What follows belongs to an exercise in optimizing a design on an open flow for small area; a production flow would make more cautious choices.
RTL that was checked went through simulation tests only; none was proved equivalent to the original.
Not every run is shown, and edits may drop behaviour that the tests do not exercise.
For runs 2 to 8, 10 and 11, only the layout was checked, not whether the RTL still works.
No activity file was given, so power comes from the tool's default toggle rates.

`flow/config.mk`:
```
export PLATFORM = sky130hd
export DESIGN_NAME = L2RnR2L
export DESIGN_NICKNAME = L2RnR2L
export VERILOG_FILES = /design/flow/design.v
export SDC_FILE = /design/flow/constraint.sdc
export NUM_CORES = 4
export LEC_CHECK = 0
export CAP_MARGIN = 20
export CORE_MARGIN = 2
export CORE_UTILIZATION = 40
export SLEW_MARGIN = 20
```
`flow/constraint.sdc`:
```
create_clock -name core_clock -period 10.0 [get_ports {clk8}]
set_input_delay 2.0000 -clock core_clock [delete_from_list [all_inputs] [get_ports {clk8}]]
set_output_delay 2.0000 -clock core_clock [all_outputs]
set_load 0.01 [all_outputs]
```
`flow/design.v`:
```
module L2RnR2L(clk8,reset8,frame_busy,cmd_inst,cmd_data,neo_size,sizeplus1,
   l2r_data,l2r_done,l2r_go);
   input clk8;
   input reset8;
   input frame_busy;
   input [3:0] cmd_inst;
   input [27:0] cmd_data;
   input [7:0] neo_size;
   input [7:0] sizeplus1;
   output l2r_done;
   output [25:0] l2r_data;
   output l2r_go;
   reg l2r_done;
   reg [25:0] l2r_data;
   reg l2r_go;
   reg [25:0] data_buf;
   reg [3:0] rite_blu;
   reg [3:0] rite_grn;
   reg [3:0] rite_red;
   reg [3:0] left_blu;
   reg [3:0] left_grn;
   reg [3:0] left_red;
   reg [4:0] mix_blu_int;
   reg [4:0] mix_grn_int;
   reg [4:0] mix_red_int;
   reg [3:0] nx_rite_blu;
   reg [3:0] nx_rite_grn;
   reg [3:0] nx_rite_red;
   reg [3:0] nx_left_blu;
   reg [3:0] nx_left_grn;
   reg [3:0] nx_left_red;
   reg [3:0] mix_blu;
   reg [3:0] mix_grn;
   reg [3:0] mix_red;
   wire [3:0] nx_mix_blu;
   wire [3:0] nx_mix_grn;
   wire [3:0] nx_mix_red;
   reg [2:0] num_lites;
   reg [4:0] address;
   reg [11:0] random;
   reg [3:0] mainsm;
   reg calc_start;
   reg calc_addr;
   reg calc_lim;
   reg do_compare;
   reg sel_color;
   reg [3:0] iteraysm;
   reg [4:0] num_lite_less1;
   reg [4:0] inner_rite_lite;
   reg [4:0] inner_rite_lim;
   reg [4:0] iteray;
   reg iteray_up;
   reg iteray_en;
   reg iteray_done;
   reg [2:0] colorsm;
   reg calc_randnum;
   reg calc_color;
   reg calc_mix;
   wire feedback = random[10] ~^ random[9];  
   reg [4:0] left_addr_lo;
   reg [4:0] left_addr_hi;
   reg [4:0] rite_addr_lo;
   reg [4:0] rite_addr_hi;
   reg left_cmp_lo;
   reg left_cmp_hi;
   reg rite_cmp_lo;
   reg rite_cmp_hi;
   reg [1:0] cmp;
   wire [1:0] cmp_int;
	reg [7:0] brite;	 
	reg [7:0] briter;	 
   localparam black = 4'h0;
   localparam s_init  = 4'b0000;
   localparam s_start = 4'b0001;
   localparam s_addr  = 4'b0011;
   localparam s_lim   = 4'b0010;
   localparam s_cmp   = 4'b0110;
   localparam s_color = 4'b0111;
   localparam s_go    = 4'b0101;
   localparam s_busy  = 4'b0100;
   localparam s_done  = 4'b1100;
   localparam s_cmd   = 4'b1001;
   localparam i_init  = 4'b0000;
   localparam i_start = 4'b0001;
   localparam i_addr  = 4'b0011;
   localparam i_loop  = 4'b0111;
   localparam i_iter  = 4'b1111;
   localparam i_next  = 4'b1011;
   localparam i_pause = 4'b0110;
   localparam c_init  = 3'b000;
   localparam c_num   = 3'b001;
   localparam c_color = 3'b011;
   localparam c_mix   = 3'b010;
   localparam c_wait  = 3'b110;
   localparam zero  = 2'b00;
   localparam seven = 2'b01;
   localparam eight = 2'b10;
   localparam fs    = 2'b11;
   localparam cmp_black = 2'b00;
   localparam cmp_rite  = 2'b01;
   localparam cmp_left  = 2'b10;
   localparam cmp_mix   = 2'b11;
   always @ (posedge clk8 or posedge reset8)
   begin
      if (reset8)
         begin
            l2r_done   <= 1'b0;
            l2r_go     <= 1'b0;
            num_lites  <= 3'b000;
				brite		  <= 8'h08;
            calc_start <= 1'b0;
            calc_addr  <= 1'b0;
            calc_lim   <= 1'b0;
            do_compare <= 1'b0;
            sel_color  <= 1'b0;
            mainsm     <= s_init;
         end
      else
         case (mainsm)
            s_init:
               begin
                  num_lites <= cmd_data[22:20];
						brite 	 <= cmd_data[19:12];
                  if (cmd_inst == 4'h6)
                     mainsm <= s_start;
               end
            s_start:
               begin
                  calc_start <= 1'b1;  
                  mainsm     <= s_addr;
               end
            s_addr:
               begin
                  calc_start <= 1'b0;
                  mainsm     <= s_lim;
               end
            s_lim:
               begin
                  calc_lim   <= 1'b1;
                  mainsm     <= s_cmp;
               end
            s_cmp:
               begin
                  calc_lim   <= 1'b0;
                  do_compare <= 1'b1;
                  mainsm     <= s_color;
               end
            s_color:
               begin
                  do_compare <= 1'b0;
                  sel_color  <= 1'b1;
                  mainsm     <= s_go;
               end
            s_go:
               begin
                  sel_color  <= 1'b0;
                  l2r_go     <= 1'b1;
                  if (frame_busy == 1)
                     mainsm <= s_busy;
               end
            s_busy:
               begin
                  l2r_go <= 1'b0;
                  if (frame_busy == 0)
                     mainsm <= s_done;
               end
            s_done:
               begin
                  calc_addr <= 1'b1;
                  l2r_done  <= 1'b1;
                  mainsm    <= s_cmd;
               end
            s_cmd:
               begin
                  calc_addr <= 1'b0;
                  l2r_done  <= 1'b0;
                  num_lites <= cmd_data[22:20];
						brite 	 <= cmd_data[19:12];
                  if (cmd_inst == 4'h6)
                     mainsm <= s_start;
               end
            default:
               begin
                  l2r_go <= 1'b0;
                  mainsm <= s_cmd;
               end
         endcase
   end
   always @ (posedge clk8 or posedge reset8)
   begin
      if (reset8)
         address <= 5'b00000;
      else
         if (calc_addr)
            begin
               if (address == neo_size[4:0])  
                  address <= 5'b00000;  
               else
                  address <= address + 1'b1;
            end
   end
   always @ (posedge clk8 or posedge reset8)
   begin
      if (reset8)
         begin
            left_addr_lo <= 5'b00000;
            left_addr_hi <= 5'b00000;
            rite_addr_lo <= 5'b00000;
            rite_addr_hi <= 5'b00000;
         end
      else
         if (calc_lim)
            begin
               left_addr_lo <= iteray;
               left_addr_hi <= num_lites + iteray;  
               rite_addr_lo <= inner_rite_lim - iteray;  
               rite_addr_hi <= neo_size[4:0] - iteray;  
            end
   end
   always @ (posedge clk8 or posedge reset8)
   begin
      if (reset8)
         begin
            left_cmp_lo <= 1'b0;
            left_cmp_hi <= 1'b0;
            rite_cmp_lo <= 1'b0;
            rite_cmp_hi <= 1'b0;
         end
      else
         if (do_compare)
            begin
               begin
                  if (address >= left_addr_lo)
                     left_cmp_lo <= 1'b1;
                  else
                     left_cmp_lo <= 1'b0;
               end
               begin
                  if (address <= left_addr_hi)
                     left_cmp_hi <= 1'b1;
                  else
                     left_cmp_hi <= 1'b0;
               end
               begin
                  if (address >= rite_addr_lo)
                     rite_cmp_lo <= 1'b1;
                  else
                     rite_cmp_lo <= 1'b0;
               end
               begin
                  if (address <= rite_addr_hi)
                     rite_cmp_hi <= 1'b1;
                  else
                     rite_cmp_hi <= 1'b0;
               end
            end
   end
   assign cmp_int = {left_cmp_lo & left_cmp_hi, rite_cmp_lo & rite_cmp_hi};
   always @ (cmp_int)
   begin
      cmp <= cmp_int;
   end
	always @ (posedge clk8 or posedge reset8)
   begin
      if (reset8)
         briter <= 8'h0C; 
		else
			begin
				if (calc_start)
					briter <= brite + {1'b0, brite[7:1]};
			end
	end
   always @ (posedge clk8 or posedge reset8)
   begin
      if (reset8)
         begin
            num_lite_less1  <= 5'b00000;
            inner_rite_lite <= 5'b00000;
            inner_rite_lim  <= 5'b00000;
            iteray_en       <= 1'b0;
            iteray_done     <= 1'b0;
            iteraysm        <= i_init;
         end
      else
         case (iteraysm)
            i_init:
               begin
                  iteray_en       <= 1'b0;
                  iteray_done     <= 1'b0;
                  if (sel_color)
                     iteraysm     <= i_start;
               end
            i_start:
               begin
                  num_lite_less1  <= num_lites - 3'b001;
                  inner_rite_lite <= sizeplus1[4:0] - num_lites; 
                  inner_rite_lim  <= neo_size[4:0] - num_lites; 
                  iteraysm        <= i_addr;
               end
            i_addr:
               begin
                  if (address[4:3] == 2'b01)
                     iteraysm <= i_loop;
               end
            i_loop:
               begin
                  if (iteray_up == 1'b0 && iteray == 5'b00000)
                     iteraysm <= i_pause;  
                  else
                     iteraysm <= i_iter;  
               end
            i_iter:
               begin
                  iteray_en <= 1'b1;
                  iteraysm  <= i_next;
               end
            i_next:
               begin
                  iteray_en <= 1'b0;
                  if (address[4] == 1'b1)
                     iteraysm <= i_addr;  
               end
            i_pause:
               begin
                  iteray_done <= 1'b1;
                  if (address == neo_size[4:0] && calc_addr == 1'b1)
                     iteraysm <= i_init;  
               end
            default:
               begin
                  iteraysm <= i_init;
               end
         endcase
   end
   always @ (posedge clk8 or posedge reset8)
   begin
      if (reset8)
         begin
            iteray    <= 5'b00000;
            iteray_up <= 1'b1;
         end
      else
         begin
            begin
               if (iteray_en == 1'b1 && iteray == inner_rite_lite)
                  iteray_up <= 1'b0;
               else if (iteray_done == 1'b1)
                  iteray_up <= 1'b1;
            end
            if (iteray_en)
               begin
                  if (iteray_up == 1'b1 && iteray < inner_rite_lite)
                     iteray <= iteray + 1'b1;
                  else
                     iteray <= iteray - 1'b1;
               end
         end
   end
   always @ (posedge clk8 or posedge reset8)
   begin
      if (reset8)
         begin
            calc_randnum <= 1'b0;
            calc_color   <= 1'b0;
            calc_mix     <= 1'b0;
            colorsm      <= c_init;
         end
      else
         case (colorsm)
            c_init:
               begin
                  calc_randnum <= 1'b0;
                  calc_color   <= 1'b0;
                  calc_mix     <= 1'b0;
                  if (address[4] == 1'b1)
                     colorsm <= c_num;
               end
            c_num:
               begin
                  calc_randnum <= 1'b1;
                  colorsm      <= c_color;
               end
            c_color:
               begin
                  calc_randnum <= 1'b0;
                  calc_color   <= 1'b1;
                  colorsm      <= c_mix;
               end
            c_mix:
               begin
                  calc_color   <= 1'b0;
                  calc_mix     <= 1'b1;
                  colorsm      <= c_wait;
               end
            c_wait:
               begin
                  calc_mix     <= 1'b0;
                  if (address[4] == 1'b0)
                     colorsm <= c_init;
               end
            default:
               colorsm <= c_init;
         endcase
   end
   always @ (posedge clk8 or posedge reset8)
   begin
      if (reset8)
         random <= 12'h563;  
      else
         begin
            if (calc_randnum)
               random <= {random[10:0], feedback};  
         end
   end
   always @ (posedge clk8 or posedge reset8)
   begin
      if (reset8)
         begin
            nx_rite_blu <= 4'h0;
            nx_rite_grn <= 4'h0;
            nx_rite_red <= 4'h0;
            nx_left_blu <= 4'h0;
            nx_left_grn <= 4'h0;
            nx_left_red <= 4'h0;
         end
      else
         begin
            if (calc_color)
               begin
                  case (random[11:10])
                     3'b00:
                        begin
                           nx_rite_blu <= 4'h0;
                           nx_rite_grn <= 4'h0;
                           nx_rite_red <= 4'hF;
                           nx_left_blu <= 4'h0;
                           nx_left_grn <= 4'h8;
                           nx_left_red <= 4'h0;
                        end
                     3'b01:
                        begin
                           nx_rite_blu <= 4'h0;
                           nx_rite_grn <= 4'h0;
                           nx_rite_red <= 4'hF;
                           nx_left_blu <= 4'h8; 
                           nx_left_grn <= 4'h0;
                           nx_left_red <= 4'h0;
                        end
                     3'b10:
                        begin
                           nx_rite_blu <= 4'h8;
                           nx_rite_grn <= 4'h0;
                           nx_rite_red <= 4'hF;
                           nx_left_blu <= 4'h0;
                           nx_left_grn <= 4'h8;
                           nx_left_red <= 4'hF;
                        end
                     3'b11:
                        begin
                           nx_rite_blu <= 4'h0;
                           nx_rite_grn <= 4'hF;
                           nx_rite_red <= 4'h0;
                           nx_left_blu <= 4'h8;
                           nx_left_grn <= 4'h0;
                           nx_left_red <= 4'h0;
                        end
                  endcase
               end
         end
   end
   always @ (posedge clk8 or posedge reset8)
   begin
      if (reset8)
         begin
            mix_blu_int <= 5'b00000;
            mix_grn_int <= 5'b00000;
            mix_red_int <= 5'b00000;
         end
      else
         if (calc_mix)
            begin
               mix_blu_int <= nx_rite_blu + nx_left_blu;
               mix_grn_int <= nx_rite_grn + nx_left_grn;
               mix_red_int <= nx_rite_red + nx_left_red;
            end
   end
   assign nx_mix_blu = mix_blu_int[4] ? 4'hF : mix_blu_int[3:0];
   assign nx_mix_grn = mix_grn_int[4] ? 4'hF : mix_grn_int[3:0];
   assign nx_mix_red = mix_red_int[4] ? 4'hF : mix_red_int[3:0];
   always @ (posedge clk8 or posedge reset8)
   begin
      if (reset8)
         begin
            rite_blu <= 4'h0;
            rite_grn <= 4'hF;
            rite_red <= 4'h0;
            left_blu <= 4'h0;
            left_grn <= 4'h0;
            left_red <= 4'hF;
            mix_blu  <= 4'h0;
            mix_grn  <= 4'hF;
            mix_red  <= 4'hF;
         end
      else
         begin
            if (iteray_done == 1'b1)
               begin
                  rite_blu <= nx_rite_blu;
                  rite_grn <= nx_rite_grn;
                  rite_red <= nx_rite_red;
                  left_blu <= nx_left_blu;
                  left_grn <= nx_left_grn;
                  left_red <= nx_left_red;
                  mix_blu  <= nx_mix_blu;
                  mix_grn  <= nx_mix_grn;
                  mix_red  <= nx_mix_red;
               end
         end
   end  
   always @ (posedge clk8 or posedge reset8)
   begin
      if (reset8)
         begin
            l2r_data <= 26'h0000000;
         end
      else
         begin
            if (sel_color)
               begin
                  case (cmp)
                     cmp_black:
                        begin
                           l2r_data <= {1'b0, address, brite, black, black, black};
                        end
                     cmp_rite:
                        begin
                           l2r_data <= {1'b0, address, brite, rite_blu, rite_grn, rite_red};
                        end
                     cmp_left:
                        begin
                           l2r_data <= {1'b0, address, brite, left_blu, left_grn, left_red};
                        end
                     cmp_mix:
                        begin
                           l2r_data <= {1'b0, address, briter, mix_blu, mix_grn, mix_red};
                        end
                  endcase
               end
         end
   end
endmodule            
```
`flow/run.sh`:
```
#!/bin/bash
# synth_recipe.tcl (not shown) runs the flow's synth.tcl, then flattens the netlist and writes it again
# the make line also repeats each setting of config.mk as NAME=value (left out here)
make -C /OpenROAD-flow-scripts/flow DESIGN_CONFIG=/design/flow/config.mk WORK_HOME=/design/flow/orfs CLKGATE_MAP_FILE= SYNTH_SCRIPT=/design/flow/synth_recipe.tcl finish
```
==> impl_metrics.py, run 1 <==
metrics = {
    "outcome": {
        "run_status": "finished clean",
    },
    "logic_synthesis": {
        "synth-edff-count": 0,
        "synth.area.top_cells": "dfrtp_1 42%, ha_1 9.5%, mux2_2 7.1%, dfstp_2 5.6%, a21oi_1 3.5%",
        "synth_flop_cell": "dfrtp_1",
        "synth_top_area_share_pct": 42.2,
        "avgSynthCellArea_um2": 10.4,
        "yosysSeqAreaShare_pct": 47.8,
        "syn_area_um2": 7470,
    },
    "pwr": {
        "cellLeakagePower_nw": 3.98,
        "power_frac_comb_pct": 36.4,
        "swShare_pct": 34.6,
        "p_switching_w": 0.000872,
    },
    "layout": {
        "syn2layout_area_growth_pct": 17.9,
        "drive_gt1_share_pct": 13.6,
        "final_cell_mix": "126 x dfrtp_1, 62 x inv_1, 57 x ha_1, 56 x nand2_1, 54 x clkdlybuf4s50_1",
    },
    "floorplanning": {
        "die_x_um": 141,
        "num_rows": 49,
    },
    "timing": {
        "finalHoldViolCount": 0,
        "finalMaxSlewViolations": 0,
    },
    "critical_path": {
        "r2r_slack_ps": 7390,
        "cp.depth": 1,
        "cp.arrival_ps": 1650,
        "required_ps": 8000,
        "start_kind": "flop",
        "r2r_end": "iteray[4]",
    },
    "drt": {
        "drtIter0Drc": 267,
        "ant_nets": 0,
        "via_per_inst": 5.18,
        "dr_wl_met3_um": 470,
        "drc": 0,
        "met2_length_um": 7380,
    },
    "global_routing": {
        "met2_usage_pct": 26.9,
        "gr-usage-met1_pct": 20.7,
        "antenna_found_initial": 0,
        "top_usage_layer": "met2",
    },
    "clocking": {
        "clockBufferDepth": 2,
    },
    "placed_design": {
        "post-place-ws_ps": 6010,
    },
}
run 1: per-stage QoR:
stage | power, W | area, um^2
2_1_floorplan | 0.00157 | 7470
3_3_place_gp | 0.00178 | 8150
3_5_place_dp | 0.00183 | 8150
4_1_cts | 0.00254 | 8810
5_1_grt | 0.00271 | 8810
6_report | 0.00252 | 8810
run 1: how the worst min path moves through the flow:
stage                startpoint  depth (start not counted)          end  slack (ps)
floorplan           left_red[2]                          2  left_red[2]         450
global placement    left_red[2]                          2  left_red[2]         460
finish                briter[4]                          1    briter[4]         480
CTS                   briter[3]                          1    briter[3]         480
global route          briter[3]                          1    briter[3]         500
detailed placement    briter[3]                          1    briter[3]         470
run 1: cell type report:
type	instances	area (um^2)
Tap cell	229	287
Inverter	63	241
Multi-Input combinational cell	476	3490
Fill cell	1654	9340
Sequential cell	142	3570
Clock inverter	13	211
Clock buffer	19	443
Timing Repair Buffer	57	567
run 1: kinds of logic (layout without fill, tap and decap cells):
family          count (synthesis)  after routing  synth area share, %
compound gates                164            164                 13.3
xor+xnor                       31             31                 3.63
fa+ha+maj                      64             64                 11.4
buf+inv                        98            152                 5.51
flops                         142            142                 47.8
mux                            56             56                 8.29
other cells                     1              1               0.0502
simple gates                  160            160                 10.0
### Metal layers overlaid, run 1

Scale: 3 px per um.
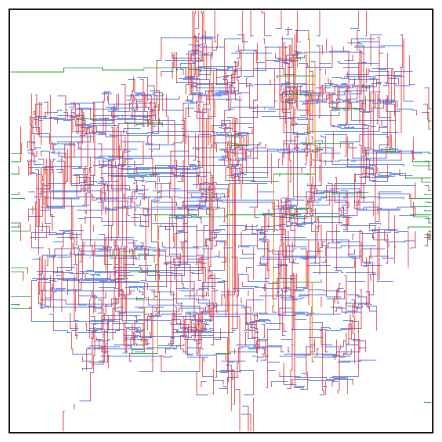
Red is met2, wire length 7380 um. Orange is met4, wire length 351 um. Blue is met1, wire length 6780 um. Green is met3, wire length 471 um.
drt wl/cell: 15.0 um
vias: 5170
Total Wirelength: 15000 um
total global-route track usage: 16.2%

### Full-chip view from the flow's report step, run 1

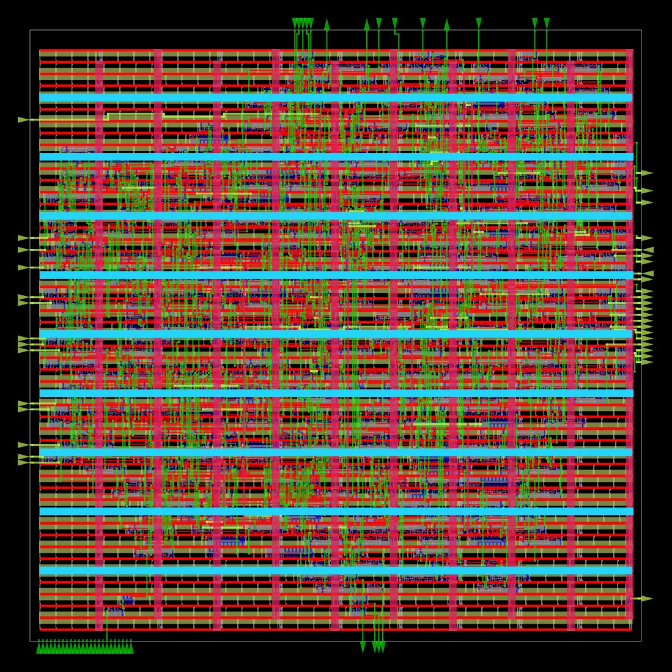
DIE HEIGHT: 141 um
Post-Layout Cell Count: 999
Final Core Density: 48.6%
I/O pins: 79

### Clock network drawn from the DEF, run 1

Scale: 4 px per um.
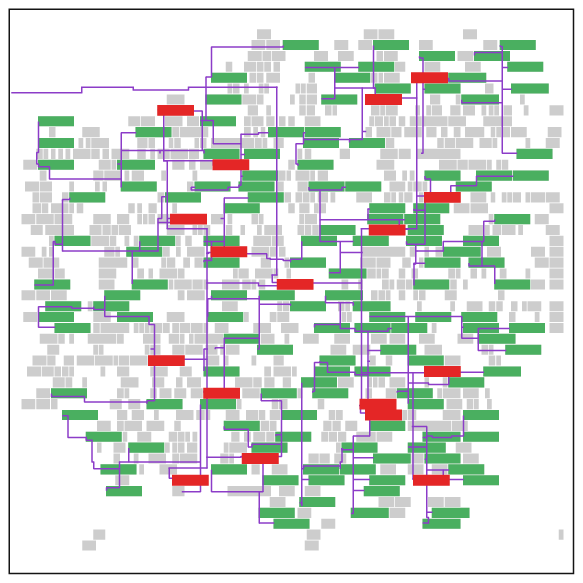
Green is flip-flops, count 142. Purple is clock wires, length 1880 um. Red is cells driving clock nets, count 17.
There are 18 routed clock nets. Position of the flops: widely spread.
P_clk: 0.000701 W
Clk pwr share: 27.8%
clock skew: 6.88 ps
worst skew pair latency: 420 ps

### PDN straps and rails, run 1

Scale: 3 px per um. Pins as bars on the die edge. Tap cells in grey.
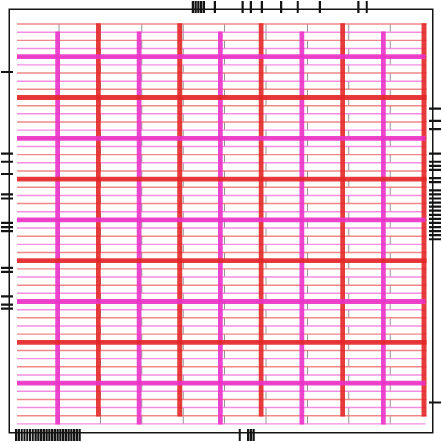

## Run 2: files that changed since run 1, shown whole
==> flow/design.v <==
module L2RnR2L(clk8,reset8,frame_busy,cmd_inst,cmd_data,neo_size,sizeplus1,
   l2r_data,l2r_done,l2r_go);
   input clk8;
   input reset8;
   input frame_busy;
   input [3:0] cmd_inst;
   input [27:0] cmd_data;
   input [7:0] neo_size;
   input [7:0] sizeplus1;
   output l2r_done;
   output [25:0] l2r_data;
   output l2r_go;
   localparam s_cmd   = 4'b0000;  
   localparam s_start = 4'b0001;
   localparam s_addr  = 4'b0011;
   localparam s_lim   = 4'b0010;
   localparam s_cmp   = 4'b0110;
   localparam s_color = 4'b0111;
   localparam s_go1   = 4'b0101;  
   localparam s_go    = 4'b0100;
   localparam s_busy1 = 4'b1100;
   localparam s_busy  = 4'b1101;
   localparam s_done  = 4'b1111;
   localparam s_cmd1  = 4'b1110;  
   localparam i_init  = 4'b0000;
   localparam i_initd = 4'b1000;  
   localparam i_start = 4'b0001;
   localparam i_addr  = 4'b0011;
   localparam i_loop  = 4'b0111;
   localparam i_iter  = 4'b0101;
   localparam i_nexte = 4'b0100;  
   localparam i_next  = 4'b0110;
   localparam i_paus1 = 4'b0010;  
   localparam i_pause = 4'b1010;
   reg [3:0] mainsm;
   reg [3:0] iteraysm;
   reg [2:0] num_lites;
   reg [7:0] brite;
   reg wrap;             
   reg [4:0] la;         
   reg [7:0] lb;         
   reg [3:0] lc;         
   reg cmp_left, cmp_rite;
   reg [4:0] inner_rite_lite;
   reg [4:0] inner_rite_lim;
   reg [4:0] iteray;
   reg iteray_up;
   reg [11:0] random;
   reg rvalid;           
   reg [2:0] dcode;      
   assign l2r_data = {1'b0, la, lb, lc[3], 3'b000, lc[2], {3{lc[1]}}, {4{lc[0]}}};
   assign l2r_done = (mainsm == s_cmd1);
   assign l2r_go   = (mainsm == s_go) | (mainsm == s_busy1);
   wire cmdlike   = (mainsm == s_cmd) | (mainsm == s_cmd1);
   wire sel_color = (mainsm == s_go1);
   wire pend      = ~mainsm[3] & (mainsm != s_go);
   wire iteray_done = (iteraysm == i_pause) | (iteraysm == i_initd);
   wire iteray_en   = (iteraysm == i_nexte);
   function ge5(input [4:0] x, input [4:0] y);
      integer i; reg c;
      begin
         c = 1'b1;
         for (i = 0; i < 5; i = i + 1)
            c = (x[i] & ~y[i]) | (x[i] & c) | (~y[i] & c);
         ge5 = c;
      end
   endfunction
   function [4:0] sub5(input [4:0] x, input [4:0] y);
      integer i; reg c;
      begin
         c = 1'b1;
         for (i = 0; i < 5; i = i + 1) begin
            sub5[i] = x[i] ^ ~y[i] ^ c;
            c = (x[i] & ~y[i]) | (x[i] & c) | (~y[i] & c);
         end
      end
   endfunction
   function [4:0] add5(input [4:0] x, input [4:0] y);
      integer i; reg c;
      begin
         c = 1'b0;
         for (i = 0; i < 5; i = i + 1) begin
            add5[i] = x[i] ^ y[i] ^ c;
            c = (x[i] & y[i]) | (x[i] & c) | (y[i] & c);
         end
      end
   endfunction
   wire [4:0] inc  = la + 1'b1;
   wire [4:0] addr_p = wrap ? 5'd0 : inc;      
   wire [4:1] addr = pend ? addr_p[4:1] : la[4:1];
   wire at_max = (la == neo_size[4:0]);
   wire pend16 = pend & ~wrap & (la == 5'd15);
   always @ (posedge clk8 or posedge reset8)
   begin
      if (reset8)
         mainsm <= s_cmd;
      else
         case (mainsm)
            s_cmd, s_cmd1:
               if (cmd_inst == 4'h6) mainsm <= s_start;
               else mainsm <= s_cmd;
            s_start: mainsm <= s_addr;
            s_addr:  mainsm <= s_lim;
            s_lim:   mainsm <= s_cmp;
            s_cmp:   mainsm <= s_color;
            s_color: mainsm <= s_go1;
            s_go1, s_go:
               if (frame_busy) mainsm <= s_busy1;
               else mainsm <= s_go;
            s_busy1, s_busy:
               if (!frame_busy) mainsm <= s_done;
               else mainsm <= s_busy;
            s_done:  mainsm <= s_cmd1;
            default: mainsm <= s_cmd;
         endcase
   end
   always @ (posedge clk8 or posedge reset8)
   begin
      if (reset8)
         begin
            wrap <= 1'b1;
         end
      else
         begin
            if (mainsm == s_cmd1)
               wrap <= at_max;
         end
   end
   always @ (posedge clk8)
   begin
      if (cmdlike)
         begin
            num_lites <= cmd_data[22:20];
            brite     <= cmd_data[19:12];
         end
   end
   wire [4:0] left_addr_hi = add5({2'b00, num_lites}, iteray);
   wire [4:0] rite_addr_lo = sub5(inner_rite_lim, iteray);
   wire [4:0] rite_addr_hi = sub5(neo_size[4:0], iteray);
   always @ (posedge clk8)
   begin
      if (mainsm == s_cmp)
         begin
            cmp_left <= ge5(addr_p, iteray) & ge5(left_addr_hi, addr_p);
            cmp_rite <= ge5(addr_p, rite_addr_lo) & ge5(rite_addr_hi, addr_p);
         end
   end
   always @ (posedge clk8 or posedge reset8)
   begin
      if (reset8)
         iteraysm <= i_init;
      else
         case (iteraysm)
            i_init, i_initd:
               if (sel_color) iteraysm <= i_start;
               else iteraysm <= i_init;
            i_start: iteraysm <= i_addr;
            i_addr:
               if (addr[4:3] == 2'b01) iteraysm <= i_loop;
            i_loop:
               if (iteray_up == 1'b0 && iteray == 5'b00000)
                  iteraysm <= i_paus1;
               else
                  iteraysm <= i_iter;
            i_iter: iteraysm <= i_nexte;
            i_nexte, i_next:
               if (addr[4]) iteraysm <= i_addr;
               else iteraysm <= i_next;
            i_paus1, i_pause:
               if (mainsm == s_cmd1 && at_max) iteraysm <= i_initd;
               else iteraysm <= i_pause;
            default: iteraysm <= i_init;
         endcase
   end
   always @ (posedge clk8)
   begin
      if (iteraysm == i_start)
         inner_rite_lite <= sub5(sizeplus1[4:0], {2'b00, num_lites});
   end
   always @ (posedge clk8 or posedge reset8)
   begin
      if (reset8)
         inner_rite_lim <= 5'b00000;
      else if (iteraysm == i_start)
         inner_rite_lim <= sub5(neo_size[4:0], {2'b00, num_lites});
   end
   wire it_eq  = (iteray == inner_rite_lite);
   wire it_dec = ~iteray_up | it_eq;
   wire [4:0] it_z = iteray ^ {5{it_dec}};
   wire [4:0] it_t;
   assign it_t[0] = iteray_en;
   assign it_t[1] = it_t[0] & it_z[0];
   assign it_t[2] = it_t[1] & it_z[1];
   assign it_t[3] = it_t[2] & it_z[2];
   assign it_t[4] = it_t[3] & it_z[3];
   always @ (posedge clk8 or posedge reset8)
   begin
      if (reset8)
         begin
            iteray    <= 5'b00000;
            iteray_up <= 1'b1;
         end
      else
         begin
            if (iteray_en == 1'b1 && it_eq)
               iteray_up <= 1'b0;
            else if (iteray_done == 1'b1)
               iteray_up <= 1'b1;
            iteray <= iteray ^ it_t;
         end
   end
   wire feedback = random[10] ~^ random[9];
   wire [1:0] nx_code = pend16 ? random[10:9] : random[11:10];
   wire nx_valid = rvalid | pend16;
   always @ (posedge clk8 or posedge reset8)
   begin
      if (reset8)
         begin
            random <= 12'h563;
            rvalid <= 1'b0;
            dcode  <= 3'b000;
         end
      else
         begin
            if (sel_color & pend16)
               begin
                  random <= {random[10:0], feedback};
                  rvalid <= 1'b1;
               end
            if (iteray_done)
               dcode <= {nx_valid, nx_code};
         end
   end
   reg [3:0] rite_c, left_c, mix_c;
   always @*
   begin
      case (dcode)
         3'b000:  rite_c = 4'b0110;
         3'b100,
         3'b101:  rite_c = 4'b0001;
         3'b110:  rite_c = 4'b1001;
         3'b111:  rite_c = 4'b0110;
         default: rite_c = 4'b0000;
      endcase
      case (dcode)
         3'b000:  left_c = 4'b0001;
         3'b100:  left_c = 4'b0100;
         3'b101:  left_c = 4'b1000;
         3'b110:  left_c = 4'b0101;
         3'b111:  left_c = 4'b1000;
         default: left_c = 4'b0000;
      endcase
      case (dcode)
         3'b000:  mix_c = 4'b0111;
         3'b100:  mix_c = 4'b0101;
         3'b101:  mix_c = 4'b1001;
         3'b110:  mix_c = 4'b1101;
         3'b111:  mix_c = 4'b1110;
         default: mix_c = 4'b0000;
      endcase
   end
   reg [7:0] briter;
   reg bc;
   integer k;
   always @*
   begin
      bc = 1'b0;
      for (k = 0; k < 7; k = k + 1)
         begin
            briter[k] = brite[k] ^ brite[k+1] ^ bc;
            bc = (brite[k] & brite[k+1]) | (brite[k] & bc) | (brite[k+1] & bc);
         end
      briter[7] = brite[7] ^ bc;
   end
   always @ (posedge clk8 or posedge reset8)
   begin
      if (reset8)
         begin
            la <= 5'b00000;
            lb <= 8'h00;
            lc <= 4'h0;
         end
      else if (sel_color)
         begin
            la <= addr_p;
            case ({cmp_left, cmp_rite})
               2'b00: begin lb <= brite;  lc <= 4'h0;   end
               2'b01: begin lb <= brite;  lc <= rite_c; end
               2'b10: begin lb <= brite;  lc <= left_c; end
               2'b11: begin lb <= briter; lc <= mix_c;  end
            endcase
         end
   end
endmodule
### PDN straps and rails, run 2

Scale: 4 px per um. Pins as bars on the die edge. Tap cells in grey.
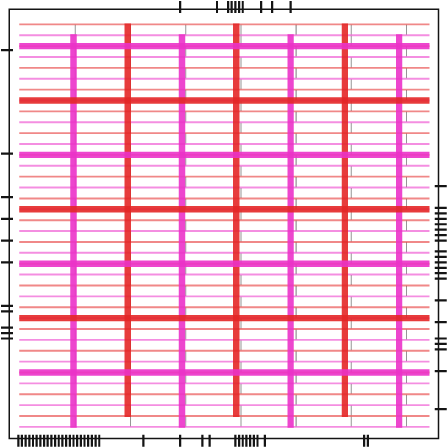
Magenta is VSS. Red is VDD.
The core has 37 rows. 7 straps on met5. 136 tap cells.
CORE AREA: 10300 um^2
Max VDD drop: 0.0000907 V
DIE HEIGHT: 107 um
DIE WIDTH: 107 um

### Clock network drawn from the DEF, run 2

Scale: 6 px per um.
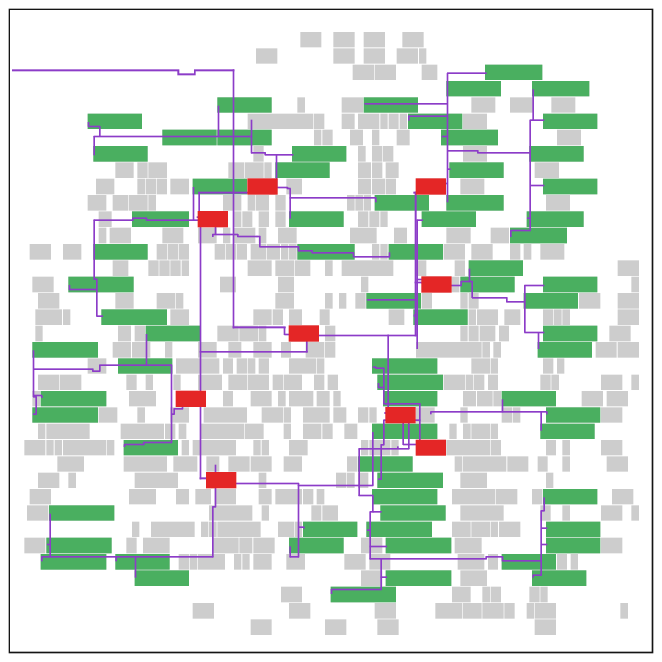
Green is flip-flops, count 71. Red is cells driving clock nets, count 9. Purple is clock wires, length 929 um.
There are 10 routed clock nets. Position of the flops: widely spread.
worst skew pair latency: 350 ps
Clk pwr share: 20.9%
clock skew: 10.7 ps
P_clk: 0.000255 W

==> impl_metrics.py, run 2 <==
metrics = {
    "layout": {
        "fin_cells": 590,
        "fillCellCount": 996,
        "fin_area_um2": 5020,
        "multi_input_area_um2": 2110,
        "syn2layout_area_growth_pct": 18.5,
        "finish.utilization_pct": 48.6,
        "final_cell_mix": "51 x clkdlybuf4s50_1, 45 x dfrtp_1, 34 x nand2_1, 31 x nor2_1",
    },
    "floorplanning": {
        "num_rows": 37,
        "ios": 79,
    },
    "clocking": {
        "clockBufferDepth": 2,
        "cts_buffers": 9,
    },
    "logic_synthesis": {
        "synth_adder_area_share_pct": 14.0,
        "synth.area.top_cells": "dfrtp_1 27%, edfxtp_1 13%, fa_1 7.6%, dfstp_2 5.0%, ha_1 4.4%",
        "synth_top_area_share_pct": 26.6,
        "synthMuxAreaShare_pct": 5.55,
        "synth_flop_cell": "dfrtp_1",
        "yosys.area_share.simple_pct": 13.1,
        "synth-xor-area-share_pct": 6.61,
        "synth_top_family_by_area": "adder cells",
        "avgSynthCellArea_um2": 10.4,
        "syn_area_um2": 4240,
        "synth-edff-count": 18,
        "yosysSeqAreaShare_pct": 44.3,
        "synth-compound-area-share_pct": 10.3,
    },
    "drt": {
        "drtIter0Drc": 76,
        "wl_per_cell_um": 13.5,
        "via_per_inst": 5.03,
        "met2_length_um": 3940,
        "ant_nets": 0,
        "wirelength_um": 7990,
        "drc": 0,
        "dr_wl_met3_um": 244,
        "via_count": 2969,
    },
    "global_routing": {
        "top_usage_layer": "met2",
        "grtUsageTotal_pct": 15.4,
        "met2_usage_pct": 26.3,
        "antenna_found_initial": 0,
        "gr-usage-met1_pct": 18.6,
    },
    "pwr": {
        "cellLeakagePower_nw": 2.18,
        "swShare_pct": 37.2,
        "power_frac_comb_pct": 39.4,
        "p_total_w": 0.00122,
    },
    "critical_path": {
        "cp.depth": 12,
        "r2r_slack_ps": 6640,
        "cp.arrival_ps": 5030,
        "required_ps": 10180,
        "r2r_end": "lb[6]",
        "cp_common_cell": "fa_1",
        "start_kind": "input pin",
    },
    "placed_design": {
        "post-place-ws_ps": 4810,
        "place_area_um2": 4800,
    },
    "hold_path": {
        "min_to": "rvalid",
        "hold_depth": 1,
        "holdCritStartpoint": "rvalid",
    },
    "outcome": {
        "run_status": "finished clean",
    },
    "timing": {
        "finalHoldViolCount": 0,
        "finalMaxSlewViolations": 0,
    },
}
run 2: cell types whose count changed after synthesis, moves of 13 or more:
cell      before  now
a21o_1        17    1
a21oi_1       53   24
dfrtp_1      126   45
edfxtp_1       0   18
ha_1          57   15
inv_1         63   29
mux2_2        47   12
nand2_1       56   34
nor2_1        44   31
o21ai_0       48   28
run 2: cells by family after synthesis:
family / Yosys count
xor gates and xnor gates: 32
other: 1
DFF: 71
muxes: 22
AOI/OAI and AO/OA: 73
adders and majority gates: 39
and+or+nand+nor: 114
buffers and inverters: 57
run 2: power by group through the flow:
| stage | clock network, W | logic (W) | registers [W] |
|---|---|---|---|
| 2_1_floorplan | 0 | 0.000357 | 0.000458 |
| 6_report | 0.000255 | 0.000481 | 0.000484 |
| 3_5_place_dp | 0 | 0.000484 | 0.000491 |
| 5_1_grt | 0.000275 | 0.000550 | 0.000500 |
| 3_3_place_gp | 0 | 0.000474 | 0.000486 |
| 4_1_cts | 0.000263 | 0.000487 | 0.000485 |
run 2: cell type report:
cell class / count / area share (%)
inverters: 29 / 2.17
clock buffers: 10 / 2.54
flip-flops and latches: 71 / 37.4
repair buffers: 54 / 10.6
clock inverters: 6 / 1.84
well taps: 136 / 3.39
multi-input cells: 284 / 42.1
### Placement by cell class, run 2

Scale: 4 px per um.
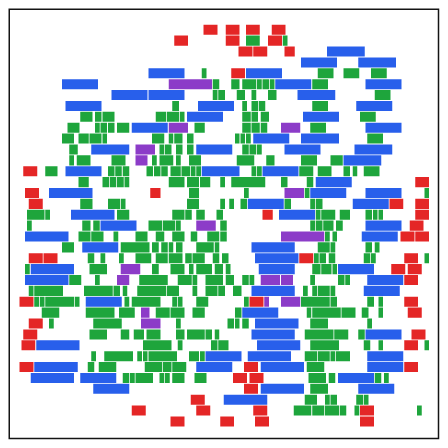

==> run 3, diff against run 2 <==
--- a/flow/config.mk
+++ b/flow/config.mk
@@ -7,5 +7,6 @@
 export LEC_CHECK = 0
 export CAP_MARGIN = 20
 export CORE_MARGIN = 2
-export CORE_UTILIZATION = 40
+export CORE_UTILIZATION = 70
+export PLACE_DENSITY = 0.85
 export SLEW_MARGIN = 20
### Placement by cell class, run 3

Scale: 6 px per um.
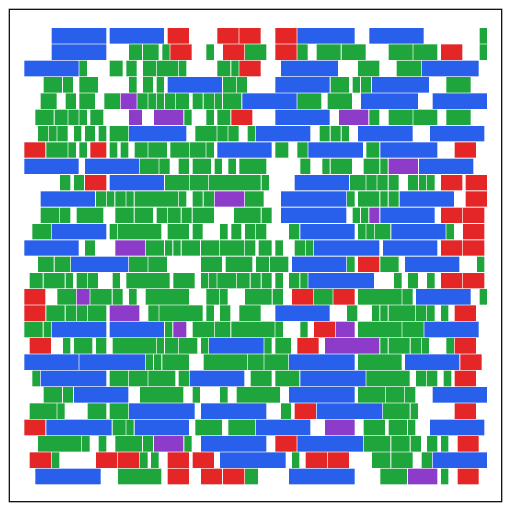
Red is other buffers and delay cells, cells 52, share of their area 11%. Blue is flops, cells 71, share of their area 39%. Purple is clock drivers and dummy loads, cells 16, share of their area 3.9%. Green is all other logic, cells 313, share of their area 46%.
Final Core Density: 83.3%
Seq area share: 38.3%
# rows: 28

==> impl_metrics.py, run 3 <==
metrics = {
    "layout": {
        "fillCellCount": 351,
        "nNonClkBuffers": 52,
        "clkCellAreaFrac_pct": 3.85,
        "multi_input_area_um2": 2120,
        "inverters": 29,
        "multi_input_area_share_pct": 43.2,
        "syn2layout_area_growth_pct": 15.7,
        "seq_cells": 71,
        "final_cell_mix": "51 x clkdlybuf4s50_1, 45 x dfrtp_1, 34 x nand2_1, 31 x nor2_1",
        "nClkBuffers": 10,
    },
    "logic_synthesis": {
        "avgSynthCellArea_um2": 10.4,
        "synth_top_area_share_pct": 26.6,
        "synth-compound-area-share_pct": 10.3,
        "synth-xor-area-share_pct": 6.61,
        "synth_adder_area_share_pct": 14.0,
        "synth.area.top_cells": "dfrtp_1 27%, edfxtp_1 13%, fa_1 7.6%, dfstp_2 5.0%, ha_1 4.4%",
        "synthMuxAreaShare_pct": 5.55,
        "synth_flop_cell": "dfrtp_1",
        "yosys.area_share.simple_pct": 13.1,
        "synth_top_family_by_area": "adder cells",
        "syn_area_um2": 4240,
    },
    "outcome": {
        "run_status": "finished clean",
    },
    "pwr": {
        "p_total_w": 0.00120,
        "clkPwrFrac_pct": 18.4,
        "pg_seq_w": 0.000490,
        "ir_drop_v": 0.000165,
        "power_frac_comb_pct": 40.8,
        "power_leader": "sequential cells",
        "cellLeakagePower_nw": 2.16,
        "swShare_pct": 39.2,
        "p_clk_w": 0.000221,
        "p_comb_w": 0.000489,
    },
    "floorplanning": {
        "die_x_um": 81.8,
        "ios": 79,
        "nWellTaps": 75,
        "coreArea_um2": 5890,
    },
    "critical_path": {
        "r2r_slack_ps": 6620,
        "r2r_end": "lb[6]",
        "start_kind": "input pin",
        "required_ps": 10190,
        "cp_common_cell": "fa_1",
    },
    "timing": {
        "finalMaxSlewViolations": 0,
        "fmax_mhz": 205,
        "finalHoldViolCount": 0,
    },
    "clocking": {
        "cts_buffers": 9,
        "insertion_delay_ps": 350,
        "clockBufferDepth": 2,
        "post_cts_buffers": 0,
    },
    "hold_path": {
        "hold_depth": 1,
        "min_to": "rvalid",
    },
    "drt": {
        "via_count": 3039,
        "wirelength_um": 8470,
        "via_per_inst": 5.77,
        "drtIter0Drc": 165,
        "ant_nets": 0,
        "drc": 0,
    },
    "placed_design": {
        "io_buffers": 51,
        "place_area_um2": 4710,
    },
    "global_routing": {
        "antenna_found_initial": 0,
    },
}
### Full-chip view from the flow's report step, run 3

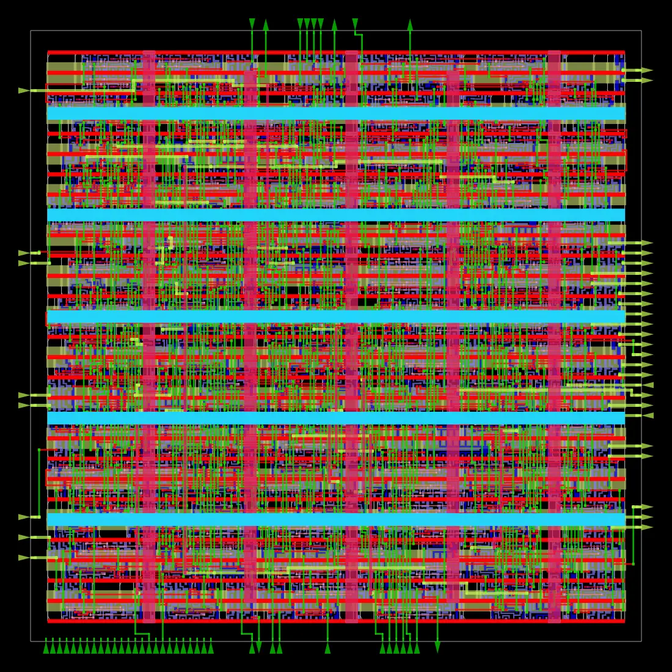
Post-Layout Cell Count: 527
finished layout cell area: 4900 um^2
DIE HEIGHT: 81.8 um
die area: 6690 um^2

==> run 3: through the flow <==
step                util (%)  worst slack [ps]
detailed placement      80.0              4810
finish                  83.3              5130
CTS                     83.2              5150
global placement        80.0              4900
global route            83.3              5020
floorplan                  -              5590
==> run 3: layer usage <==
metal,global-route usage (%),routed length [um],up-vias
met1,33.5,3470,1471
met3,7.80,361,18
met2,50.7,4460,82
met5,0,0,-
li1,-,-,1468
met4,9.83,181,0
==> run 3: worst reg2reg max path, delay by kind of cell, from the launching register on <==
family | cells | cell delay (ps)
flip-flops | 1 | 470
adder cells (fa/ha/maj) | 5 | 1810
AND/OR/NAND/NOR | 1 | 110
buffers and inverters | 1 | 80
AO/OA/AOI/OAI | 4 | 830
==> run 3: how the worst max path moves through the flow <==
| stage | from | end | depth (start not counted) |
|---|---|---|---|
| after floorplan | neo_size[0] | cmp_rite | 11 |
| after global placement | neo_size[0] | cmp_rite | 12 |
| after detailed placement | neo_size[0] | cmp_rite | 12 |
| after CTS | neo_size[0] | cmp_rite | 12 |
| after global routing | neo_size[0] | cmp_rite | 12 |
| final | neo_size[0] | cmp_rite | 12 |
==> run 4, diff against run 3 <==
--- a/flow/config.mk
+++ b/flow/config.mk
@@ -8,5 +8,7 @@
 export CAP_MARGIN = 20
 export CORE_MARGIN = 2
 export CORE_UTILIZATION = 70
+export CTS_CLUSTER_DIAMETER = 200
+export CTS_CLUSTER_SIZE = 50
 export PLACE_DENSITY = 0.85
 export SLEW_MARGIN = 20
### PDN straps and rails, run 4

Scale: 4 px per um. Pins as bars on the die edge. Tap cells in grey.
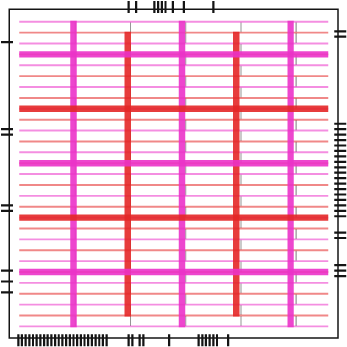
Red is VDD. Magenta is VSS.
79 signal pins sit on the boundary. 5 straps on met5. 29 met1 rails follow the rows. The core has 28 rows. 5 straps on met4.
DIE WIDTH: 81.8 um
CORE AREA: 5890 um^2
Max VDD drop: 0.000165 V

==> impl_metrics.py, run 4 <==
metrics = {
    "outcome": {
        "run_status": "finished clean",
    },
    "layout": {
        "clkCellAreaFrac_pct": 3.85,
        "inverters": 29,
        "seq_cells": 71,
        "multi_input_area_um2": 2120,
        "multi_input_area_share_pct": 43.2,
        "nClkBuffers": 10,
        "seq_area_share_pct": 38.3,
        "fin_cells": 527,
        "final_cell_mix": "51 x clkdlybuf4s50_1, 45 x dfrtp_1, 34 x nand2_1, 31 x nor2_1",
        "nNonClkBuffers": 52,
    },
    "logic_synthesis": {
        "synth_adder_area_share_pct": 14.0,
        "synth_top_family_by_area": "adder cells",
        "avgSynthCellArea_um2": 10.4,
        "synth-compound-area-share_pct": 10.3,
        "synth_flop_cell": "dfrtp_1",
        "yosys.area_share.simple_pct": 13.1,
    },
    "hold_path": {
        "min_to": "rvalid",
        "hold_depth": 1,
    },
    "pwr": {
        "power_frac_comb_pct": 40.8,
        "clkPwrFrac_pct": 18.4,
        "p_total_w": 0.00120,
        "cellLeakagePower_nw": 2.16,
        "swShare_pct": 39.2,
    },
    "floorplanning": {
        "ios": 79,
        "num_rows": 28,
        "dieArea_um2": 6690,
    },
    "drt": {
        "via_count": 3039,
        "drtIter0Drc": 165,
        "via_per_inst": 5.77,
        "drc": 0,
    },
    "clocking": {
        "insertion_delay_ps": 350,
        "clockBufferDepth": 2,
    },
    "global_routing": {
        "grt_use_met3_pct": 7.80,
        "met2_usage_pct": 50.7,
        "antenna_found_initial": 0,
        "gr-usage-met1_pct": 33.5,
    },
    "critical_path": {
        "start_kind": "input pin",
        "cp_common_cell": "fa_1",
    },
    "timing": {
        "setup_slack_ps": 5130,
        "finalMaxSlewViolations": 0,
    },
    "placed_design": {
        "place_area_um2": 4710,
    },
}
### Metal layers overlaid, run 4

Scale: 6 px per um.
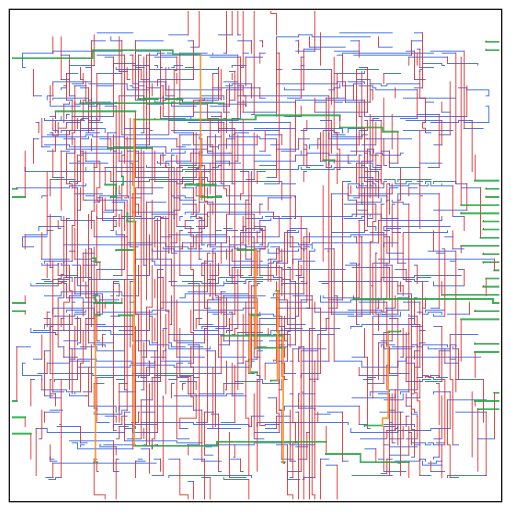
Green is met3, wire length 361 um. Blue is met1, wire length 3470 um. Red is met2, wire length 4460 um. Orange is met4, wire length 181 um.
Total Wirelength: 8470 um
drt wl/cell: 16.1 um
total global-route track usage: 28.7%

-- run 4: worst max path at each step --
| stage | from | end | cells after the start |
|---|---|---|---|
| finish | neo_size[0] | cmp_rite | 12 |
| global route | neo_size[0] | cmp_rite | 12 |
| CTS | neo_size[0] | cmp_rite | 12 |
| detailed placement | neo_size[0] | cmp_rite | 12 |
| global placement | neo_size[0] | cmp_rite | 12 |
| floorplan | neo_size[0] | cmp_rite | 11 |
-- run 4: metrics by stage --
| stage | utilization [%] | hold WS (ps) |
|---|---|---|
| floorplan | - | 429 |
| global placement | 80.0 | 446 |
| detailed placement | 80.0 | 447 |
| CTS | 83.2 | 469 |
| global route | 83.3 | 485 |
| finish | 83.3 | 464 |
-- run 4: per-layer routing --
metal	vias up	wire length [um]
met5	-	0
met4	0	181
met3	18	361
met2	82	4460
met1	1471	3470
li1	1468	-
-- run 4: power by group through the flow --
stage | sequential [W] | combinational, W | clock (W)
after floorplan | 0.000458 | 0.000357 | 0
after global placement | 0.000484 | 0.000464 | 0
after detailed placement | 0.000493 | 0.000486 | 0
after CTS | 0.000488 | 0.000491 | 0.000226
after global routing | 0.000503 | 0.000549 | 0.000241
final | 0.000490 | 0.000489 | 0.000221
### Clock network drawn from the DEF, run 4

Scale: 6 px per um.
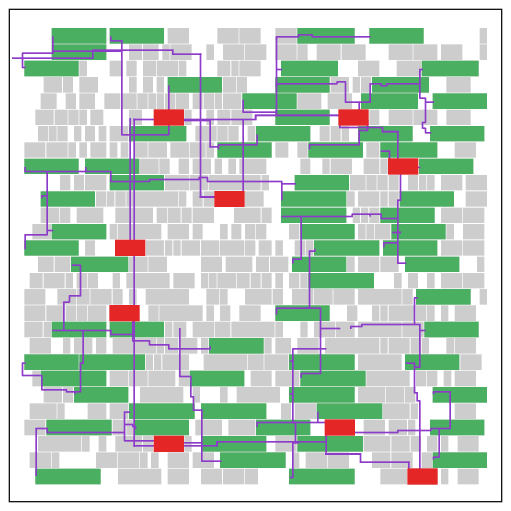

==> run 5, diff against run 4 <==
--- a/flow/config.mk
+++ b/flow/config.mk
@@ -8,7 +8,8 @@
 export CAP_MARGIN = 20
 export CORE_MARGIN = 2
 export CORE_UTILIZATION = 70
-export CTS_CLUSTER_DIAMETER = 200
-export CTS_CLUSTER_SIZE = 50
+export CTS_BUF_LIST = sky130_fd_sc_hd__clkbuf_4 sky130_fd_sc_hd__clkbuf_8
+export CTS_CLUSTER_DIAMETER = 100
+export CTS_CLUSTER_SIZE = 30
 export PLACE_DENSITY = 0.85
 export SLEW_MARGIN = 20
### Clock network drawn from the DEF, run 5

Scale: 6 px per um.
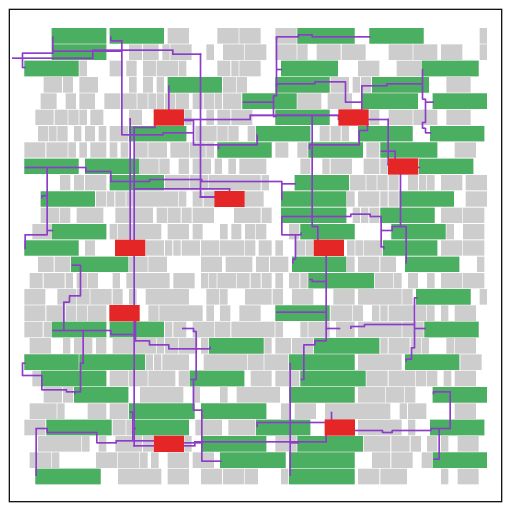
Green is flip-flops, count 71. Purple is clock wires, length 877 um. Red is cells driving clock nets, count 9.
Position of the flops: widely spread. There are 10 routed clock nets.
worst skew pair latency: 360 ps
clock skew: 7.22 ps
P_clk: 0.000230 W

### Full-chip view from the flow's report step, run 5

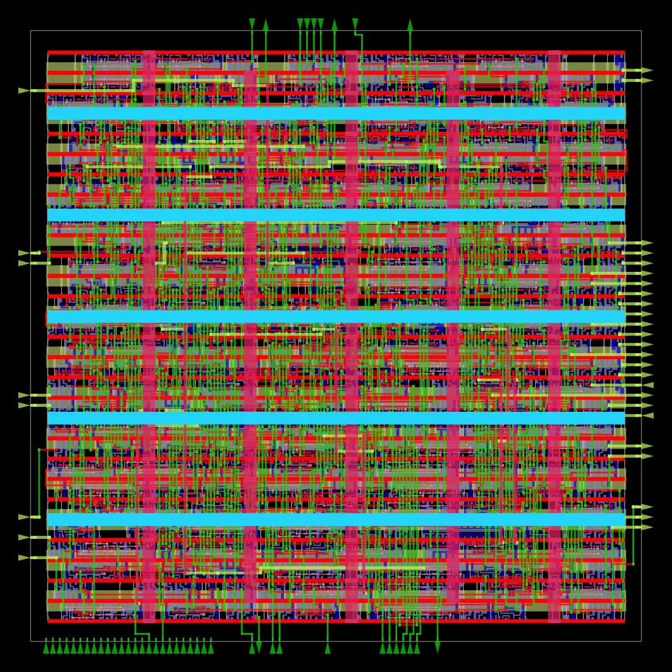
Final Core Density: 83.4%
Total Wirelength: 8590 um
finished layout cell area: 4910 um^2

==> impl_metrics.py, run 5 <==
metrics = {
    "outcome": {
        "run_status": "finished clean",
    },
    "drt": {
        "dr_wl_met3_um": 385,
        "via_count": 3079,
        "top_layer": "met4",
        "met2_length_um": 4550,
        "drc": 0,
        "wl_met1_um": 3450,
        "via_per_inst": 5.84,
        "drtIter0Drc": 168,
        "wl_per_cell_um": 16.3,
    },
    "clocking": {
        "cts_buffers": 9,
        "clkTransAtPathRegs_ps": 80,
        "htree_levels": 3,
        "post_cts_buffers": 0,
        "clockBufferDepth": 2,
    },
    "pwr": {
        "p_total_w": 0.00121,
        "cellLeakagePower_nw": 2.16,
        "ir_drop_v": 0.000156,
    },
    "layout": {
        "final_cell_mix": "51 x clkdlybuf4s50_1, 45 x dfrtp_1, 34 x nand2_1, 31 x nor2_1",
        "reg_top3": "random: 12 flops, brite: 8 flops, lb: 8 flops",
        "largest_register_ffs": 12,
        "fin_cells": 527,
    },
    "timing": {
        "finalHoldViolCount": 0,
        "setup_slack_ps": 5130,
        "finalMaxSlewViolations": 0,
        "fin_tns_setup_ps": 0,
    },
    "floorplanning": {
        "num_rows": 28,
        "dieArea_um2": 6690,
        "die_x_um": 81.8,
        "ios": 79,
    },
    "hold_path": {
        "min_to": "rvalid",
        "hold_depth": 1,
    },
    "critical_path": {
        "start_kind": "input pin",
        "crit_end": "cmp_rite",
        "crit_start": "neo_size[0]",
        "cp_common_cell": "fa_1",
    },
    "placed_design": {
        "place_area_um2": 4710,
    },
    "global_routing": {
        "grtUsageTotal_pct": 28.7,
        "antenna_found_initial": 0,
        "grt_use_met3_pct": 6.59,
        "met2_usage_pct": 51.2,
        "gr-usage-met1_pct": 33.5,
    },
    "logic_synthesis": {
        "synth_flop_cell": "dfrtp_1",
        "avgSynthCellArea_um2": 10.4,
        "syn_area_um2": 4240,
    },
}
[run 5: cell counts after synthesis]
No cell type changed its count.
[run 5: area by class of cell]
class	count	area [um^2]	area share, %
clock inverters	7	70.1	1.43
clock buffers	9	124	2.52
repair buffers	52	518	10.6
multi-input cells	284	2120	43.1
flip-flops and latches	71	1880	38.2
well taps	75	93.8	1.91
inverters	29	110	2.24
[run 5: cell families (layout without fill, tap and decap cells)]
logic type      count (synthesis)  in the layout  share of synthesized area (%)
simple gates                  114            114                           13.1
compound gates                 73             73                           10.3
flops                          71             71                           44.3
buf+inv                        57             97                           6.14
fa+ha+maj                      39             39                           14.0
xor+xnor                       32             32                           6.61
mux                            22             22                           5.55
other cells                     1              4                         0.0885
[run 5: power by group]
part | switching (W) | internal [W]
clock | 0.000114 | 0.000115
combinational | 0.000249 | 0.000243
sequential | 0.000109 | 0.000382
[run 5: critical path: cells and delay by family]
kind / cells / cell delay [ps]
adder cells (fa/ha/maj): 4 / 1380
buffers and inverters: 2 / 590
XOR/XNOR: 2 / 490
AO/OA/AOI/OAI: 3 / 470
multiplexers: 1 / 150
### Placement by cell class, run 5

Scale: 6 px per um.
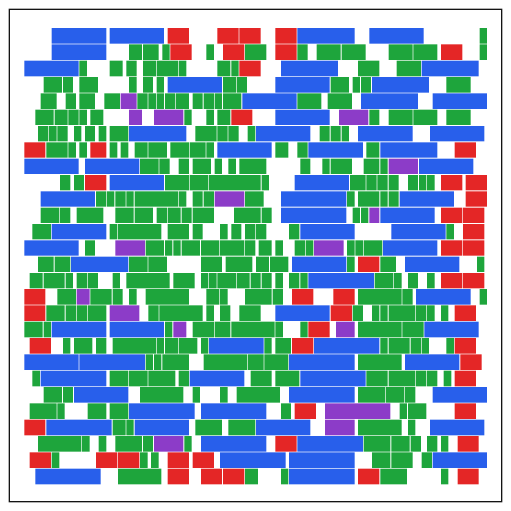

==> run 6, diff against run 5 <==
==> flow/flow/run.sh (new file) <==
#!/bin/bash
# Standard layout, with the smallest buffer as the port buffer.
set -euo pipefail
export BUFFER_PORTS_ARGS="-buffer_cell sky130_fd_sc_hd__buf_1"
bash standard.sh > standard.log 2>&1
==> flow/standard.sh (new file) <==
#!/bin/bash
# synth_recipe.tcl (not shown) runs the flow's synth.tcl, then flattens the netlist and writes it again
# the make line also repeats each setting of config.mk as NAME=value (left out here)
make -C /OpenROAD-flow-scripts/flow DESIGN_CONFIG=/design/flow/config.mk WORK_HOME=/design/flow/orfs CLKGATE_MAP_FILE= SYNTH_SCRIPT=/design/flow/synth_recipe.tcl "${@:-finish}"
--- a/flow/config.mk
+++ b/flow/config.mk
@@ -8,8 +8,5 @@
 export CAP_MARGIN = 20
 export CORE_MARGIN = 2
 export CORE_UTILIZATION = 70
-export CTS_BUF_LIST = sky130_fd_sc_hd__clkbuf_4 sky130_fd_sc_hd__clkbuf_8
-export CTS_CLUSTER_DIAMETER = 100
-export CTS_CLUSTER_SIZE = 30
 export PLACE_DENSITY = 0.85
 export SLEW_MARGIN = 20
removed: flow/run.sh
### Placement by cell class, run 6

Scale: 6 px per um.
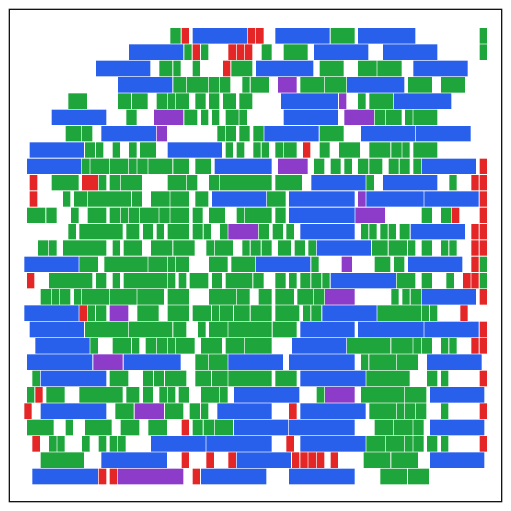
Blue is flops, cells 71, share of their area 42%. Purple is clock drivers and dummy loads, cells 16, share of their area 4.2%. Red is other buffers and delay cells, cells 52, share of their area 4.4%. Green is all other logic, cells 313, share of their area 50%.
Seq area share: 40.9%
Final Core Density: 77.9%
finished layout cell area: 4590 um^2

### Clock network drawn from the DEF, run 6

Scale: 6 px per um.
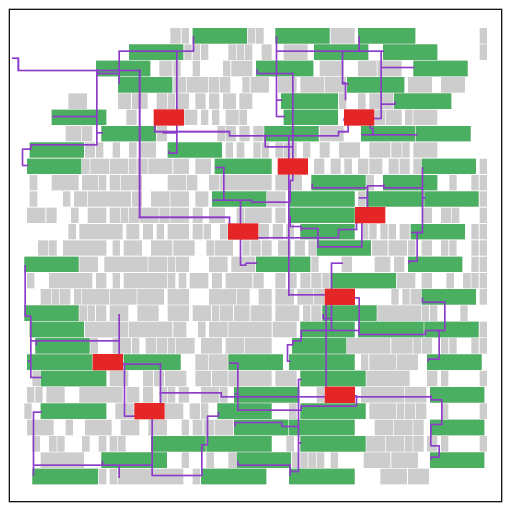
Red is cells driving clock nets, count 9. Green is flip-flops, count 71. Purple is clock wires, length 847 um.
There are 10 routed clock nets. Position of the flops: widely spread.
Clk pwr share: 19.4%
worst skew pair latency: 350 ps
P_clk: 0.000221 W
clock skew: 11.3 ps

==> impl_metrics.py, run 6 <==
metrics = {
    "logic_synthesis": {
        "synth_adder_area_share_pct": 14.0,
        "avgSynthCellArea_um2": 10.4,
        "synth_top_family_by_area": "adder cells",
        "synth-compound-area-share_pct": 10.3,
        "syn_area_um2": 4240,
        "synth_flop_cell": "dfrtp_1",
        "synthMuxAreaShare_pct": 5.55,
    },
    "floorplanning": {
        "ios": 79,
        "num_rows": 28,
        "dieArea_um2": 6690,
        "die_x_um": 81.8,
    },
    "timing": {
        "finalHoldViolCount": 0,
        "fin_tns_setup_ps": 0,
        "finalMaxSlewViolations": 0,
    },
    "critical_path": {
        "critPathBufInv": 2,
        "cp_common_cell": "fa_1",
        "crit_start": "neo_size[0]",
        "crit_end": "cmp_rite",
        "cp.depth": 12,
    },
    "drt": {
        "wl_met1_um": 3280,
        "via_count": 3043,
        "top_layer": "met4",
        "wl_per_cell_um": 15.0,
        "via_per_inst": 5.77,
        "drtIter0Drc": 141,
        "drc": 0,
        "met2_length_um": 4080,
        "dr_wl_met3_um": 433,
    },
    "global_routing": {
        "met2_usage_pct": 44.4,
        "antenna_found_initial": 0,
        "gr-usage-met1_pct": 34.0,
        "grtUsageTotal_pct": 26.5,
    },
    "hold_path": {
        "hold_depth": 1,
    },
    "clocking": {
        "htree_levels": 3,
        "clockBufferDepth": 2,
        "clkTransAtPathRegs_ps": 70,
        "cts_buffers": 9,
    },
    "outcome": {
        "run_status": "finished clean",
    },
    "pwr": {
        "ir_drop_v": 0.000138,
        "power_frac_comb_pct": 37.9,
        "p_int_w": 0.000683,
        "cellLeakagePower_nw": 2.02,
        "p_switching_w": 0.000454,
        "p_seq_share_pct": 42.7,
    },
    "layout": {
        "final_cell_mix": "51 x buf_1, 45 x dfrtp_1, 34 x nand2_1, 31 x nor2_1",
    },
}
run 6: cell count changes in the layout (fill, tap and decap cells not counted), sizes merged:
cell / change
buf: +51
clkdlybuf4s50: -51
clkinv: +3
inv: -3
clkbuf: +1
clkinvlp: -1
run 6: final cells by class:
type,count,area [um^2]
Inverter,29,110
Fill cell,407,1300
Tap cell,75,93.8
Sequential cell,71,1880
Multi-Input combinational cell,284,2120
Clock buffer,10,128
Clock inverter,6,61.3
Timing Repair Buffer,52,199
run 6: stage by stage:
step           cell area [um^2]  hold slack, ps  setup slack (ps)  total power (W)  utilization (%)
2_1_floorplan              4250             429              5590         0.000815                -
3_3_place_gp               4390             447              5230         0.000890             74.6
3_5_place_dp               4390             448              5130         0.000917             74.6
4_1_cts                    4580             468              5470          0.00114             77.8
5_1_grt                    4590             477              5300          0.00123             77.9
6_report                   4590             466              5420          0.00114             77.9
run 6: power by group through the flow:
stage          clock network, W  logic, W  registers (W)
6_report               0.000221  0.000431       0.000485
2_1_floorplan                 0  0.000357       0.000458
4_1_cts                0.000224  0.000432       0.000485
3_5_place_dp                  0  0.000427       0.000490
3_3_place_gp                  0  0.000406       0.000484
5_1_grt                0.000239  0.000492       0.000502
### Metal layers overlaid, run 6

Scale: 6 px per um.
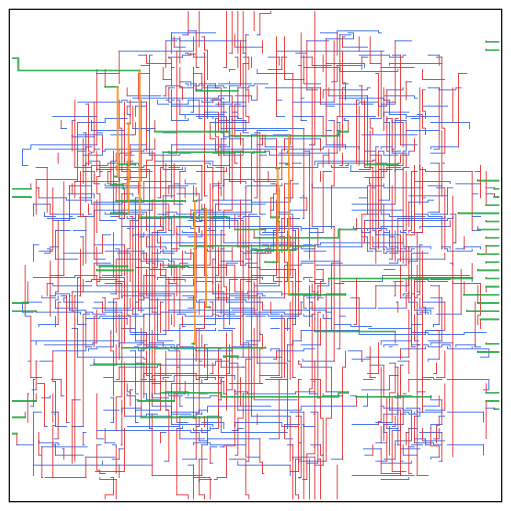

==> run 7, diff against run 6 <==
--- a/flow/design.v
+++ b/flow/design.v
@@ -259,18 +259,19 @@
          default: mix_c = 4'b0000;
       endcase
    end
-   reg [7:0] briter;
-   reg bc;
+   wire mixed = cmp_left & cmp_rite;
+   reg [7:0] lb_d;
+   reg bc, bh;
    integer k;
    always @*
    begin
       bc = 1'b0;
-      for (k = 0; k < 7; k = k + 1)
-         begin
-            briter[k] = brite[k] ^ brite[k+1] ^ bc;
-            bc = (brite[k] & brite[k+1]) | (brite[k] & bc) | (brite[k+1] & bc);
-         end
-      briter[7] = brite[7] ^ bc;
+      for (k = 0; k < 8; k = k + 1)
+         begin
+            bh = (k < 7) ? (brite[k+1] & mixed) : 1'b0;
+            lb_d[k] = brite[k] ^ bh ^ bc;
+            bc = (brite[k] & bh) | (brite[k] & bc) | (bh & bc);
+         end
    end
    always @ (posedge clk8 or posedge reset8)
    begin
@@ -283,11 +284,12 @@
       else if (sel_color)
          begin
             la <= addr_p;
+            lb <= lb_d;
             case ({cmp_left, cmp_rite})
-               2'b00: begin lb <= brite;  lc <= 4'h0;   end
-               2'b01: begin lb <= brite;  lc <= rite_c; end
-               2'b10: begin lb <= brite;  lc <= left_c; end
-               2'b11: begin lb <= briter; lc <= mix_c;  end
+               2'b00: lc <= 4'h0;
+               2'b01: lc <= rite_c;
+               2'b10: lc <= left_c;
+               2'b11: lc <= mix_c;
             endcase
          end
    end
==> flow/flow/run.sh (replaced) <==
#!/bin/bash
set -euo pipefail
export BUFFER_PORTS_ARGS="-buffer_cell sky130_fd_sc_hd__buf_1"
export CTS_ARGS="-sink_clustering_enable -repair_clock_nets -dont_use_dummy_load -sink_clustering_size 40 -sink_clustering_max_diameter 150 -buf_list sky130_fd_sc_hd__clkbuf_16"
bash standard.sh > standard.log 2>&1
### Metal layers overlaid, run 7

Scale: 6 px per um.
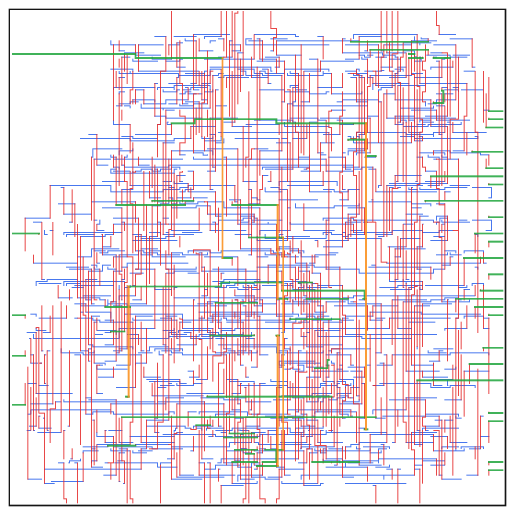
Blue is met1, wire length 3690 um. Green is met3, wire length 453 um. Orange is met4, wire length 175 um. Red is met2, wire length 4490 um.
total global-route track usage: 28.8%
vias: 3056
Total Wirelength: 8810 um
drt wl/cell: 16.6 um

### Placement by cell class, run 7

Scale: 6 px per um.
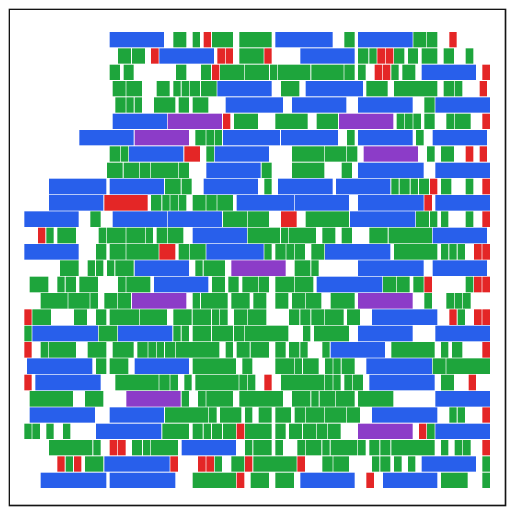
Purple is cells driving clock nets, cells 9, share of their area 4.9%. Blue is flops, cells 71, share of their area 41%. Green is all other logic, cells 320, share of their area 49%. Red is other buffers and delay cells, cells 55, share of their area 5.1%.
Final Core Density: 79.3%
finished layout cell area: 4700 um^2
Seq area share: 40.0%
CORE AREA: 5920 um^2

==> impl_metrics.py, run 7 <==
metrics = {
    "critical_path": {
        "cp.depth": 12,
        "crit_start": "neo_size[0]",
        "crit_end": "cmp_rite",
        "cp_common_cell": "fa_1",
    },
    "drt": {
        "drc": 0,
        "via_per_inst": 5.77,
    },
    "clocking": {
        "clkTransAtPathRegs_ps": 50,
        "cts_buffers": 9,
    },
    "layout": {
        "fillCellCount": 371,
        "multi_input_area_um2": 2100,
        "seq_area_um2": 1880,
    },
    "floorplanning": {
        "die_x_um": 82.5,
        "ios": 79,
    },
    "timing": {
        "finalMaxSlewViolations": 0,
        "finalHoldViolCount": 0,
        "clock_skew_ps": 19.4,
        "fin_tns_setup_ps": 0,
    },
    "placed_design": {
        "post-place-ws_ps": 5410,
        "place_area_um2": 4470,
    },
    "pwr": {
        "p_int_w": 0.000694,
        "p_total_w": 0.00112,
        "power_frac_comb_pct": 34.8,
        "cellLeakagePower_nw": 2.05,
    },
    "outcome": {
        "run_status": "finished clean",
    },
    "logic_synthesis": {
        "synth_flop_cell": "dfrtp_1",
        "avgSynthCellArea_um2": 10.3,
        "syn_area_um2": 4310,
        "synthMuxAreaShare_pct": 5.17,
        "synth_adder_area_share_pct": 12.5,
    },
    "global_routing": {
        "antenna_found_initial": 0,
    },
}
-- run 7: power by group through the flow --
stage	registers [W]	clock network [W]	logic, W
finish	0.000470	0.000260	0.000389
global route	0.000485	0.000273	0.000444
CTS	0.000469	0.000260	0.000390
detailed placement	0.000472	0	0.000381
global placement	0.000466	0	0.000362
floorplan	0.000443	0	0.000310
-- run 7: layout make-up --
type | count | area share [%]
flip-flops and latches | 71 | 40.0
multi-input cells | 280 | 44.8
well taps | 75 | 2.00
clock buffers | 9 | 4.80
repair buffers | 55 | 4.98
inverters | 40 | 3.46
-- run 7: kinds of logic (layout without fill, tap and decap cells) --
kind of cell               after synthesis  in the layout
xor gates and xnor gates                28             28
other                                    1              4
and+or+nand+nor                        128            128
buffers and inverters                   70            104
AOI/OAI and AO/OA                       69             69
DFF                                     71             71
muxes                                   18             18
adders and majority gates               33             33
-- run 7: routing by layer --
layer | part of all wire (%) | track usage, % | vias up | routed length, um
met2 | 51 | 50.5 | 105 | 4490
li1 | - | - | 1460 | -
met5 | 0 | 0 | - | 0
met4 | 2.0 | 13.2 | 0 | 175
met3 | 5.1 | 4.35 | 14 | 453
met1 | 42 | 35.0 | 1477 | 3690
### Clock network drawn from the DEF, run 7

Scale: 6 px per um.
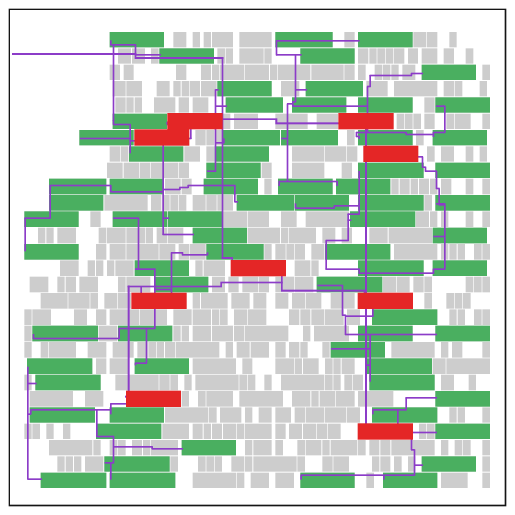

==> run 8, diff against run 7 <==
==> flow/flow/run.sh (replaced) <==
#!/bin/bash
set -euo pipefail
export BUFFER_PORTS_ARGS="-buffer_cell sky130_fd_sc_hd__buf_1"
export CTS_ARGS="-sink_clustering_enable -repair_clock_nets -dont_use_dummy_load"
bash standard.sh > standard.log 2>&1
### Clock network drawn from the DEF, run 8

Scale: 6 px per um.
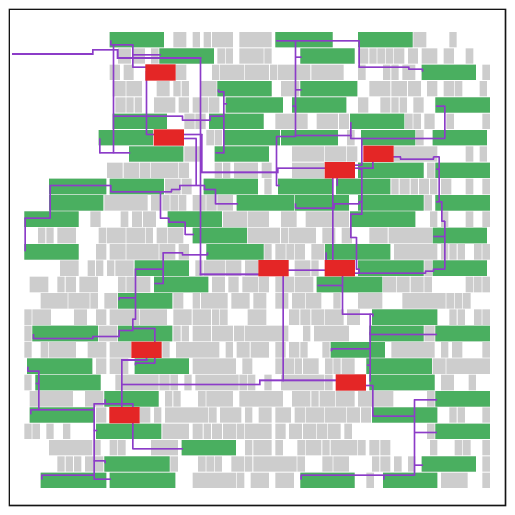
Red is cells driving clock nets, count 9. Green is flip-flops, count 71. Purple is clock wires, length 834 um.
Position of the flops: widely spread. There are 10 routed clock nets.
clock skew: 27.5 ps
P_clk: 0.000172 W
Clk pwr share: 16.7%

==> impl_metrics.py, run 8 <==
metrics = {
    "drt": {
        "top_layer": "met4",
        "wirelength_um": 8310,
        "met2_length_um": 4220,
        "drc": 0,
        "via_count": 2992,
        "via_per_inst": 5.65,
        "drtIter0Drc": 216,
        "wl_per_cell_um": 15.7,
        "wl_met1_um": 3540,
        "dr_wl_met3_um": 407,
    },
    "layout": {
        "largest_register_ffs": 12,
        "finish.utilization_pct": 77.6,
    },
    "logic_synthesis": {
        "synth_adder_area_share_pct": 12.5,
        "synth_flop_cell": "dfrtp_1",
        "synthMuxAreaShare_pct": 5.17,
        "syn_area_um2": 4310,
        "synth_top_area_share_pct": 26.1,
        "synth_common_cells": "46 x nand2_1, 45 x dfrtp_1, 38 x inv_1, 21 x a21oi_1, 21 x o21ai_0",
        "avgSynthCellArea_um2": 10.3,
        "synth-xor-area-share_pct": 5.86,
    },
    "pwr": {
        "power_frac_comb_pct": 37.6,
        "p_total_w": 0.00102,
        "p_int_w": 0.000615,
        "cellLeakagePower_nw": 2.00,
    },
    "global_routing": {
        "top_usage_layer": "met2",
        "grt_pass1_vias": 2983,
        "antenna_found_initial": 0,
        "gr-usage-met1_pct": 32.8,
        "overflow": 0,
        "met2_usage_pct": 48.2,
    },
    "critical_path": {
        "cp_common_cell": "fa_1",
        "crit_start": "neo_size[0]",
        "critPathBufInv": 3,
        "cp.depth": 12,
        "cp_max_fo": 2,
        "start_kind": "input pin",
        "crit_end": "cmp_rite",
    },
    "floorplanning": {
        "coreArea_um2": 5920,
        "die_x_um": 82.5,
        "ios": 79,
    },
    "placed_design": {
        "post-place-ws_ps": 5410,
        "place_area_um2": 4470,
    },
    "timing": {
        "finalHoldViolCount": 0,
        "fin_tns_setup_ps": 0,
        "finalCriticalPeriod_ps": 4240,
        "finalMaxSlewViolations": 0,
    },
    "clocking": {
        "clkTransAtPathRegs_ps": 70,
        "cts_buffers": 9,
    },
    "outcome": {
        "run_status": "finished clean",
    },
}
### Full-chip view from the flow's report step, run 8

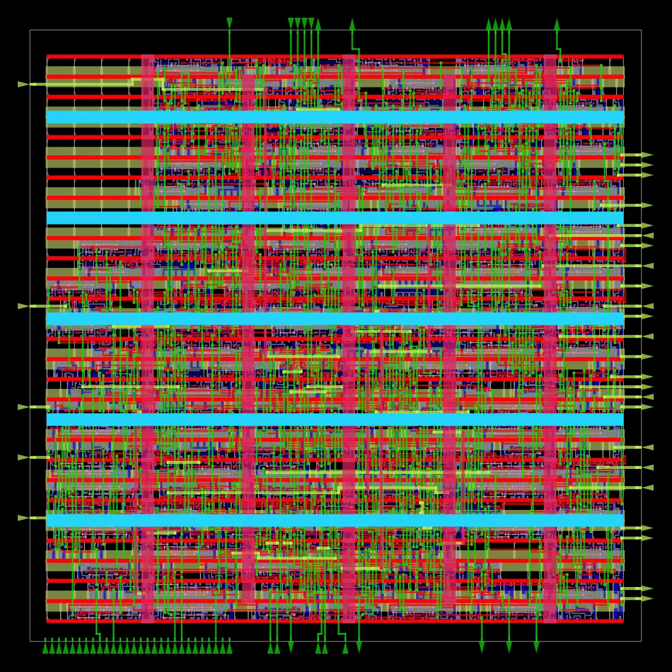
finished layout cell area: 4590 um^2
die area: 6800 um^2
DIE HEIGHT: 82.5 um
Post-Layout Cell Count: 530

run 8: power by group through the flow:
stage / logic [W] / registers [W] / clock network (W)
2_1_floorplan: 0.000310 / 0.000443 / 0
3_3_place_gp: 0.000362 / 0.000466 / 0
3_5_place_dp: 0.000381 / 0.000472 / 0
4_1_cts: 0.000385 / 0.000466 / 0.000174
5_1_grt: 0.000441 / 0.000483 / 0.000185
6_report: 0.000385 / 0.000468 / 0.000172
run 8: cells by family (layout without fill, tap and decap cells):
family                     Yosys count  after routing
AOI/OAI and AO/OA                   69             69
xor gates and xnor gates            28             28
adders and majority gates           33             33
buffers and inverters               70            104
DFF                                 71             71
muxes                               18             18
other                                1              4
and+or+nand+nor                    128            128
run 8: layout make-up:
cell class / count / area [um^2]
Multi-Input combinational cell: 280 / 2100
Sequential cell: 71 / 1880
Fill cell: 387 / 1330
Timing Repair Buffer: 55 / 234
Inverter: 40 / 163
Clock buffer: 9 / 124
Tap cell: 75 / 93.8
run 8: worst reg2reg max path, stage by stage, from the launching register on:
cell	delay (ps)
edfxtp_1	550
and3_1	250
ha_1	200
fa_1	370
inv_1	80
fa_1	170
inv_1	50
fa_1	380
fa_1	390
fa_1	370
inv_1	80
fa_1	400
o21ai_0	160
### PDN straps and rails, run 8

Scale: 4 px per um. Pins as bars on the die edge. Tap cells in grey.
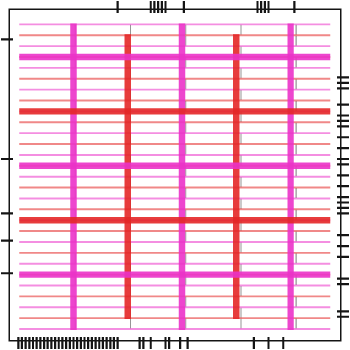

==> run 9, diff against run 8 <==
--- a/flow/design.v
+++ b/flow/design.v
@@ -137,11 +137,16 @@
    wire [4:0] left_addr_hi = add5({2'b00, num_lites}, iteray);
    wire [4:0] rite_addr_lo = sub5(inner_rite_lim, iteray);
    wire [4:0] rite_addr_hi = sub5(neo_size[4:0], iteray);
+   wire [4:0] cl_d = sub5(addr_p, iteray);
+   wire cl_c1 = iteray[0] & num_lites[0];
+   wire cl_c2 = (iteray[1] & num_lites[1]) | (iteray[1] & cl_c1) | (num_lites[1] & cl_c1);
+   wire cl_c3 = (iteray[2] & num_lites[2]) | (iteray[2] & cl_c2) | (num_lites[2] & cl_c2);
+   wire cl_b = ge5(addr_p, iteray) & ~(iteray[4] & iteray[3] & cl_c3) & ~cl_d[4] & ~cl_d[3] & ge5({2'b00, num_lites}, {2'b00, cl_d[2:0]});
    always @ (posedge clk8)
    begin
       if (mainsm == s_cmp)
          begin
-            cmp_left <= ge5(addr_p, iteray) & ge5(left_addr_hi, addr_p);
+            cmp_left <= cl_b;
             cmp_rite <= ge5(addr_p, rite_addr_lo) & ge5(rite_addr_hi, addr_p);
          end
    end
### PDN straps and rails, run 9

Scale: 4 px per um. Pins as bars on the die edge. Tap cells in grey.
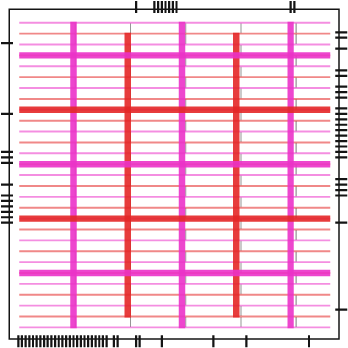
Red is VDD. Magenta is VSS.
5 straps on met5. 5 straps on met4. 75 tap cells. 29 met1 rails follow the rows. The core has 28 rows.
DIE HEIGHT: 82.1 um
DIE WIDTH: 82.1 um
Max VDD drop: 0.000154 V

==> impl_metrics.py, run 9 <==
metrics = {
    "critical_path": {
        "cp.depth": 12,
        "crit_end": "cmp_rite",
        "cp_common_cell": "fa_1",
        "cp_max_fo": 4,
        "critPathBufInv": 3,
        "crit_start": "neo_size[0]",
    },
    "floorplanning": {
        "dieArea_um2": 6740,
    },
    "layout": {
        "fillCellCount": 391,
        "fin_area_um2": 4520,
        "seq_area_um2": 1880,
        "largest_register_ffs": 12,
        "finish.utilization_pct": 76.4,
        "multi_input_area_um2": 2070,
    },
    "drt": {
        "drc": 0,
        "wl_per_cell_um": 16.1,
    },
    "placed_design": {
        "post-place-ws_ps": 5310,
        "place_area_um2": 4400,
    },
    "outcome": {
        "run_status": "finished clean",
    },
    "pwr": {
        "cellLeakagePower_nw": 1.93,
    },
    "timing": {
        "finalHoldViolCount": 0,
        "finalCriticalPeriod_ps": 4360,
    },
    "logic_synthesis": {
        "synth_common_cells": "45 x dfrtp_1, 44 x nand2_1, 40 x inv_1, 24 x o21ai_0, 21 x nor2_1",
        "syn_area_um2": 4270,
        "synth_flop_cell": "dfrtp_1",
        "synth_top_area_share_pct": 26.4,
    },
    "clocking": {
        "clkTransAtPathRegs_ps": 70,
        "cts_buffers": 9,
    },
}
### Clock network drawn from the DEF, run 9

Scale: 6 px per um.
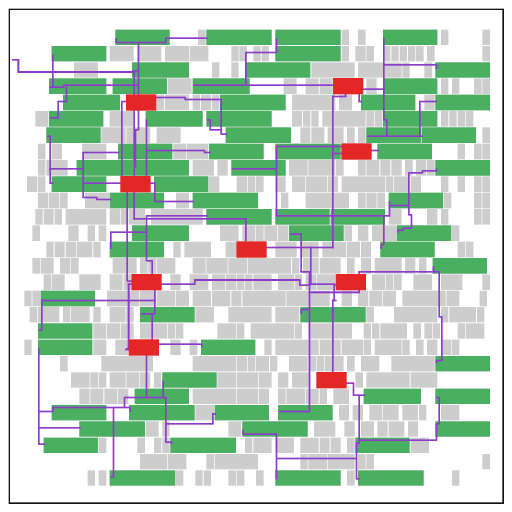
Green is flip-flops, count 71. Red is cells driving clock nets, count 9. Purple is clock wires, length 891 um.
Position of the flops: widely spread. There are 10 routed clock nets.
Clk pwr share: 18.9%
worst skew pair latency: 340 ps
P_clk: 0.000175 W
clock skew: 15.1 ps

run 9: layout make-up:
| class | count | area share (%) |
|---|---|---|
| clock buffers | 9 | 2.74 |
| well taps | 75 | 2.08 |
| multi-input cells | 271 | 45.8 |
| repair buffers | 52 | 4.40 |
| flip-flops and latches | 71 | 41.5 |
| inverters | 41 | 3.43 |
run 9: routing by layer:
metal / share of wire (%) / GRT usage [%] / up-vias
li1: - / - / 1435
met1: 45 / 39.1 / 1449
met2: 46 / 40.9 / 141
met3: 7.1 / 4.62 / 24
met4: 1.8 / 10.8 / 0
met5: 0 / 0 / -
run 9: kinds of logic after synthesis:
family,count (synthesis),share of synthesized area (%)
AOI/OAI and AO/OA,59,8.36
xor gates and xnor gates,26,5.34
adders and majority gates,34,13.3
buffers and inverters,72,7.68
DFF,71,44.0
muxes,22,5.57
other,1,0.0879
and+or+nand+nor,126,15.7
run 9: power by group:
group          switching, W  internal [W]  leakage (nW)
registers         0.0000851      0.000368         0.820
clock network     0.0000944     0.0000803        0.0647
logic              0.000177      0.000120          1.05
run 9: tightest hold or removal path, stage by stage, from the launching register on:
cell	delay (ps)
dfrtp_1	340
nand2_1	50
nand2_1	50
### Full-chip view from the flow's report step, run 9

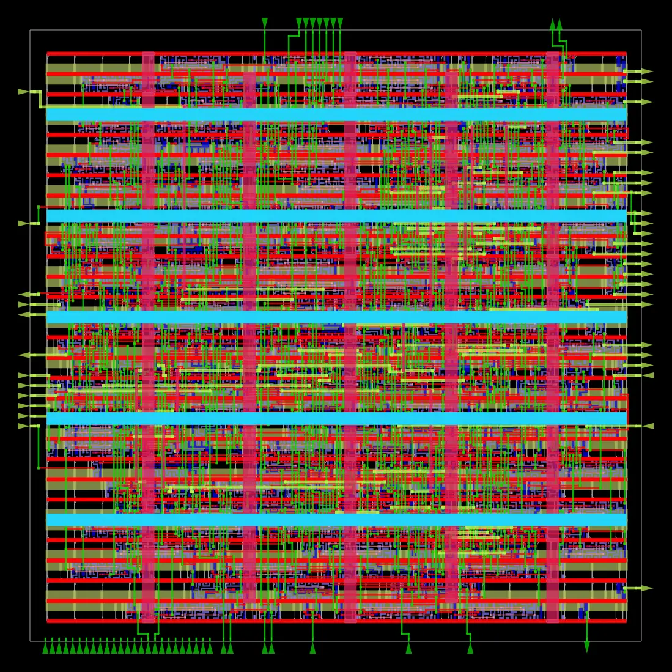

==> run 10, diff against run 9 <==
--- a/flow/design.v
+++ b/flow/design.v
@@ -17,23 +17,21 @@
    localparam s_cmp   = 4'b0110;
    localparam s_color = 4'b0111;
    localparam s_go1   = 4'b0101;  
-   localparam s_go    = 4'b0100;
+   localparam s_go    = 4'b1110;
    localparam s_busy1 = 4'b1100;
    localparam s_busy  = 4'b1101;
-   localparam s_done  = 4'b1111;
-   localparam s_cmd1  = 4'b1110;  
-   localparam i_init  = 4'b0000;
-   localparam i_initd = 4'b1000;  
-   localparam i_start = 4'b0001;
-   localparam i_addr  = 4'b0011;
-   localparam i_loop  = 4'b0111;
-   localparam i_iter  = 4'b0101;
-   localparam i_nexte = 4'b0100;  
-   localparam i_next  = 4'b0110;
-   localparam i_paus1 = 4'b0010;  
-   localparam i_pause = 4'b1010;
+   localparam s_done  = 4'b1001;
+   localparam s_cmd1  = 4'b1000;  
+   localparam i_init  = 3'b000;
+   localparam i_start = 3'b001;
+   localparam i_addr  = 3'b011;
+   localparam i_loop  = 3'b010;
+   localparam i_iter  = 3'b110;
+   localparam i_nexte = 3'b111;  
+   localparam i_next  = 3'b101;
+   localparam i_pause = 3'b100;  
    reg [3:0] mainsm;
-   reg [3:0] iteraysm;
+   reg [2:0] iteraysm;
    reg [2:0] num_lites;
    reg [7:0] brite;
    reg wrap;             
@@ -46,15 +44,14 @@
    reg [4:0] iteray;
    reg iteray_up;
    reg [11:0] random;
-   reg rvalid;           
    reg [2:0] dcode;      
    assign l2r_data = {1'b0, la, lb, lc[3], 3'b000, lc[2], {3{lc[1]}}, {4{lc[0]}}};
    assign l2r_done = (mainsm == s_cmd1);
    assign l2r_go   = (mainsm == s_go) | (mainsm == s_busy1);
    wire cmdlike   = (mainsm == s_cmd) | (mainsm == s_cmd1);
    wire sel_color = (mainsm == s_go1);
-   wire pend      = ~mainsm[3] & (mainsm != s_go);
-   wire iteray_done = (iteraysm == i_pause) | (iteraysm == i_initd);
+   wire pend      = ~mainsm[3];
+   wire iteray_done = (iteraysm == i_pause);
    wire iteray_en   = (iteraysm == i_nexte);
    function ge5(input [4:0] x, input [4:0] y);
       integer i; reg c;
@@ -89,7 +86,6 @@
    wire [4:0] addr_p = wrap ? 5'd0 : inc;      
    wire [4:1] addr = pend ? addr_p[4:1] : la[4:1];
    wire at_max = (la == neo_size[4:0]);
-   wire pend16 = pend & ~wrap & (la == 5'd15);
    always @ (posedge clk8 or posedge reset8)
    begin
       if (reset8)
@@ -156,25 +152,22 @@
          iteraysm <= i_init;
       else
          case (iteraysm)
-            i_init, i_initd:
+            i_init:
                if (sel_color) iteraysm <= i_start;
-               else iteraysm <= i_init;
             i_start: iteraysm <= i_addr;
             i_addr:
                if (addr[4:3] == 2'b01) iteraysm <= i_loop;
             i_loop:
                if (iteray_up == 1'b0 && iteray == 5'b00000)
-                  iteraysm <= i_paus1;
+                  iteraysm <= i_pause;
                else
                   iteraysm <= i_iter;
             i_iter: iteraysm <= i_nexte;
             i_nexte, i_next:
                if (addr[4]) iteraysm <= i_addr;
                else iteraysm <= i_next;
-            i_paus1, i_pause:
-               if (mainsm == s_cmd1 && at_max) iteraysm <= i_initd;
-               else iteraysm <= i_pause;
-            default: iteraysm <= i_init;
+            i_pause:
+               if (mainsm == s_cmd1 && at_max) iteraysm <= i_init;
          endcase
    end
    always @ (posedge clk8)
@@ -215,54 +208,42 @@
          end
    end
    wire feedback = random[10] ~^ random[9];
-   wire [1:0] nx_code = pend16 ? random[10:9] : random[11:10];
-   wire nx_valid = rvalid | pend16;
-   always @ (posedge clk8 or posedge reset8)
-   begin
-      if (reset8)
-         begin
-            random <= 12'h563;
-            rvalid <= 1'b0;
-            dcode  <= 3'b000;
-         end
-      else
-         begin
-            if (sel_color & pend16)
-               begin
-                  random <= {random[10:0], feedback};
-                  rvalid <= 1'b1;
-               end
+   always @ (posedge clk8 or posedge reset8)
+   begin
+      if (reset8)
+         begin
+            random   <= 12'h563;
+            dcode[2] <= 1'b0;
+         end
+      else
+         begin
+            if (mainsm == s_cmd1 && la == 5'd15 && !at_max)
+               random <= {random[10:0], feedback};
             if (iteray_done)
-               dcode <= {nx_valid, nx_code};
-         end
+               dcode[2] <= 1'b1;
+         end
+   end
+   always @ (posedge clk8)
+   begin
+      if (iteray_done)
+         dcode[1:0] <= random[11:10];
    end
    reg [3:0] rite_c, left_c, mix_c;
    always @*
    begin
-      case (dcode)
-         3'b000:  rite_c = 4'b0110;
-         3'b100,
-         3'b101:  rite_c = 4'b0001;
-         3'b110:  rite_c = 4'b1001;
-         3'b111:  rite_c = 4'b0110;
-         default: rite_c = 4'b0000;
-      endcase
-      case (dcode)
-         3'b000:  left_c = 4'b0001;
-         3'b100:  left_c = 4'b0100;
-         3'b101:  left_c = 4'b1000;
-         3'b110:  left_c = 4'b0101;
-         3'b111:  left_c = 4'b1000;
-         default: left_c = 4'b0000;
-      endcase
-      case (dcode)
-         3'b000:  mix_c = 4'b0111;
-         3'b100:  mix_c = 4'b0101;
-         3'b101:  mix_c = 4'b1001;
-         3'b110:  mix_c = 4'b1101;
-         3'b111:  mix_c = 4'b1110;
-         default: mix_c = 4'b0000;
-      endcase
+      if (!dcode[2])
+         begin
+            rite_c = 4'b0110;
+            left_c = 4'b0001;
+            mix_c  = 4'b0111;
+         end
+      else
+         case (dcode[1:0])
+            2'b00:   begin rite_c = 4'b0001; left_c = 4'b0100; mix_c = 4'b0101; end
+            2'b01:   begin rite_c = 4'b0001; left_c = 4'b1000; mix_c = 4'b1001; end
+            2'b10:   begin rite_c = 4'b1001; left_c = 4'b0101; mix_c = 4'b1101; end
+            default: begin rite_c = 4'b0110; left_c = 4'b1000; mix_c = 4'b1110; end
+         endcase
    end
    wire mixed = cmp_left & cmp_rite;
    reg [7:0] lb_d;
### Full-chip view from the flow's report step, run 10

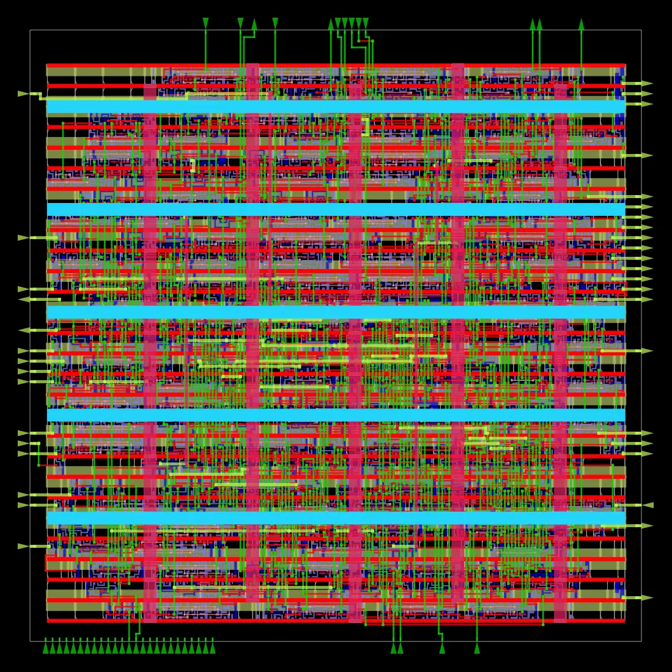
Post-Layout Cell Count: 480
Total Wirelength: 7710 um
finished layout cell area: 4400 um^2

==> impl_metrics.py, run 10 <==
metrics = {
    "clocking": {
        "cts_buffers": 9,
        "insertion_delay_ps": 340,
    },
    "logic_synthesis": {
        "synth_top_area_share_pct": 24.8,
        "synth_flop_cell": "dfrtp_1",
        "syn_area_um2": 4130,
    },
    "layout": {
        "seq_cells": 69,
        "seq_area_um2": 1840,
        "clkCellAreaFrac_pct": 2.81,
        "multi_input_area_um2": 2000,
        "inverters": 35,
        "multi_input_area_share_pct": 45.5,
        "largest_register_ffs": 12,
        "largest_class": "multi-input gates",
        "bufAreaShareNonClock_pct": 4.94,
        "seq_area_share_pct": 41.7,
        "nNonClkBuffers": 54,
        "fillCellCount": 353,
    },
    "pwr": {
        "ir_drop_v": 0.000151,
        "cellLeakagePower_nw": 1.91,
    },
    "global_routing": {
        "gr-usage-met1_pct": 36.8,
        "met2_usage_pct": 42.1,
        "top_usage_layer": "met2",
        "grt_use_met3_pct": 4.67,
    },
    "floorplanning": {
        "dieArea_um2": 6540,
        "die_h_um": 80.9,
        "nWellTaps": 72,
    },
    "critical_path": {
        "critPathBufInv": 3,
        "crit_start": "neo_size[0]",
        "cp_max_fo": 2,
        "cp_common_cell": "fa_1",
    },
    "drt": {
        "dr_wl_met3_um": 408,
        "wl_met1_um": 3430,
        "drc": 0,
        "top_layer": "met4",
        "wl_per_cell_um": 16.1,
        "met2_length_um": 3760,
    },
    "placed_design": {
        "place_area_um2": 4270,
    },
    "outcome": {
        "run_status": "finished clean",
    },
    "timing": {
        "finalCriticalPeriod_ps": 4250,
    },
}
### Clock network drawn from the DEF, run 10

Scale: 8 px per um.
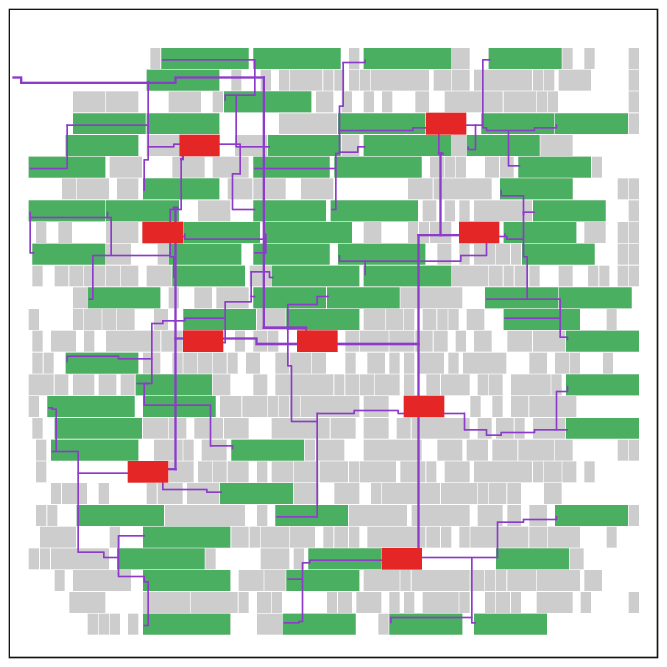
Green is flip-flops, count 69. Purple is clock wires, length 820 um. Red is cells driving clock nets, count 9.
There are 10 routed clock nets. Position of the flops: widely spread.
Clk pwr share: 14.8%
clock skew: 13.3 ps
P_clk: 0.000170 W

[run 10: changes by cell type in the layout (fill, tap and decap cells not counted), moves of 7 or more]
cell,previous run,this run
nand2_1,44,30
mux2_1,0,12
nor2b_1,3,10
xnor2_1,18,11
mux2_2,14,7
nor2_1,21,13
[run 10: power breakdown]
part / internal (W) / leakage (nW) / switching, W
registers: 0.000377 / 0.764 / 0.000104
clock network: 0.0000802 / 0.0647 / 0.0000901
logic: 0.000221 / 1.08 / 0.000280
[run 10: metrics by stage]
| step | setup slack (ps) | utilization [%] | std cells | hold slack (ps) |
|---|---|---|---|---|
| global placement | 5470 | 76.1 | 470 | 428 |
| global route | 5600 | 78.5 | 480 | 475 |
| detailed placement | 5410 | 76.1 | 470 | 426 |
| floorplan | 5720 | - | 374 | 418 |
| CTS | 5760 | 78.3 | 479 | 442 |
| finish | 5750 | 78.5 | 480 | 440 |
[run 10: logic make-up after synthesis]
family	after synthesis	share of synthesized area, %
flops	69	44.4
simple gates	98	12.6
compound gates	57	9.72
fa+ha+maj	33	13.4
mux	25	6.72
buf+inv	64	7.38
xor+xnor	24	5.63
other cells	1	0.0907
### Metal layers overlaid, run 10

Scale: 6 px per um.
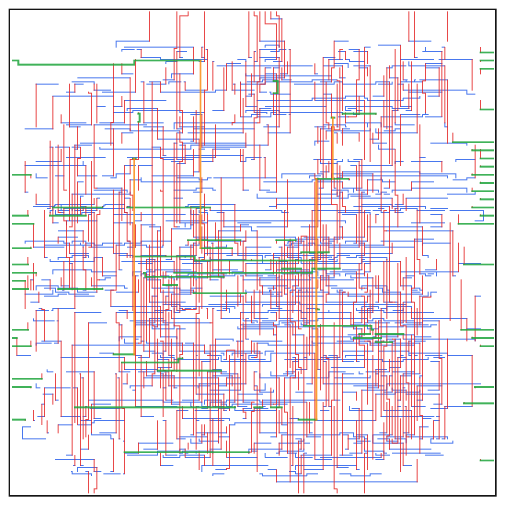

==> run 11, diff against run 10 <==
--- a/flow/design.v
+++ b/flow/design.v
@@ -86,6 +86,7 @@
    wire [4:0] addr_p = wrap ? 5'd0 : inc;      
    wire [4:1] addr = pend ? addr_p[4:1] : la[4:1];
    wire at_max = (la == neo_size[4:0]);
+   wire pend16 = pend & ~wrap & (la == 5'd15);
    always @ (posedge clk8 or posedge reset8)
    begin
       if (reset8)
@@ -208,6 +209,7 @@
          end
    end
    wire feedback = random[10] ~^ random[9];
+   wire [1:0] nx_code = pend16 ? random[10:9] : random[11:10];
    always @ (posedge clk8 or posedge reset8)
    begin
       if (reset8)
@@ -217,7 +219,7 @@
          end
       else
          begin
-            if (mainsm == s_cmd1 && la == 5'd15 && !at_max)
+            if (sel_color & pend16)
                random <= {random[10:0], feedback};
             if (iteray_done)
                dcode[2] <= 1'b1;
@@ -226,7 +228,7 @@
    always @ (posedge clk8)
    begin
       if (iteray_done)
-         dcode[1:0] <= random[11:10];
+         dcode[1:0] <= nx_code;
    end
    reg [3:0] rite_c, left_c, mix_c;
    always @*
### Metal layers overlaid, run 11

Scale: 6 px per um.
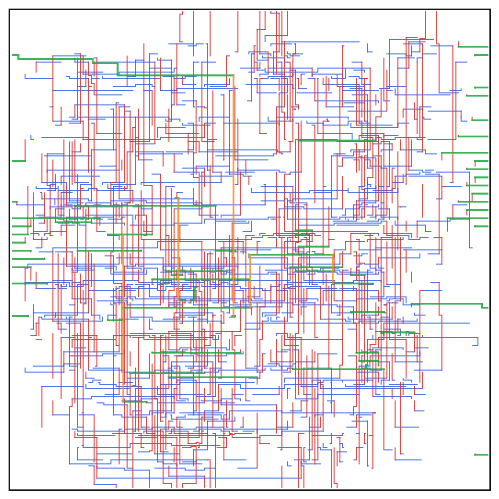
Red is met2, wire length 3640 um. Orange is met4, wire length 98.6 um. Blue is met1, wire length 3250 um. Green is met3, wire length 407 um.
vias: 2667
Total Wirelength: 7390 um
total global-route track usage: 26.0%
drt wl/cell: 15.8 um

### PDN straps and rails, run 11

Scale: 4 px per um. Pins as bars on the die edge. Tap cells in grey.
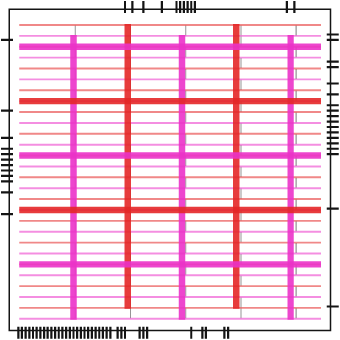
Red is VDD. Magenta is VSS.
72 tap cells. 79 signal pins sit on the boundary. 5 straps on met4. The core has 27 rows.
CORE AREA: 5540 um^2
DIE HEIGHT: 79.9 um
DIE WIDTH: 79.9 um

==> impl_metrics.py, run 11 <==
metrics = {
    "global_routing": {
        "top_usage_layer": "met2",
        "grt_use_met3_pct": 5.09,
        "met2_usage_pct": 42.1,
        "gr-usage-met1_pct": 34.9,
    },
    "logic_synthesis": {
        "synth-xor-area-share_pct": 6.08,
        "synth_top_area_share_pct": 25.4,
        "synth_adder_area_share_pct": 14.6,
        "yosys.area_share.simple_pct": 10.5,
        "syn_area_um2": 4030,
        "synthMuxAreaShare_pct": 6.64,
        "synth_warnings": 1,
        "synth-compound-area-share_pct": 8.31,
        "synth_top_family_by_area": "adder cells",
        "synth_flop_cell": "dfrtp_1",
    },
    "drt": {
        "top_layer": "met4",
        "dr_wl_met3_um": 407,
        "wl_met1_um": 3250,
    },
    "critical_path": {
        "cp_max_fo": 2,
        "cp_common_cell": "fa_1",
        "critPathBufInv": 3,
        "crit_start": "neo_size[0]",
    },
    "timing": {
        "setup_slack_ps": 5600,
        "finalCriticalPeriod_ps": 4400,
        "finalHoldViolCount": 0,
        "clock_skew_ps": 24.2,
    },
    "layout": {
        "largest_register_ffs": 12,
        "fin_cells": 467,
        "largest_class": "multi-input gates",
        "finish.utilization_pct": 77.1,
        "seq_area_um2": 1840,
        "multi_input_area_share_pct": 43.9,
        "fin_area_um2": 4270,
        "multi_input_area_um2": 1880,
        "seq_cells": 69,
        "seq_area_share_pct": 43.0,
        "bufAreaShareNonClock_pct": 4.65,
    },
    "pwr": {
        "ir_drop_v": 0.000158,
        "cellLeakagePower_nw": 1.85,
        "p_total_w": 0.00121,
    },
    "placed_design": {
        "post-place-ws_ps": 5350,
        "place_area_um2": 4150,
        "dp.cells": 458,
    },
    "floorplanning": {
        "nWellTaps": 72,
        "dieArea_um2": 6390,
    },
    "clocking": {
        "cts_buffers": 9,
        "insertion_delay_ps": 350,
        "clkTransAtPathRegs_ps": 60,
    },
    "outcome": {
        "run_status": "finished clean",
    },
}
-- run 11: cell types whose count changed in the layout (fill, tap and decap cells not counted), moves of 4 or more --
cell	previous run	this run
nor2b_1	10	4
nor2_1	13	17
nor3_1	9	4
maj3_2	0	4
xnor2_1	11	16
mux2_1	12	0
mux2_2	7	22
o21ai_0	20	16
inv_1	33	38
nand2_1	30	25
-- run 11: worst reg2reg max path: cells and delay by family (launching register included) --
kind / cells / cell delay, ps
AO/OA/AOI/OAI: 1 / 190
adder cells (fa/ha/maj): 7 / 2270
buffers and inverters: 3 / 220
flip-flops: 1 / 530
AND/OR/NAND/NOR: 1 / 240
-- run 11: worst min path at each step --
stage | cells after the start | end
floorplan | 2 | random[0]
global placement | 2 | lb[2]
detailed placement | 2 | lb[7]
CTS | 2 | lb[7]
global route | 2 | lb[2]
finish | 2 | lb[7]
-- run 11: report_power, final --
| part | switching (W) | total [W] | internal (W) | leakage, nW |
|---|---|---|---|---|
| Combinational | 0.000294 | 0.000539 | 0.000245 | 0.998 |
| Sequential | 0.000107 | 0.000495 | 0.000388 | 0.787 |
| Clock | 0.0000920 | 0.000172 | 0.0000802 | 0.0647 |
### Full-chip view from the flow's report step, run 11

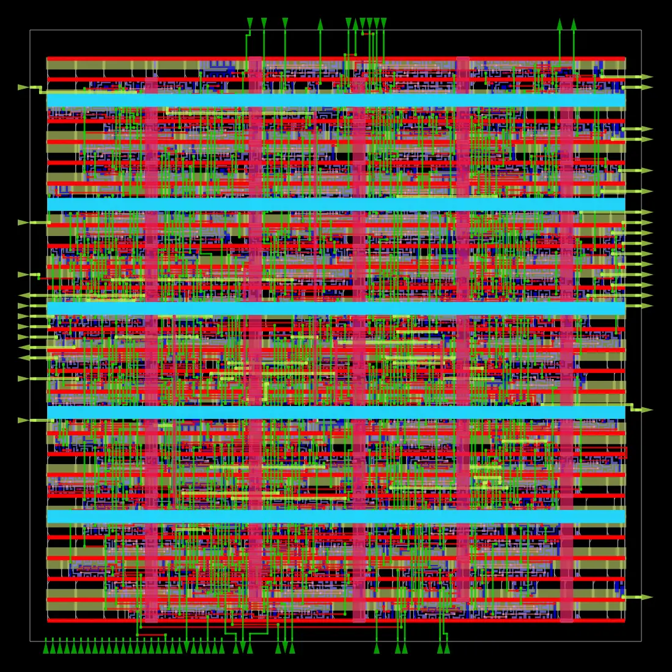

==> run 12, diff against run 11 <==
--- a/flow/design.v
+++ b/flow/design.v
@@ -214,21 +214,16 @@
    begin
       if (reset8)
          begin
-            random   <= 12'h563;
-            dcode[2] <= 1'b0;
+            random <= 12'h563;
+            dcode  <= 3'b000;
          end
       else
          begin
             if (sel_color & pend16)
                random <= {random[10:0], feedback};
             if (iteray_done)
-               dcode[2] <= 1'b1;
-         end
-   end
-   always @ (posedge clk8)
-   begin
-      if (iteray_done)
-         dcode[1:0] <= nx_code;
+               dcode <= {1'b1, nx_code};
+         end
    end
    reg [3:0] rite_c, left_c, mix_c;
    always @*
### Full-chip view from the flow's report step, run 12

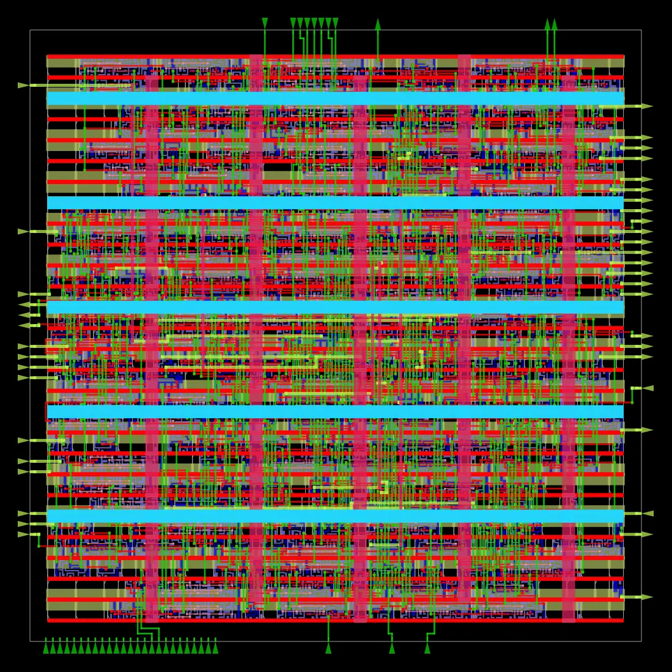
DIE HEIGHT: 79.6 um
finished layout cell area: 4280 um^2

### PDN straps and rails, run 12

Scale: 4 px per um. Pins as bars on the die edge. Tap cells in grey.
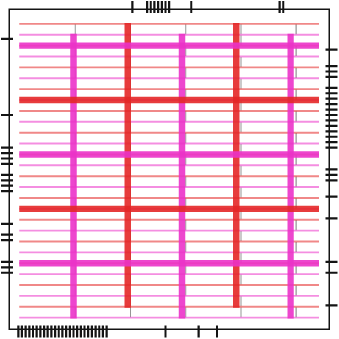
Red is VDD. Magenta is VSS.
The core has 27 rows. 79 signal pins sit on the boundary. 72 tap cells.
CORE AREA: 5510 um^2
DIE WIDTH: 79.6 um
Max VDD drop: 0.000182 V

==> impl_metrics.py, run 12 <==
metrics = {
    "drt": {
        "via_count": 2660,
    },
    "logic_synthesis": {
        "synth_warnings": 1,
        "syn_area_um2": 4000,
    },
    "timing": {
        "clock_skew_ps": 26.5,
        "finalHoldViolCount": 0,
        "tightest_slew_ps": 862,
        "finalCriticalPeriod_ps": 4240,
        "setup_slack_ps": 5760,
        "finalMaxSlewViolations": 0,
    },
    "placed_design": {
        "post-place-ws_ps": 5480,
        "place_area_um2": 4150,
        "dp.cells": 472,
    },
    "layout": {
        "finish.utilization_pct": 77.7,
        "fin_cells": 481,
        "largest_register_ffs": 12,
    },
    "outcome": {
        "run_status": "finished clean",
    },
    "clocking": {
        "insertion_delay_ps": 350,
        "cts_buffers": 9,
        "clkTransAtPathRegs_ps": 60,
    },
    "global_routing": {
        "grtUsageTotal_pct": 25.6,
    },
    "critical_path": {
        "cp_common_cell": "fa_1",
        "critPathBufInv": 3,
        "cp_max_fo": 2,
        "crit_start": "neo_size[0]",
    },
    "pwr": {
        "power_frac_comb_pct": 41.0,
        "p_switching_w": 0.000434,
        "p_total_w": 0.00109,
        "swShare_pct": 39.7,
        "p_int_w": 0.000658,
        "pg_seq_w": 0.000476,
        "clkPwrFrac_pct": 15.4,
        "p_seq_share_pct": 43.6,
    },
    "hold_path": {
        "min_to": "lb[1]",
        "hold_depth": 2,
    },
    "floorplanning": {
        "dieArea_um2": 6340,
    },
}
-- run 12: cell count changes after synthesis, sizes merged, moves of 3 or more --
cell / previous run / this run
nand2: 25 / 47
mux2: 22 / 16
o21ai: 16 / 21
o211ai: 1 / 4
-- run 12: cell type report --
cell class | instances | area (um^2)
well taps | 72 | 90.1
flip-flops and latches | 69 | 1830
clock buffers | 9 | 124
inverters | 38 | 144
repair buffers | 52 | 199
multi-input cells | 241 | 1900
fillers | 369 | 1230
-- run 12: logic make-up (layout without fill, tap and decap cells) --
| family | Yosys count | count (layout) | share of synthesized area (%) |
|---|---|---|---|
| simple gates | 104 | 104 | 12.9 |
| flops | 69 | 69 | 45.6 |
| buf+inv | 63 | 99 | 7.31 |
| compound gates | 52 | 52 | 8.41 |
| fa+ha+maj | 35 | 35 | 14.4 |
| xor+xnor | 28 | 28 | 6.12 |
| mux | 18 | 18 | 5.09 |
| other cells | 1 | 4 | 0.0937 |
-- run 12: layer usage --
metal,global-route usage [%],vias up,part of all wire (%)
met5,0,-,0
met4,8.45,0,2.1
met3,5.88,12,5.2
met2,41.0,78,49
met1,35.0,1276,44
li1,-,1294,-
### Metal layers overlaid, run 12

Scale: 6 px per um.
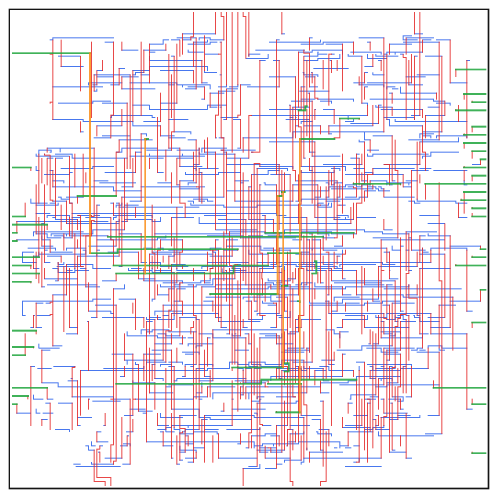

==> run 13, diff against run 12 <==
--- a/flow/design.v
+++ b/flow/design.v
@@ -46,10 +46,12 @@
    reg [11:0] random;
    reg [2:0] dcode;      
    assign l2r_data = {1'b0, la, lb, lc[3], 3'b000, lc[2], {3{lc[1]}}, {4{lc[0]}}};
-   assign l2r_done = (mainsm == s_cmd1);
-   assign l2r_go   = (mainsm == s_go) | (mainsm == s_busy1);
-   wire cmdlike   = (mainsm == s_cmd) | (mainsm == s_cmd1);
-   wire sel_color = (mainsm == s_go1);
+   wire is_cmd1   = mainsm[3] & ~mainsm[2] & ~mainsm[0];                
+   wire is_cmp    = ~mainsm[3] & mainsm[2] & mainsm[1] & ~mainsm[0];    
+   assign l2r_done = is_cmd1;
+   assign l2r_go   = mainsm[3] & mainsm[2] & ~mainsm[0];                
+   wire cmdlike   = ~mainsm[2] & ~mainsm[1] & ~mainsm[0];               
+   wire sel_color = ~mainsm[3] & mainsm[2] & ~mainsm[1];               
    wire pend      = ~mainsm[3];
    wire iteray_done = (iteraysm == i_pause);
    wire iteray_en   = (iteraysm == i_nexte);
@@ -119,7 +121,7 @@
          end
       else
          begin
-            if (mainsm == s_cmd1)
+            if (is_cmd1)
                wrap <= at_max;
          end
    end
@@ -141,7 +143,7 @@
    wire cl_b = ge5(addr_p, iteray) & ~(iteray[4] & iteray[3] & cl_c3) & ~cl_d[4] & ~cl_d[3] & ge5({2'b00, num_lites}, {2'b00, cl_d[2:0]});
    always @ (posedge clk8)
    begin
-      if (mainsm == s_cmp)
+      if (is_cmp)
          begin
             cmp_left <= cl_b;
             cmp_rite <= ge5(addr_p, rite_addr_lo) & ge5(rite_addr_hi, addr_p);
@@ -168,7 +170,7 @@
                if (addr[4]) iteraysm <= i_addr;
                else iteraysm <= i_next;
             i_pause:
-               if (mainsm == s_cmd1 && at_max) iteraysm <= i_init;
+               if (is_cmd1 && at_max) iteraysm <= i_init;
          endcase
    end
    always @ (posedge clk8)
@@ -214,16 +216,21 @@
    begin
       if (reset8)
          begin
-            random <= 12'h563;
-            dcode  <= 3'b000;
+            random   <= 12'h563;
+            dcode[2] <= 1'b0;
          end
       else
          begin
             if (sel_color & pend16)
                random <= {random[10:0], feedback};
             if (iteray_done)
-               dcode <= {1'b1, nx_code};
-         end
+               dcode[2] <= 1'b1;
+         end
+   end
+   always @ (posedge clk8)
+   begin
+      if (iteray_done)
+         dcode[1:0] <= nx_code;
    end
    reg [3:0] rite_c, left_c, mix_c;
    always @*
### Metal layers overlaid, run 13

Scale: 6 px per um.
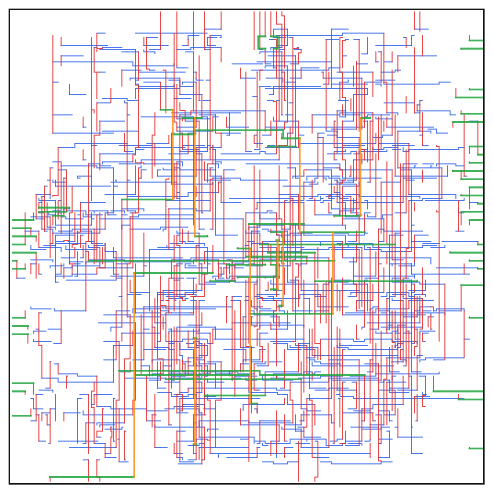
Green is met3, wire length 460 um. Orange is met4, wire length 178 um. Red is met2, wire length 3420 um. Blue is met1, wire length 3010 um.
drt wl/cell: 15.1 um
total global-route track usage: 24.9%
Total Wirelength: 7070 um

==> impl_metrics.py, run 13 <==
metrics = {
    "critical_path": {
        "cp_max_fo": 2,
        "required_ps": 10150,
        "critPathBufInv": 3,
        "crit_path_max_incr_delay_ps": 400,
        "cp_common_cell": "fa_1",
    },
    "pwr": {
        "swShare_pct": 40.6,
        "ir_drop_v": 0.000168,
        "power_frac_comb_pct": 42.7,
        "clkPwrFrac_pct": 14.5,
        "p_switching_w": 0.000469,
        "p_seq_share_pct": 42.7,
    },
    "drt": {
        "top_layer": "met4",
        "met2_length_um": 3420,
        "dr_wl_met3_um": 459,
        "wl_met1_um": 3010,
    },
    "outcome": {
        "run_status": "finished clean",
    },
    "logic_synthesis": {
        "synth_adder_area_share_pct": 15.3,
        "yosys.area_share.simple_pct": 10.4,
        "synth_warnings": 1,
        "syn_area_um2": 3920,
        "synth-compound-area-share_pct": 8.33,
        "synth-edff-count": 20,
    },
    "floorplanning": {
        "die_h_um": 78.9,
        "dieArea_um2": 6220,
        "coreArea_um2": 5470,
        "die_x_um": 78.9,
    },
    "timing": {
        "finalCriticalPeriod_ps": 4160,
        "tightest_slew_ps": 933,
        "setup_slack_ps": 5840,
        "finalHoldViolCount": 0,
        "clock_skew_ps": 18.8,
        "finalMaxSlewViolations": 0,
    },
    "global_routing": {
        "grt_use_met3_pct": 5.00,
        "met2_usage_pct": 39.6,
        "top_usage_layer": "met2",
    },
    "clocking": {
        "clkTransAtPathRegs_ps": 70,
        "insertion_delay_ps": 340,
        "cts_buffers": 9,
    },
    "layout": {
        "largest_register_ffs": 12,
        "fin_cells": 469,
    },
    "placed_design": {
        "post-place-ws_ps": 5530,
        "place_area_um2": 4100,
        "dp.cells": 460,
    },
}
### Placement by cell class, run 13

Scale: 6 px per um.
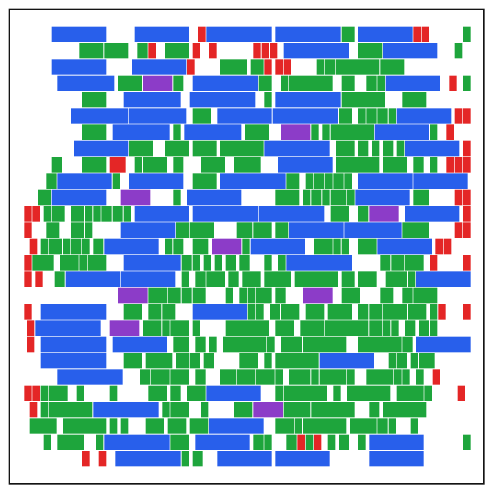
Red is other buffers and delay cells, cells 52, share of their area 4.8%. Blue is flops, cells 69, share of their area 44%. Green is all other logic, cells 267, share of their area 48%. Purple is cells driving clock nets, cells 9, share of their area 3.0%.
Final Core Density: 77.2%
finished layout cell area: 4220 um^2

[run 13: cell count changes in the layout (fill, tap and decap cells not counted), moves of 3 or more]
cell | before | now
and3_1 | 6 | 9
inv_1 | 36 | 42
mux2_1 | 4 | 0
mux2_2 | 11 | 20
nand2_1 | 46 | 31
nand3_1 | 7 | 10
nor2_1 | 16 | 12
[run 13: path summary, 6_finish.rpt]
path	startpoint	to	slack (ps)	depth (start not counted)
setup / recovery	neo_size[0]	cmp_rite	5840	11
hold / removal	lb[2]	lb[2]	480	2
setup reg to reg	cmp_rite	lb[6]	6440	12
hold reg to reg	lb[2]	lb[2]	480	2
max in group asynchronous	reset8	la[2]	7730	2
min in group asynchronous	reset8	lb[0]	1760	2
[run 13: area by class of cell]
cell class / count / area, um^2
Sequential cell: 69 / 1840
Multi-Input combinational cell: 224 / 1810
Timing Repair Buffer: 52 / 199
Inverter: 43 / 163
Clock buffer: 9 / 124
Fill cell: 368 / 1250
Tap cell: 72 / 90.1
[run 13: worst register-to-register path: stages (launching register included)]
cell and delay, ps:
edfxtp_1 550, and3_1 250, ha_1 190, fa_1 380, inv_1 80, fa_1 160, inv_1 60, fa_1 390
fa_1 400, fa_1 370, inv_1 80, fa_1 400, o21ai_0 150
### Clock network drawn from the DEF, run 13

Scale: 8 px per um.
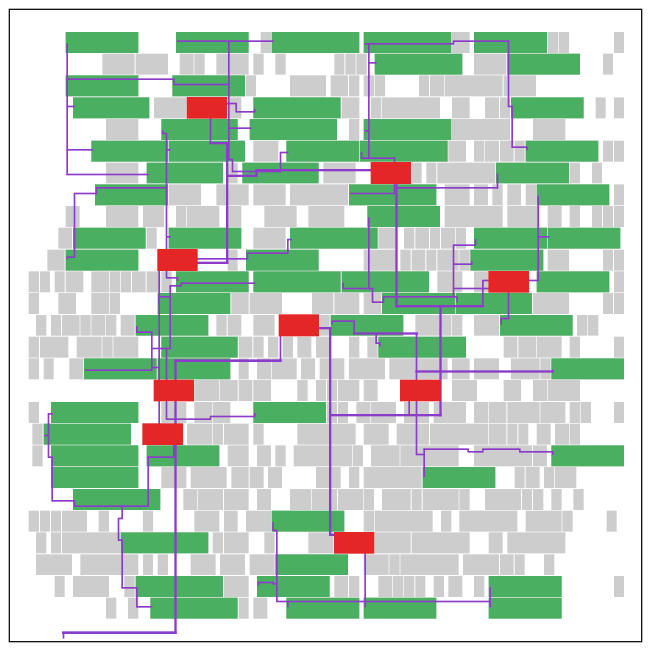

==> run 14, diff against run 13 <==
==> flow/flow/run.sh (replaced) <==
#!/bin/bash
set -euo pipefail
export BUFFER_PORTS_ARGS="-buffer_cell sky130_fd_sc_hd__buf_1"
export CTS_ARGS="-sink_clustering_enable -repair_clock_nets -dont_use_dummy_load -buf_list sky130_fd_sc_hd__clkbuf_4 -sink_clustering_size 8 -sink_clustering_max_diameter 40"
bash standard.sh > standard.log 2>&1
### Clock network drawn from the DEF, run 14

Scale: 8 px per um.
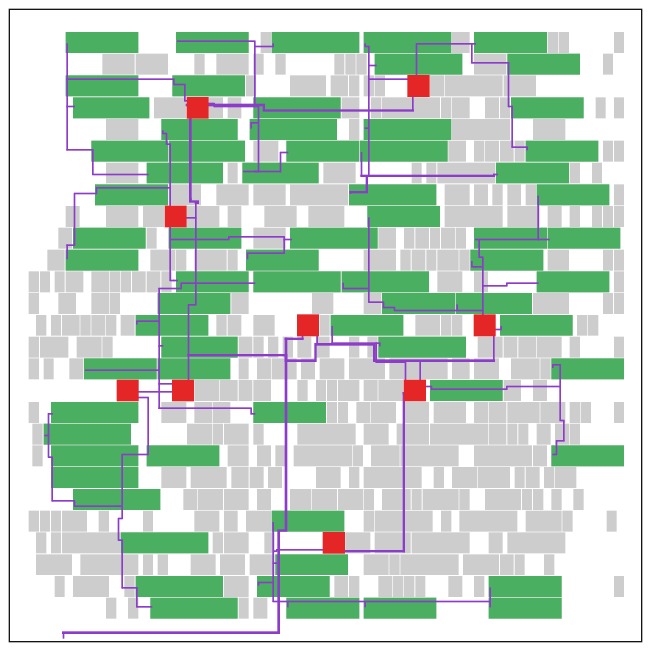
Red is cells driving clock nets, count 9. Green is flip-flops, count 69. Purple is clock wires, length 759 um.
Position of the flops: widely spread. There are 10 routed clock nets.
Clk pwr share: 11.1%
clock skew: 36.7 ps

### Metal layers overlaid, run 14

Scale: 6 px per um.
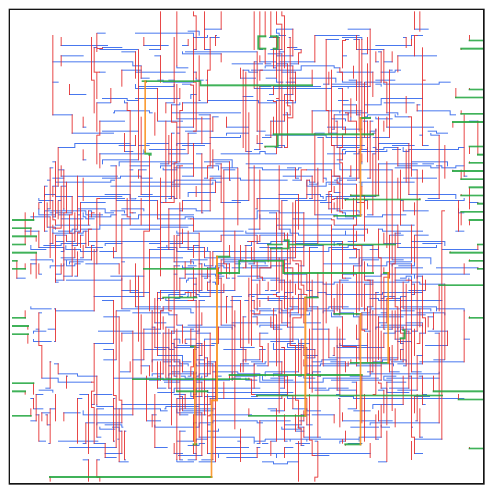
Orange is met4, wire length 139 um. Blue is met1, wire length 3060 um. Red is met2, wire length 3350 um. Green is met3, wire length 402 um.
drt wl/cell: 14.8 um
vias: 2662
Total Wirelength: 6960 um

==> impl_metrics.py, run 14 <==
metrics = {
    "hold_path": {
        "hold_depth": 2,
        "holdCritStartpoint": "lb[2]",
        "min_to": "lb[2]",
        "hold_path.class": "flop to flop",
    },
    "critical_path": {
        "r2r_end": "lb[6]",
        "crit_end": "cmp_rite",
        "rr_worst_depth": 12,
        "cp_max_fo": 2,
        "cp.depth": 10,
        "regToRegStartpoint": "cmp_rite",
        "required_ps": 10160,
        "crit_path_max_incr_delay_ps": 440,
        "r2r_slack_ps": 6450,
        "crit_start": "neo_size[0]",
        "cp_common_cell": "fa_1",
        "critPathBufInv": 3,
    },
    "timing": {
        "fmax_mhz": 248,
        "tightest_slew_ps": 944,
        "finalMaxSlewViolations": 0,
        "finalHoldViolCount": 0,
    },
    "layout": {
        "bufAreaShareNonClock_pct": 4.77,
        "seq_area_share_pct": 44.1,
        "largest_register_ffs": 12,
        "nClkBuffers": 9,
        "multi_input_area_um2": 1810,
        "clkCellAreaFrac_pct": 1.62,
        "seq_cells": 69,
        "multi_input_cells": 224,
        "final_cell_mix": "51 x buf_1, 42 x inv_1, 41 x dfrtp_1, 31 x nand2_1",
        "inverters": 43,
        "nNonClkBuffers": 52,
        "seq_area_um2": 1840,
    },
    "logic_synthesis": {
        "ys_types": 48,
        "synth-edff-count": 20,
        "syn_area_um2": 3920,
        "synth_warnings": 1,
    },
    "pwr": {
        "ir_drop_v": 0.000150,
    },
    "clocking": {
        "cts_buffers": 9,
        "clkTransAtPathRegs_ps": 110,
        "cts_tree": "done",
        "htree_levels": 3,
        "insertion_delay_ps": 410,
    },
    "global_routing": {
        "grtUsageTotal_pct": 24.9,
        "antenna_found_initial": 0,
    },
    "floorplanning": {
        "nWellTaps": 72,
        "die_h_um": 78.9,
        "dieArea_um2": 6220,
        "die_x_um": 78.9,
    },
    "placed_design": {
        "hpwl_um": 5240,
        "place_area_um2": 4100,
    },
    "outcome": {
        "run_status": "finished clean",
    },
}
[run 14: cell counts after synthesis]
No cell type changed its count.
[run 14: power by group]
group	switching, W	total [W]	internal [W]
sequential	0.000102	0.000492	0.000390
clock	0.0000813	0.000123	0.0000418
combinational	0.000278	0.000494	0.000217
total	0.000461	0.00111	0.000648
[run 14: layer usage]
metal	GRT usage, %	part of all wire [%]
met1	34.0	44
met4	10.3	2.0
met3	6.59	5.8
met2	38.5	48
met5	0	0
[run 14: stage by stage]
stage	setup slack (ps)	util (%)	instances
2_1_floorplan	5770	-	359
3_3_place_gp	5560	74.9	460
3_5_place_dp	5530	74.9	460
4_1_cts	5980	76.1	469
5_1_grt	5920	76.2	469
6_report	5960	76.2	469
[run 14: logic make-up (layout without fill, tap and decap cells)]
group / after synthesis / count (layout) / synth area share [%]
muxes: 20 / 20 / 5.74
AOI/OAI and AO/OA: 52 / 52 / 8.33
and+or+nand+nor: 84 / 84 / 10.4
DFF: 69 / 69 / 46.8
buffers and inverters: 66 / 104 / 7.27
adders and majority gates: 37 / 37 / 15.3
xor gates and xnor gates: 27 / 27 / 6.03
other: 1 / 4 / 0.0956

==> notes/layouts.md <==
Pictures saved along the way, in no particular order.

Placement by cell class.
picture 1
Scale: 6 px per um.
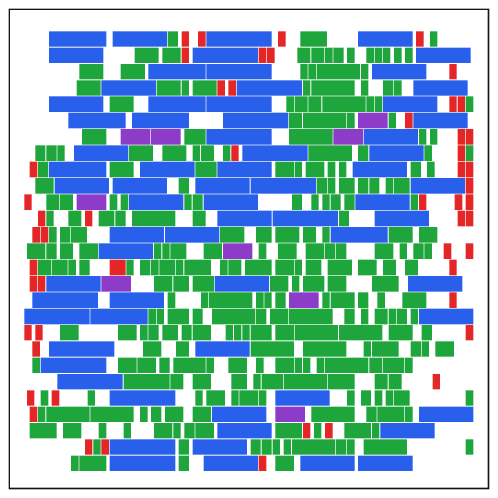
picture 2
Scale: 6 px per um.
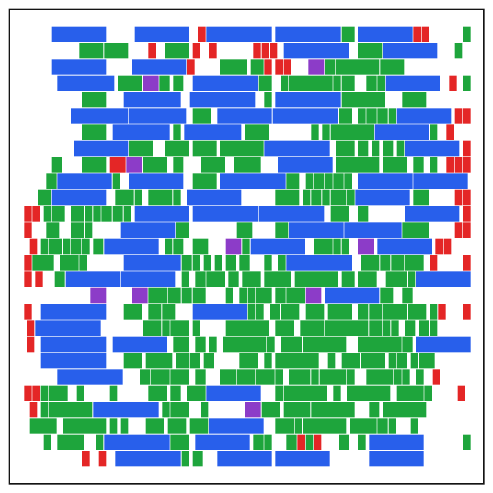
picture 3
Scale: 6 px per um.
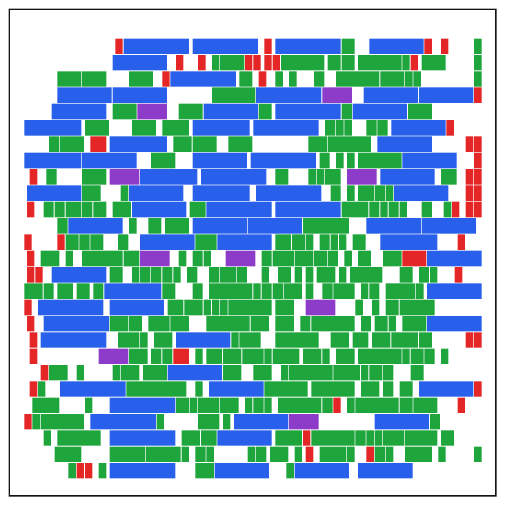
picture 4
Scale: 6 px per um.
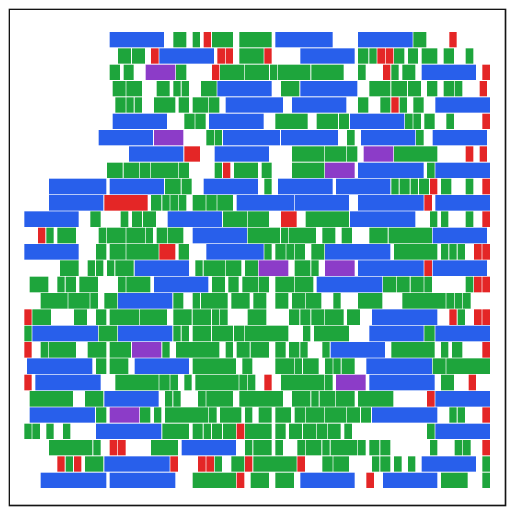
picture 5
Scale: 6 px per um.
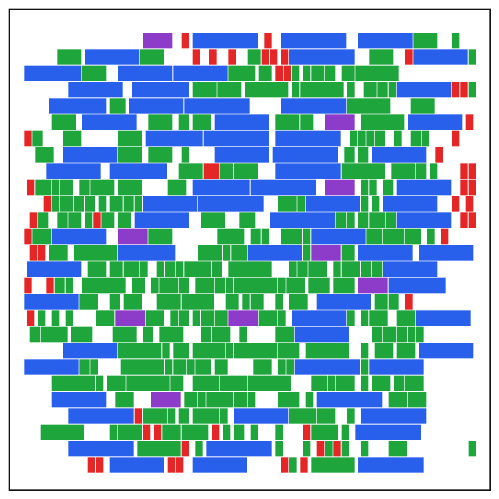
picture 6
Scale: 3 px per um.
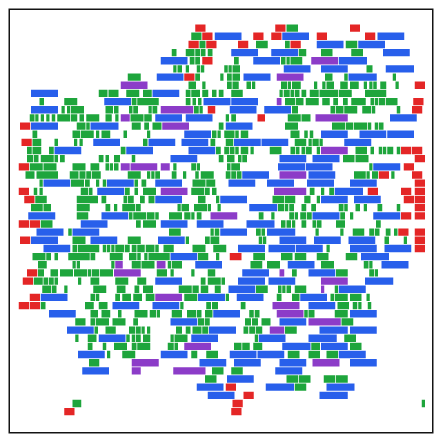
picture 5 -> run 11
picture 1 -> run 12
picture 6 -> run 1
picture 4 -> run 8
picture 2 -> run 14
picture 3 -> run 10
The one with the most sequential cells is picture 6.
The one with the most cells is picture 6.

==> afterwards: timing with drivers on the ports <==
The results above use ideal ports. As a check the final layouts listed here were re-extracted and re-timed, cells and wires unchanged.
Step 1 assumes that a clkbuf_16 drives the clock port and a buf_2 every other input.
Step 2 times the ports against the registers' clock, not the clock port: input delays grow and output delays shrink by t, the midpoint of the rising clock arrivals with the driver on.
Slacks: ideal / step 1 / step 2; pairs: ideal / step 1.
| run | t, ns | setup slack, ns | hold slack, ns | clock arrival spread, ns | worst slew at a driven data input, ns |
|---|---|---|---|---|---|
| run 1 | 0.460 | 6.346 / 6.304 / 6.092 | 0.477 / 0.477 / 0.477 | 0.008 / 0.007 | 0.04 |
| run 2 | 0.371 | 5.154 / 5.162 / 4.790 | 0.477 / 0.477 / 0.477 | 0.011 / 0.011 | 0.05 |
| run 3 | 0.379 | 5.131 / 5.134 / 4.755 | 0.464 / 0.464 / 0.464 | 0.009 / 0.010 | 0.05 |
| run 4 | 0.379 | 5.131 / 5.134 / 4.755 | 0.464 / 0.464 / 0.464 | 0.009 / 0.010 | 0.05 |
| run 5 | 0.382 | 5.129 / 5.132 / 4.750 | 0.465 / 0.465 / 0.465 | 0.007 / 0.007 | 0.05 |
| run 6 | 0.373 | 5.418 / 5.417 / 5.044 | 0.466 / 0.466 / 0.466 | 0.012 / 0.012 | 0.03 |
| run 7 | 0.359 | 5.733 / 5.739 / 5.380 | 0.470 / 0.470 / 0.470 | 0.020 / 0.020 | 0.04 |
| run 8 | 0.366 | 5.763 / 5.767 / 5.400 | 0.474 / 0.474 / 0.474 | 0.028 / 0.029 | 0.04 |
| run 9 | 0.361 | 5.644 / 5.653 / 5.291 | 0.474 / 0.474 / 0.474 | 0.015 / 0.015 | 0.03 |
| run 10 | 0.365 | 5.753 / 5.763 / 5.398 | 0.440 / 0.440 / 0.440 | 0.013 / 0.013 | 0.04 |
| run 11 | 0.366 | 5.601 / 5.607 / 5.241 | 0.489 / 0.489 / 0.489 | 0.024 / 0.024 | 0.03 |
| run 12 | 0.365 | 5.764 / 5.773 / 5.408 | 0.481 / 0.481 / 0.481 | 0.032 / 0.032 | 0.04 |
| run 13 | 0.363 | 5.838 / 5.841 / 5.478 | 0.483 / 0.483 / 0.483 | 0.020 / 0.020 | 0.03 |
| run 14 | 0.418 | 5.961 / 5.961 / 5.542 | 0.492 / 0.492 / 0.492 | 0.037 / 0.037 | 0.03 |
After both steps setup and hold are still met in every run listed. The setup slack of run 14, which loses most, moves by 0.000 ns with the drivers and by -0.419 ns with both steps.
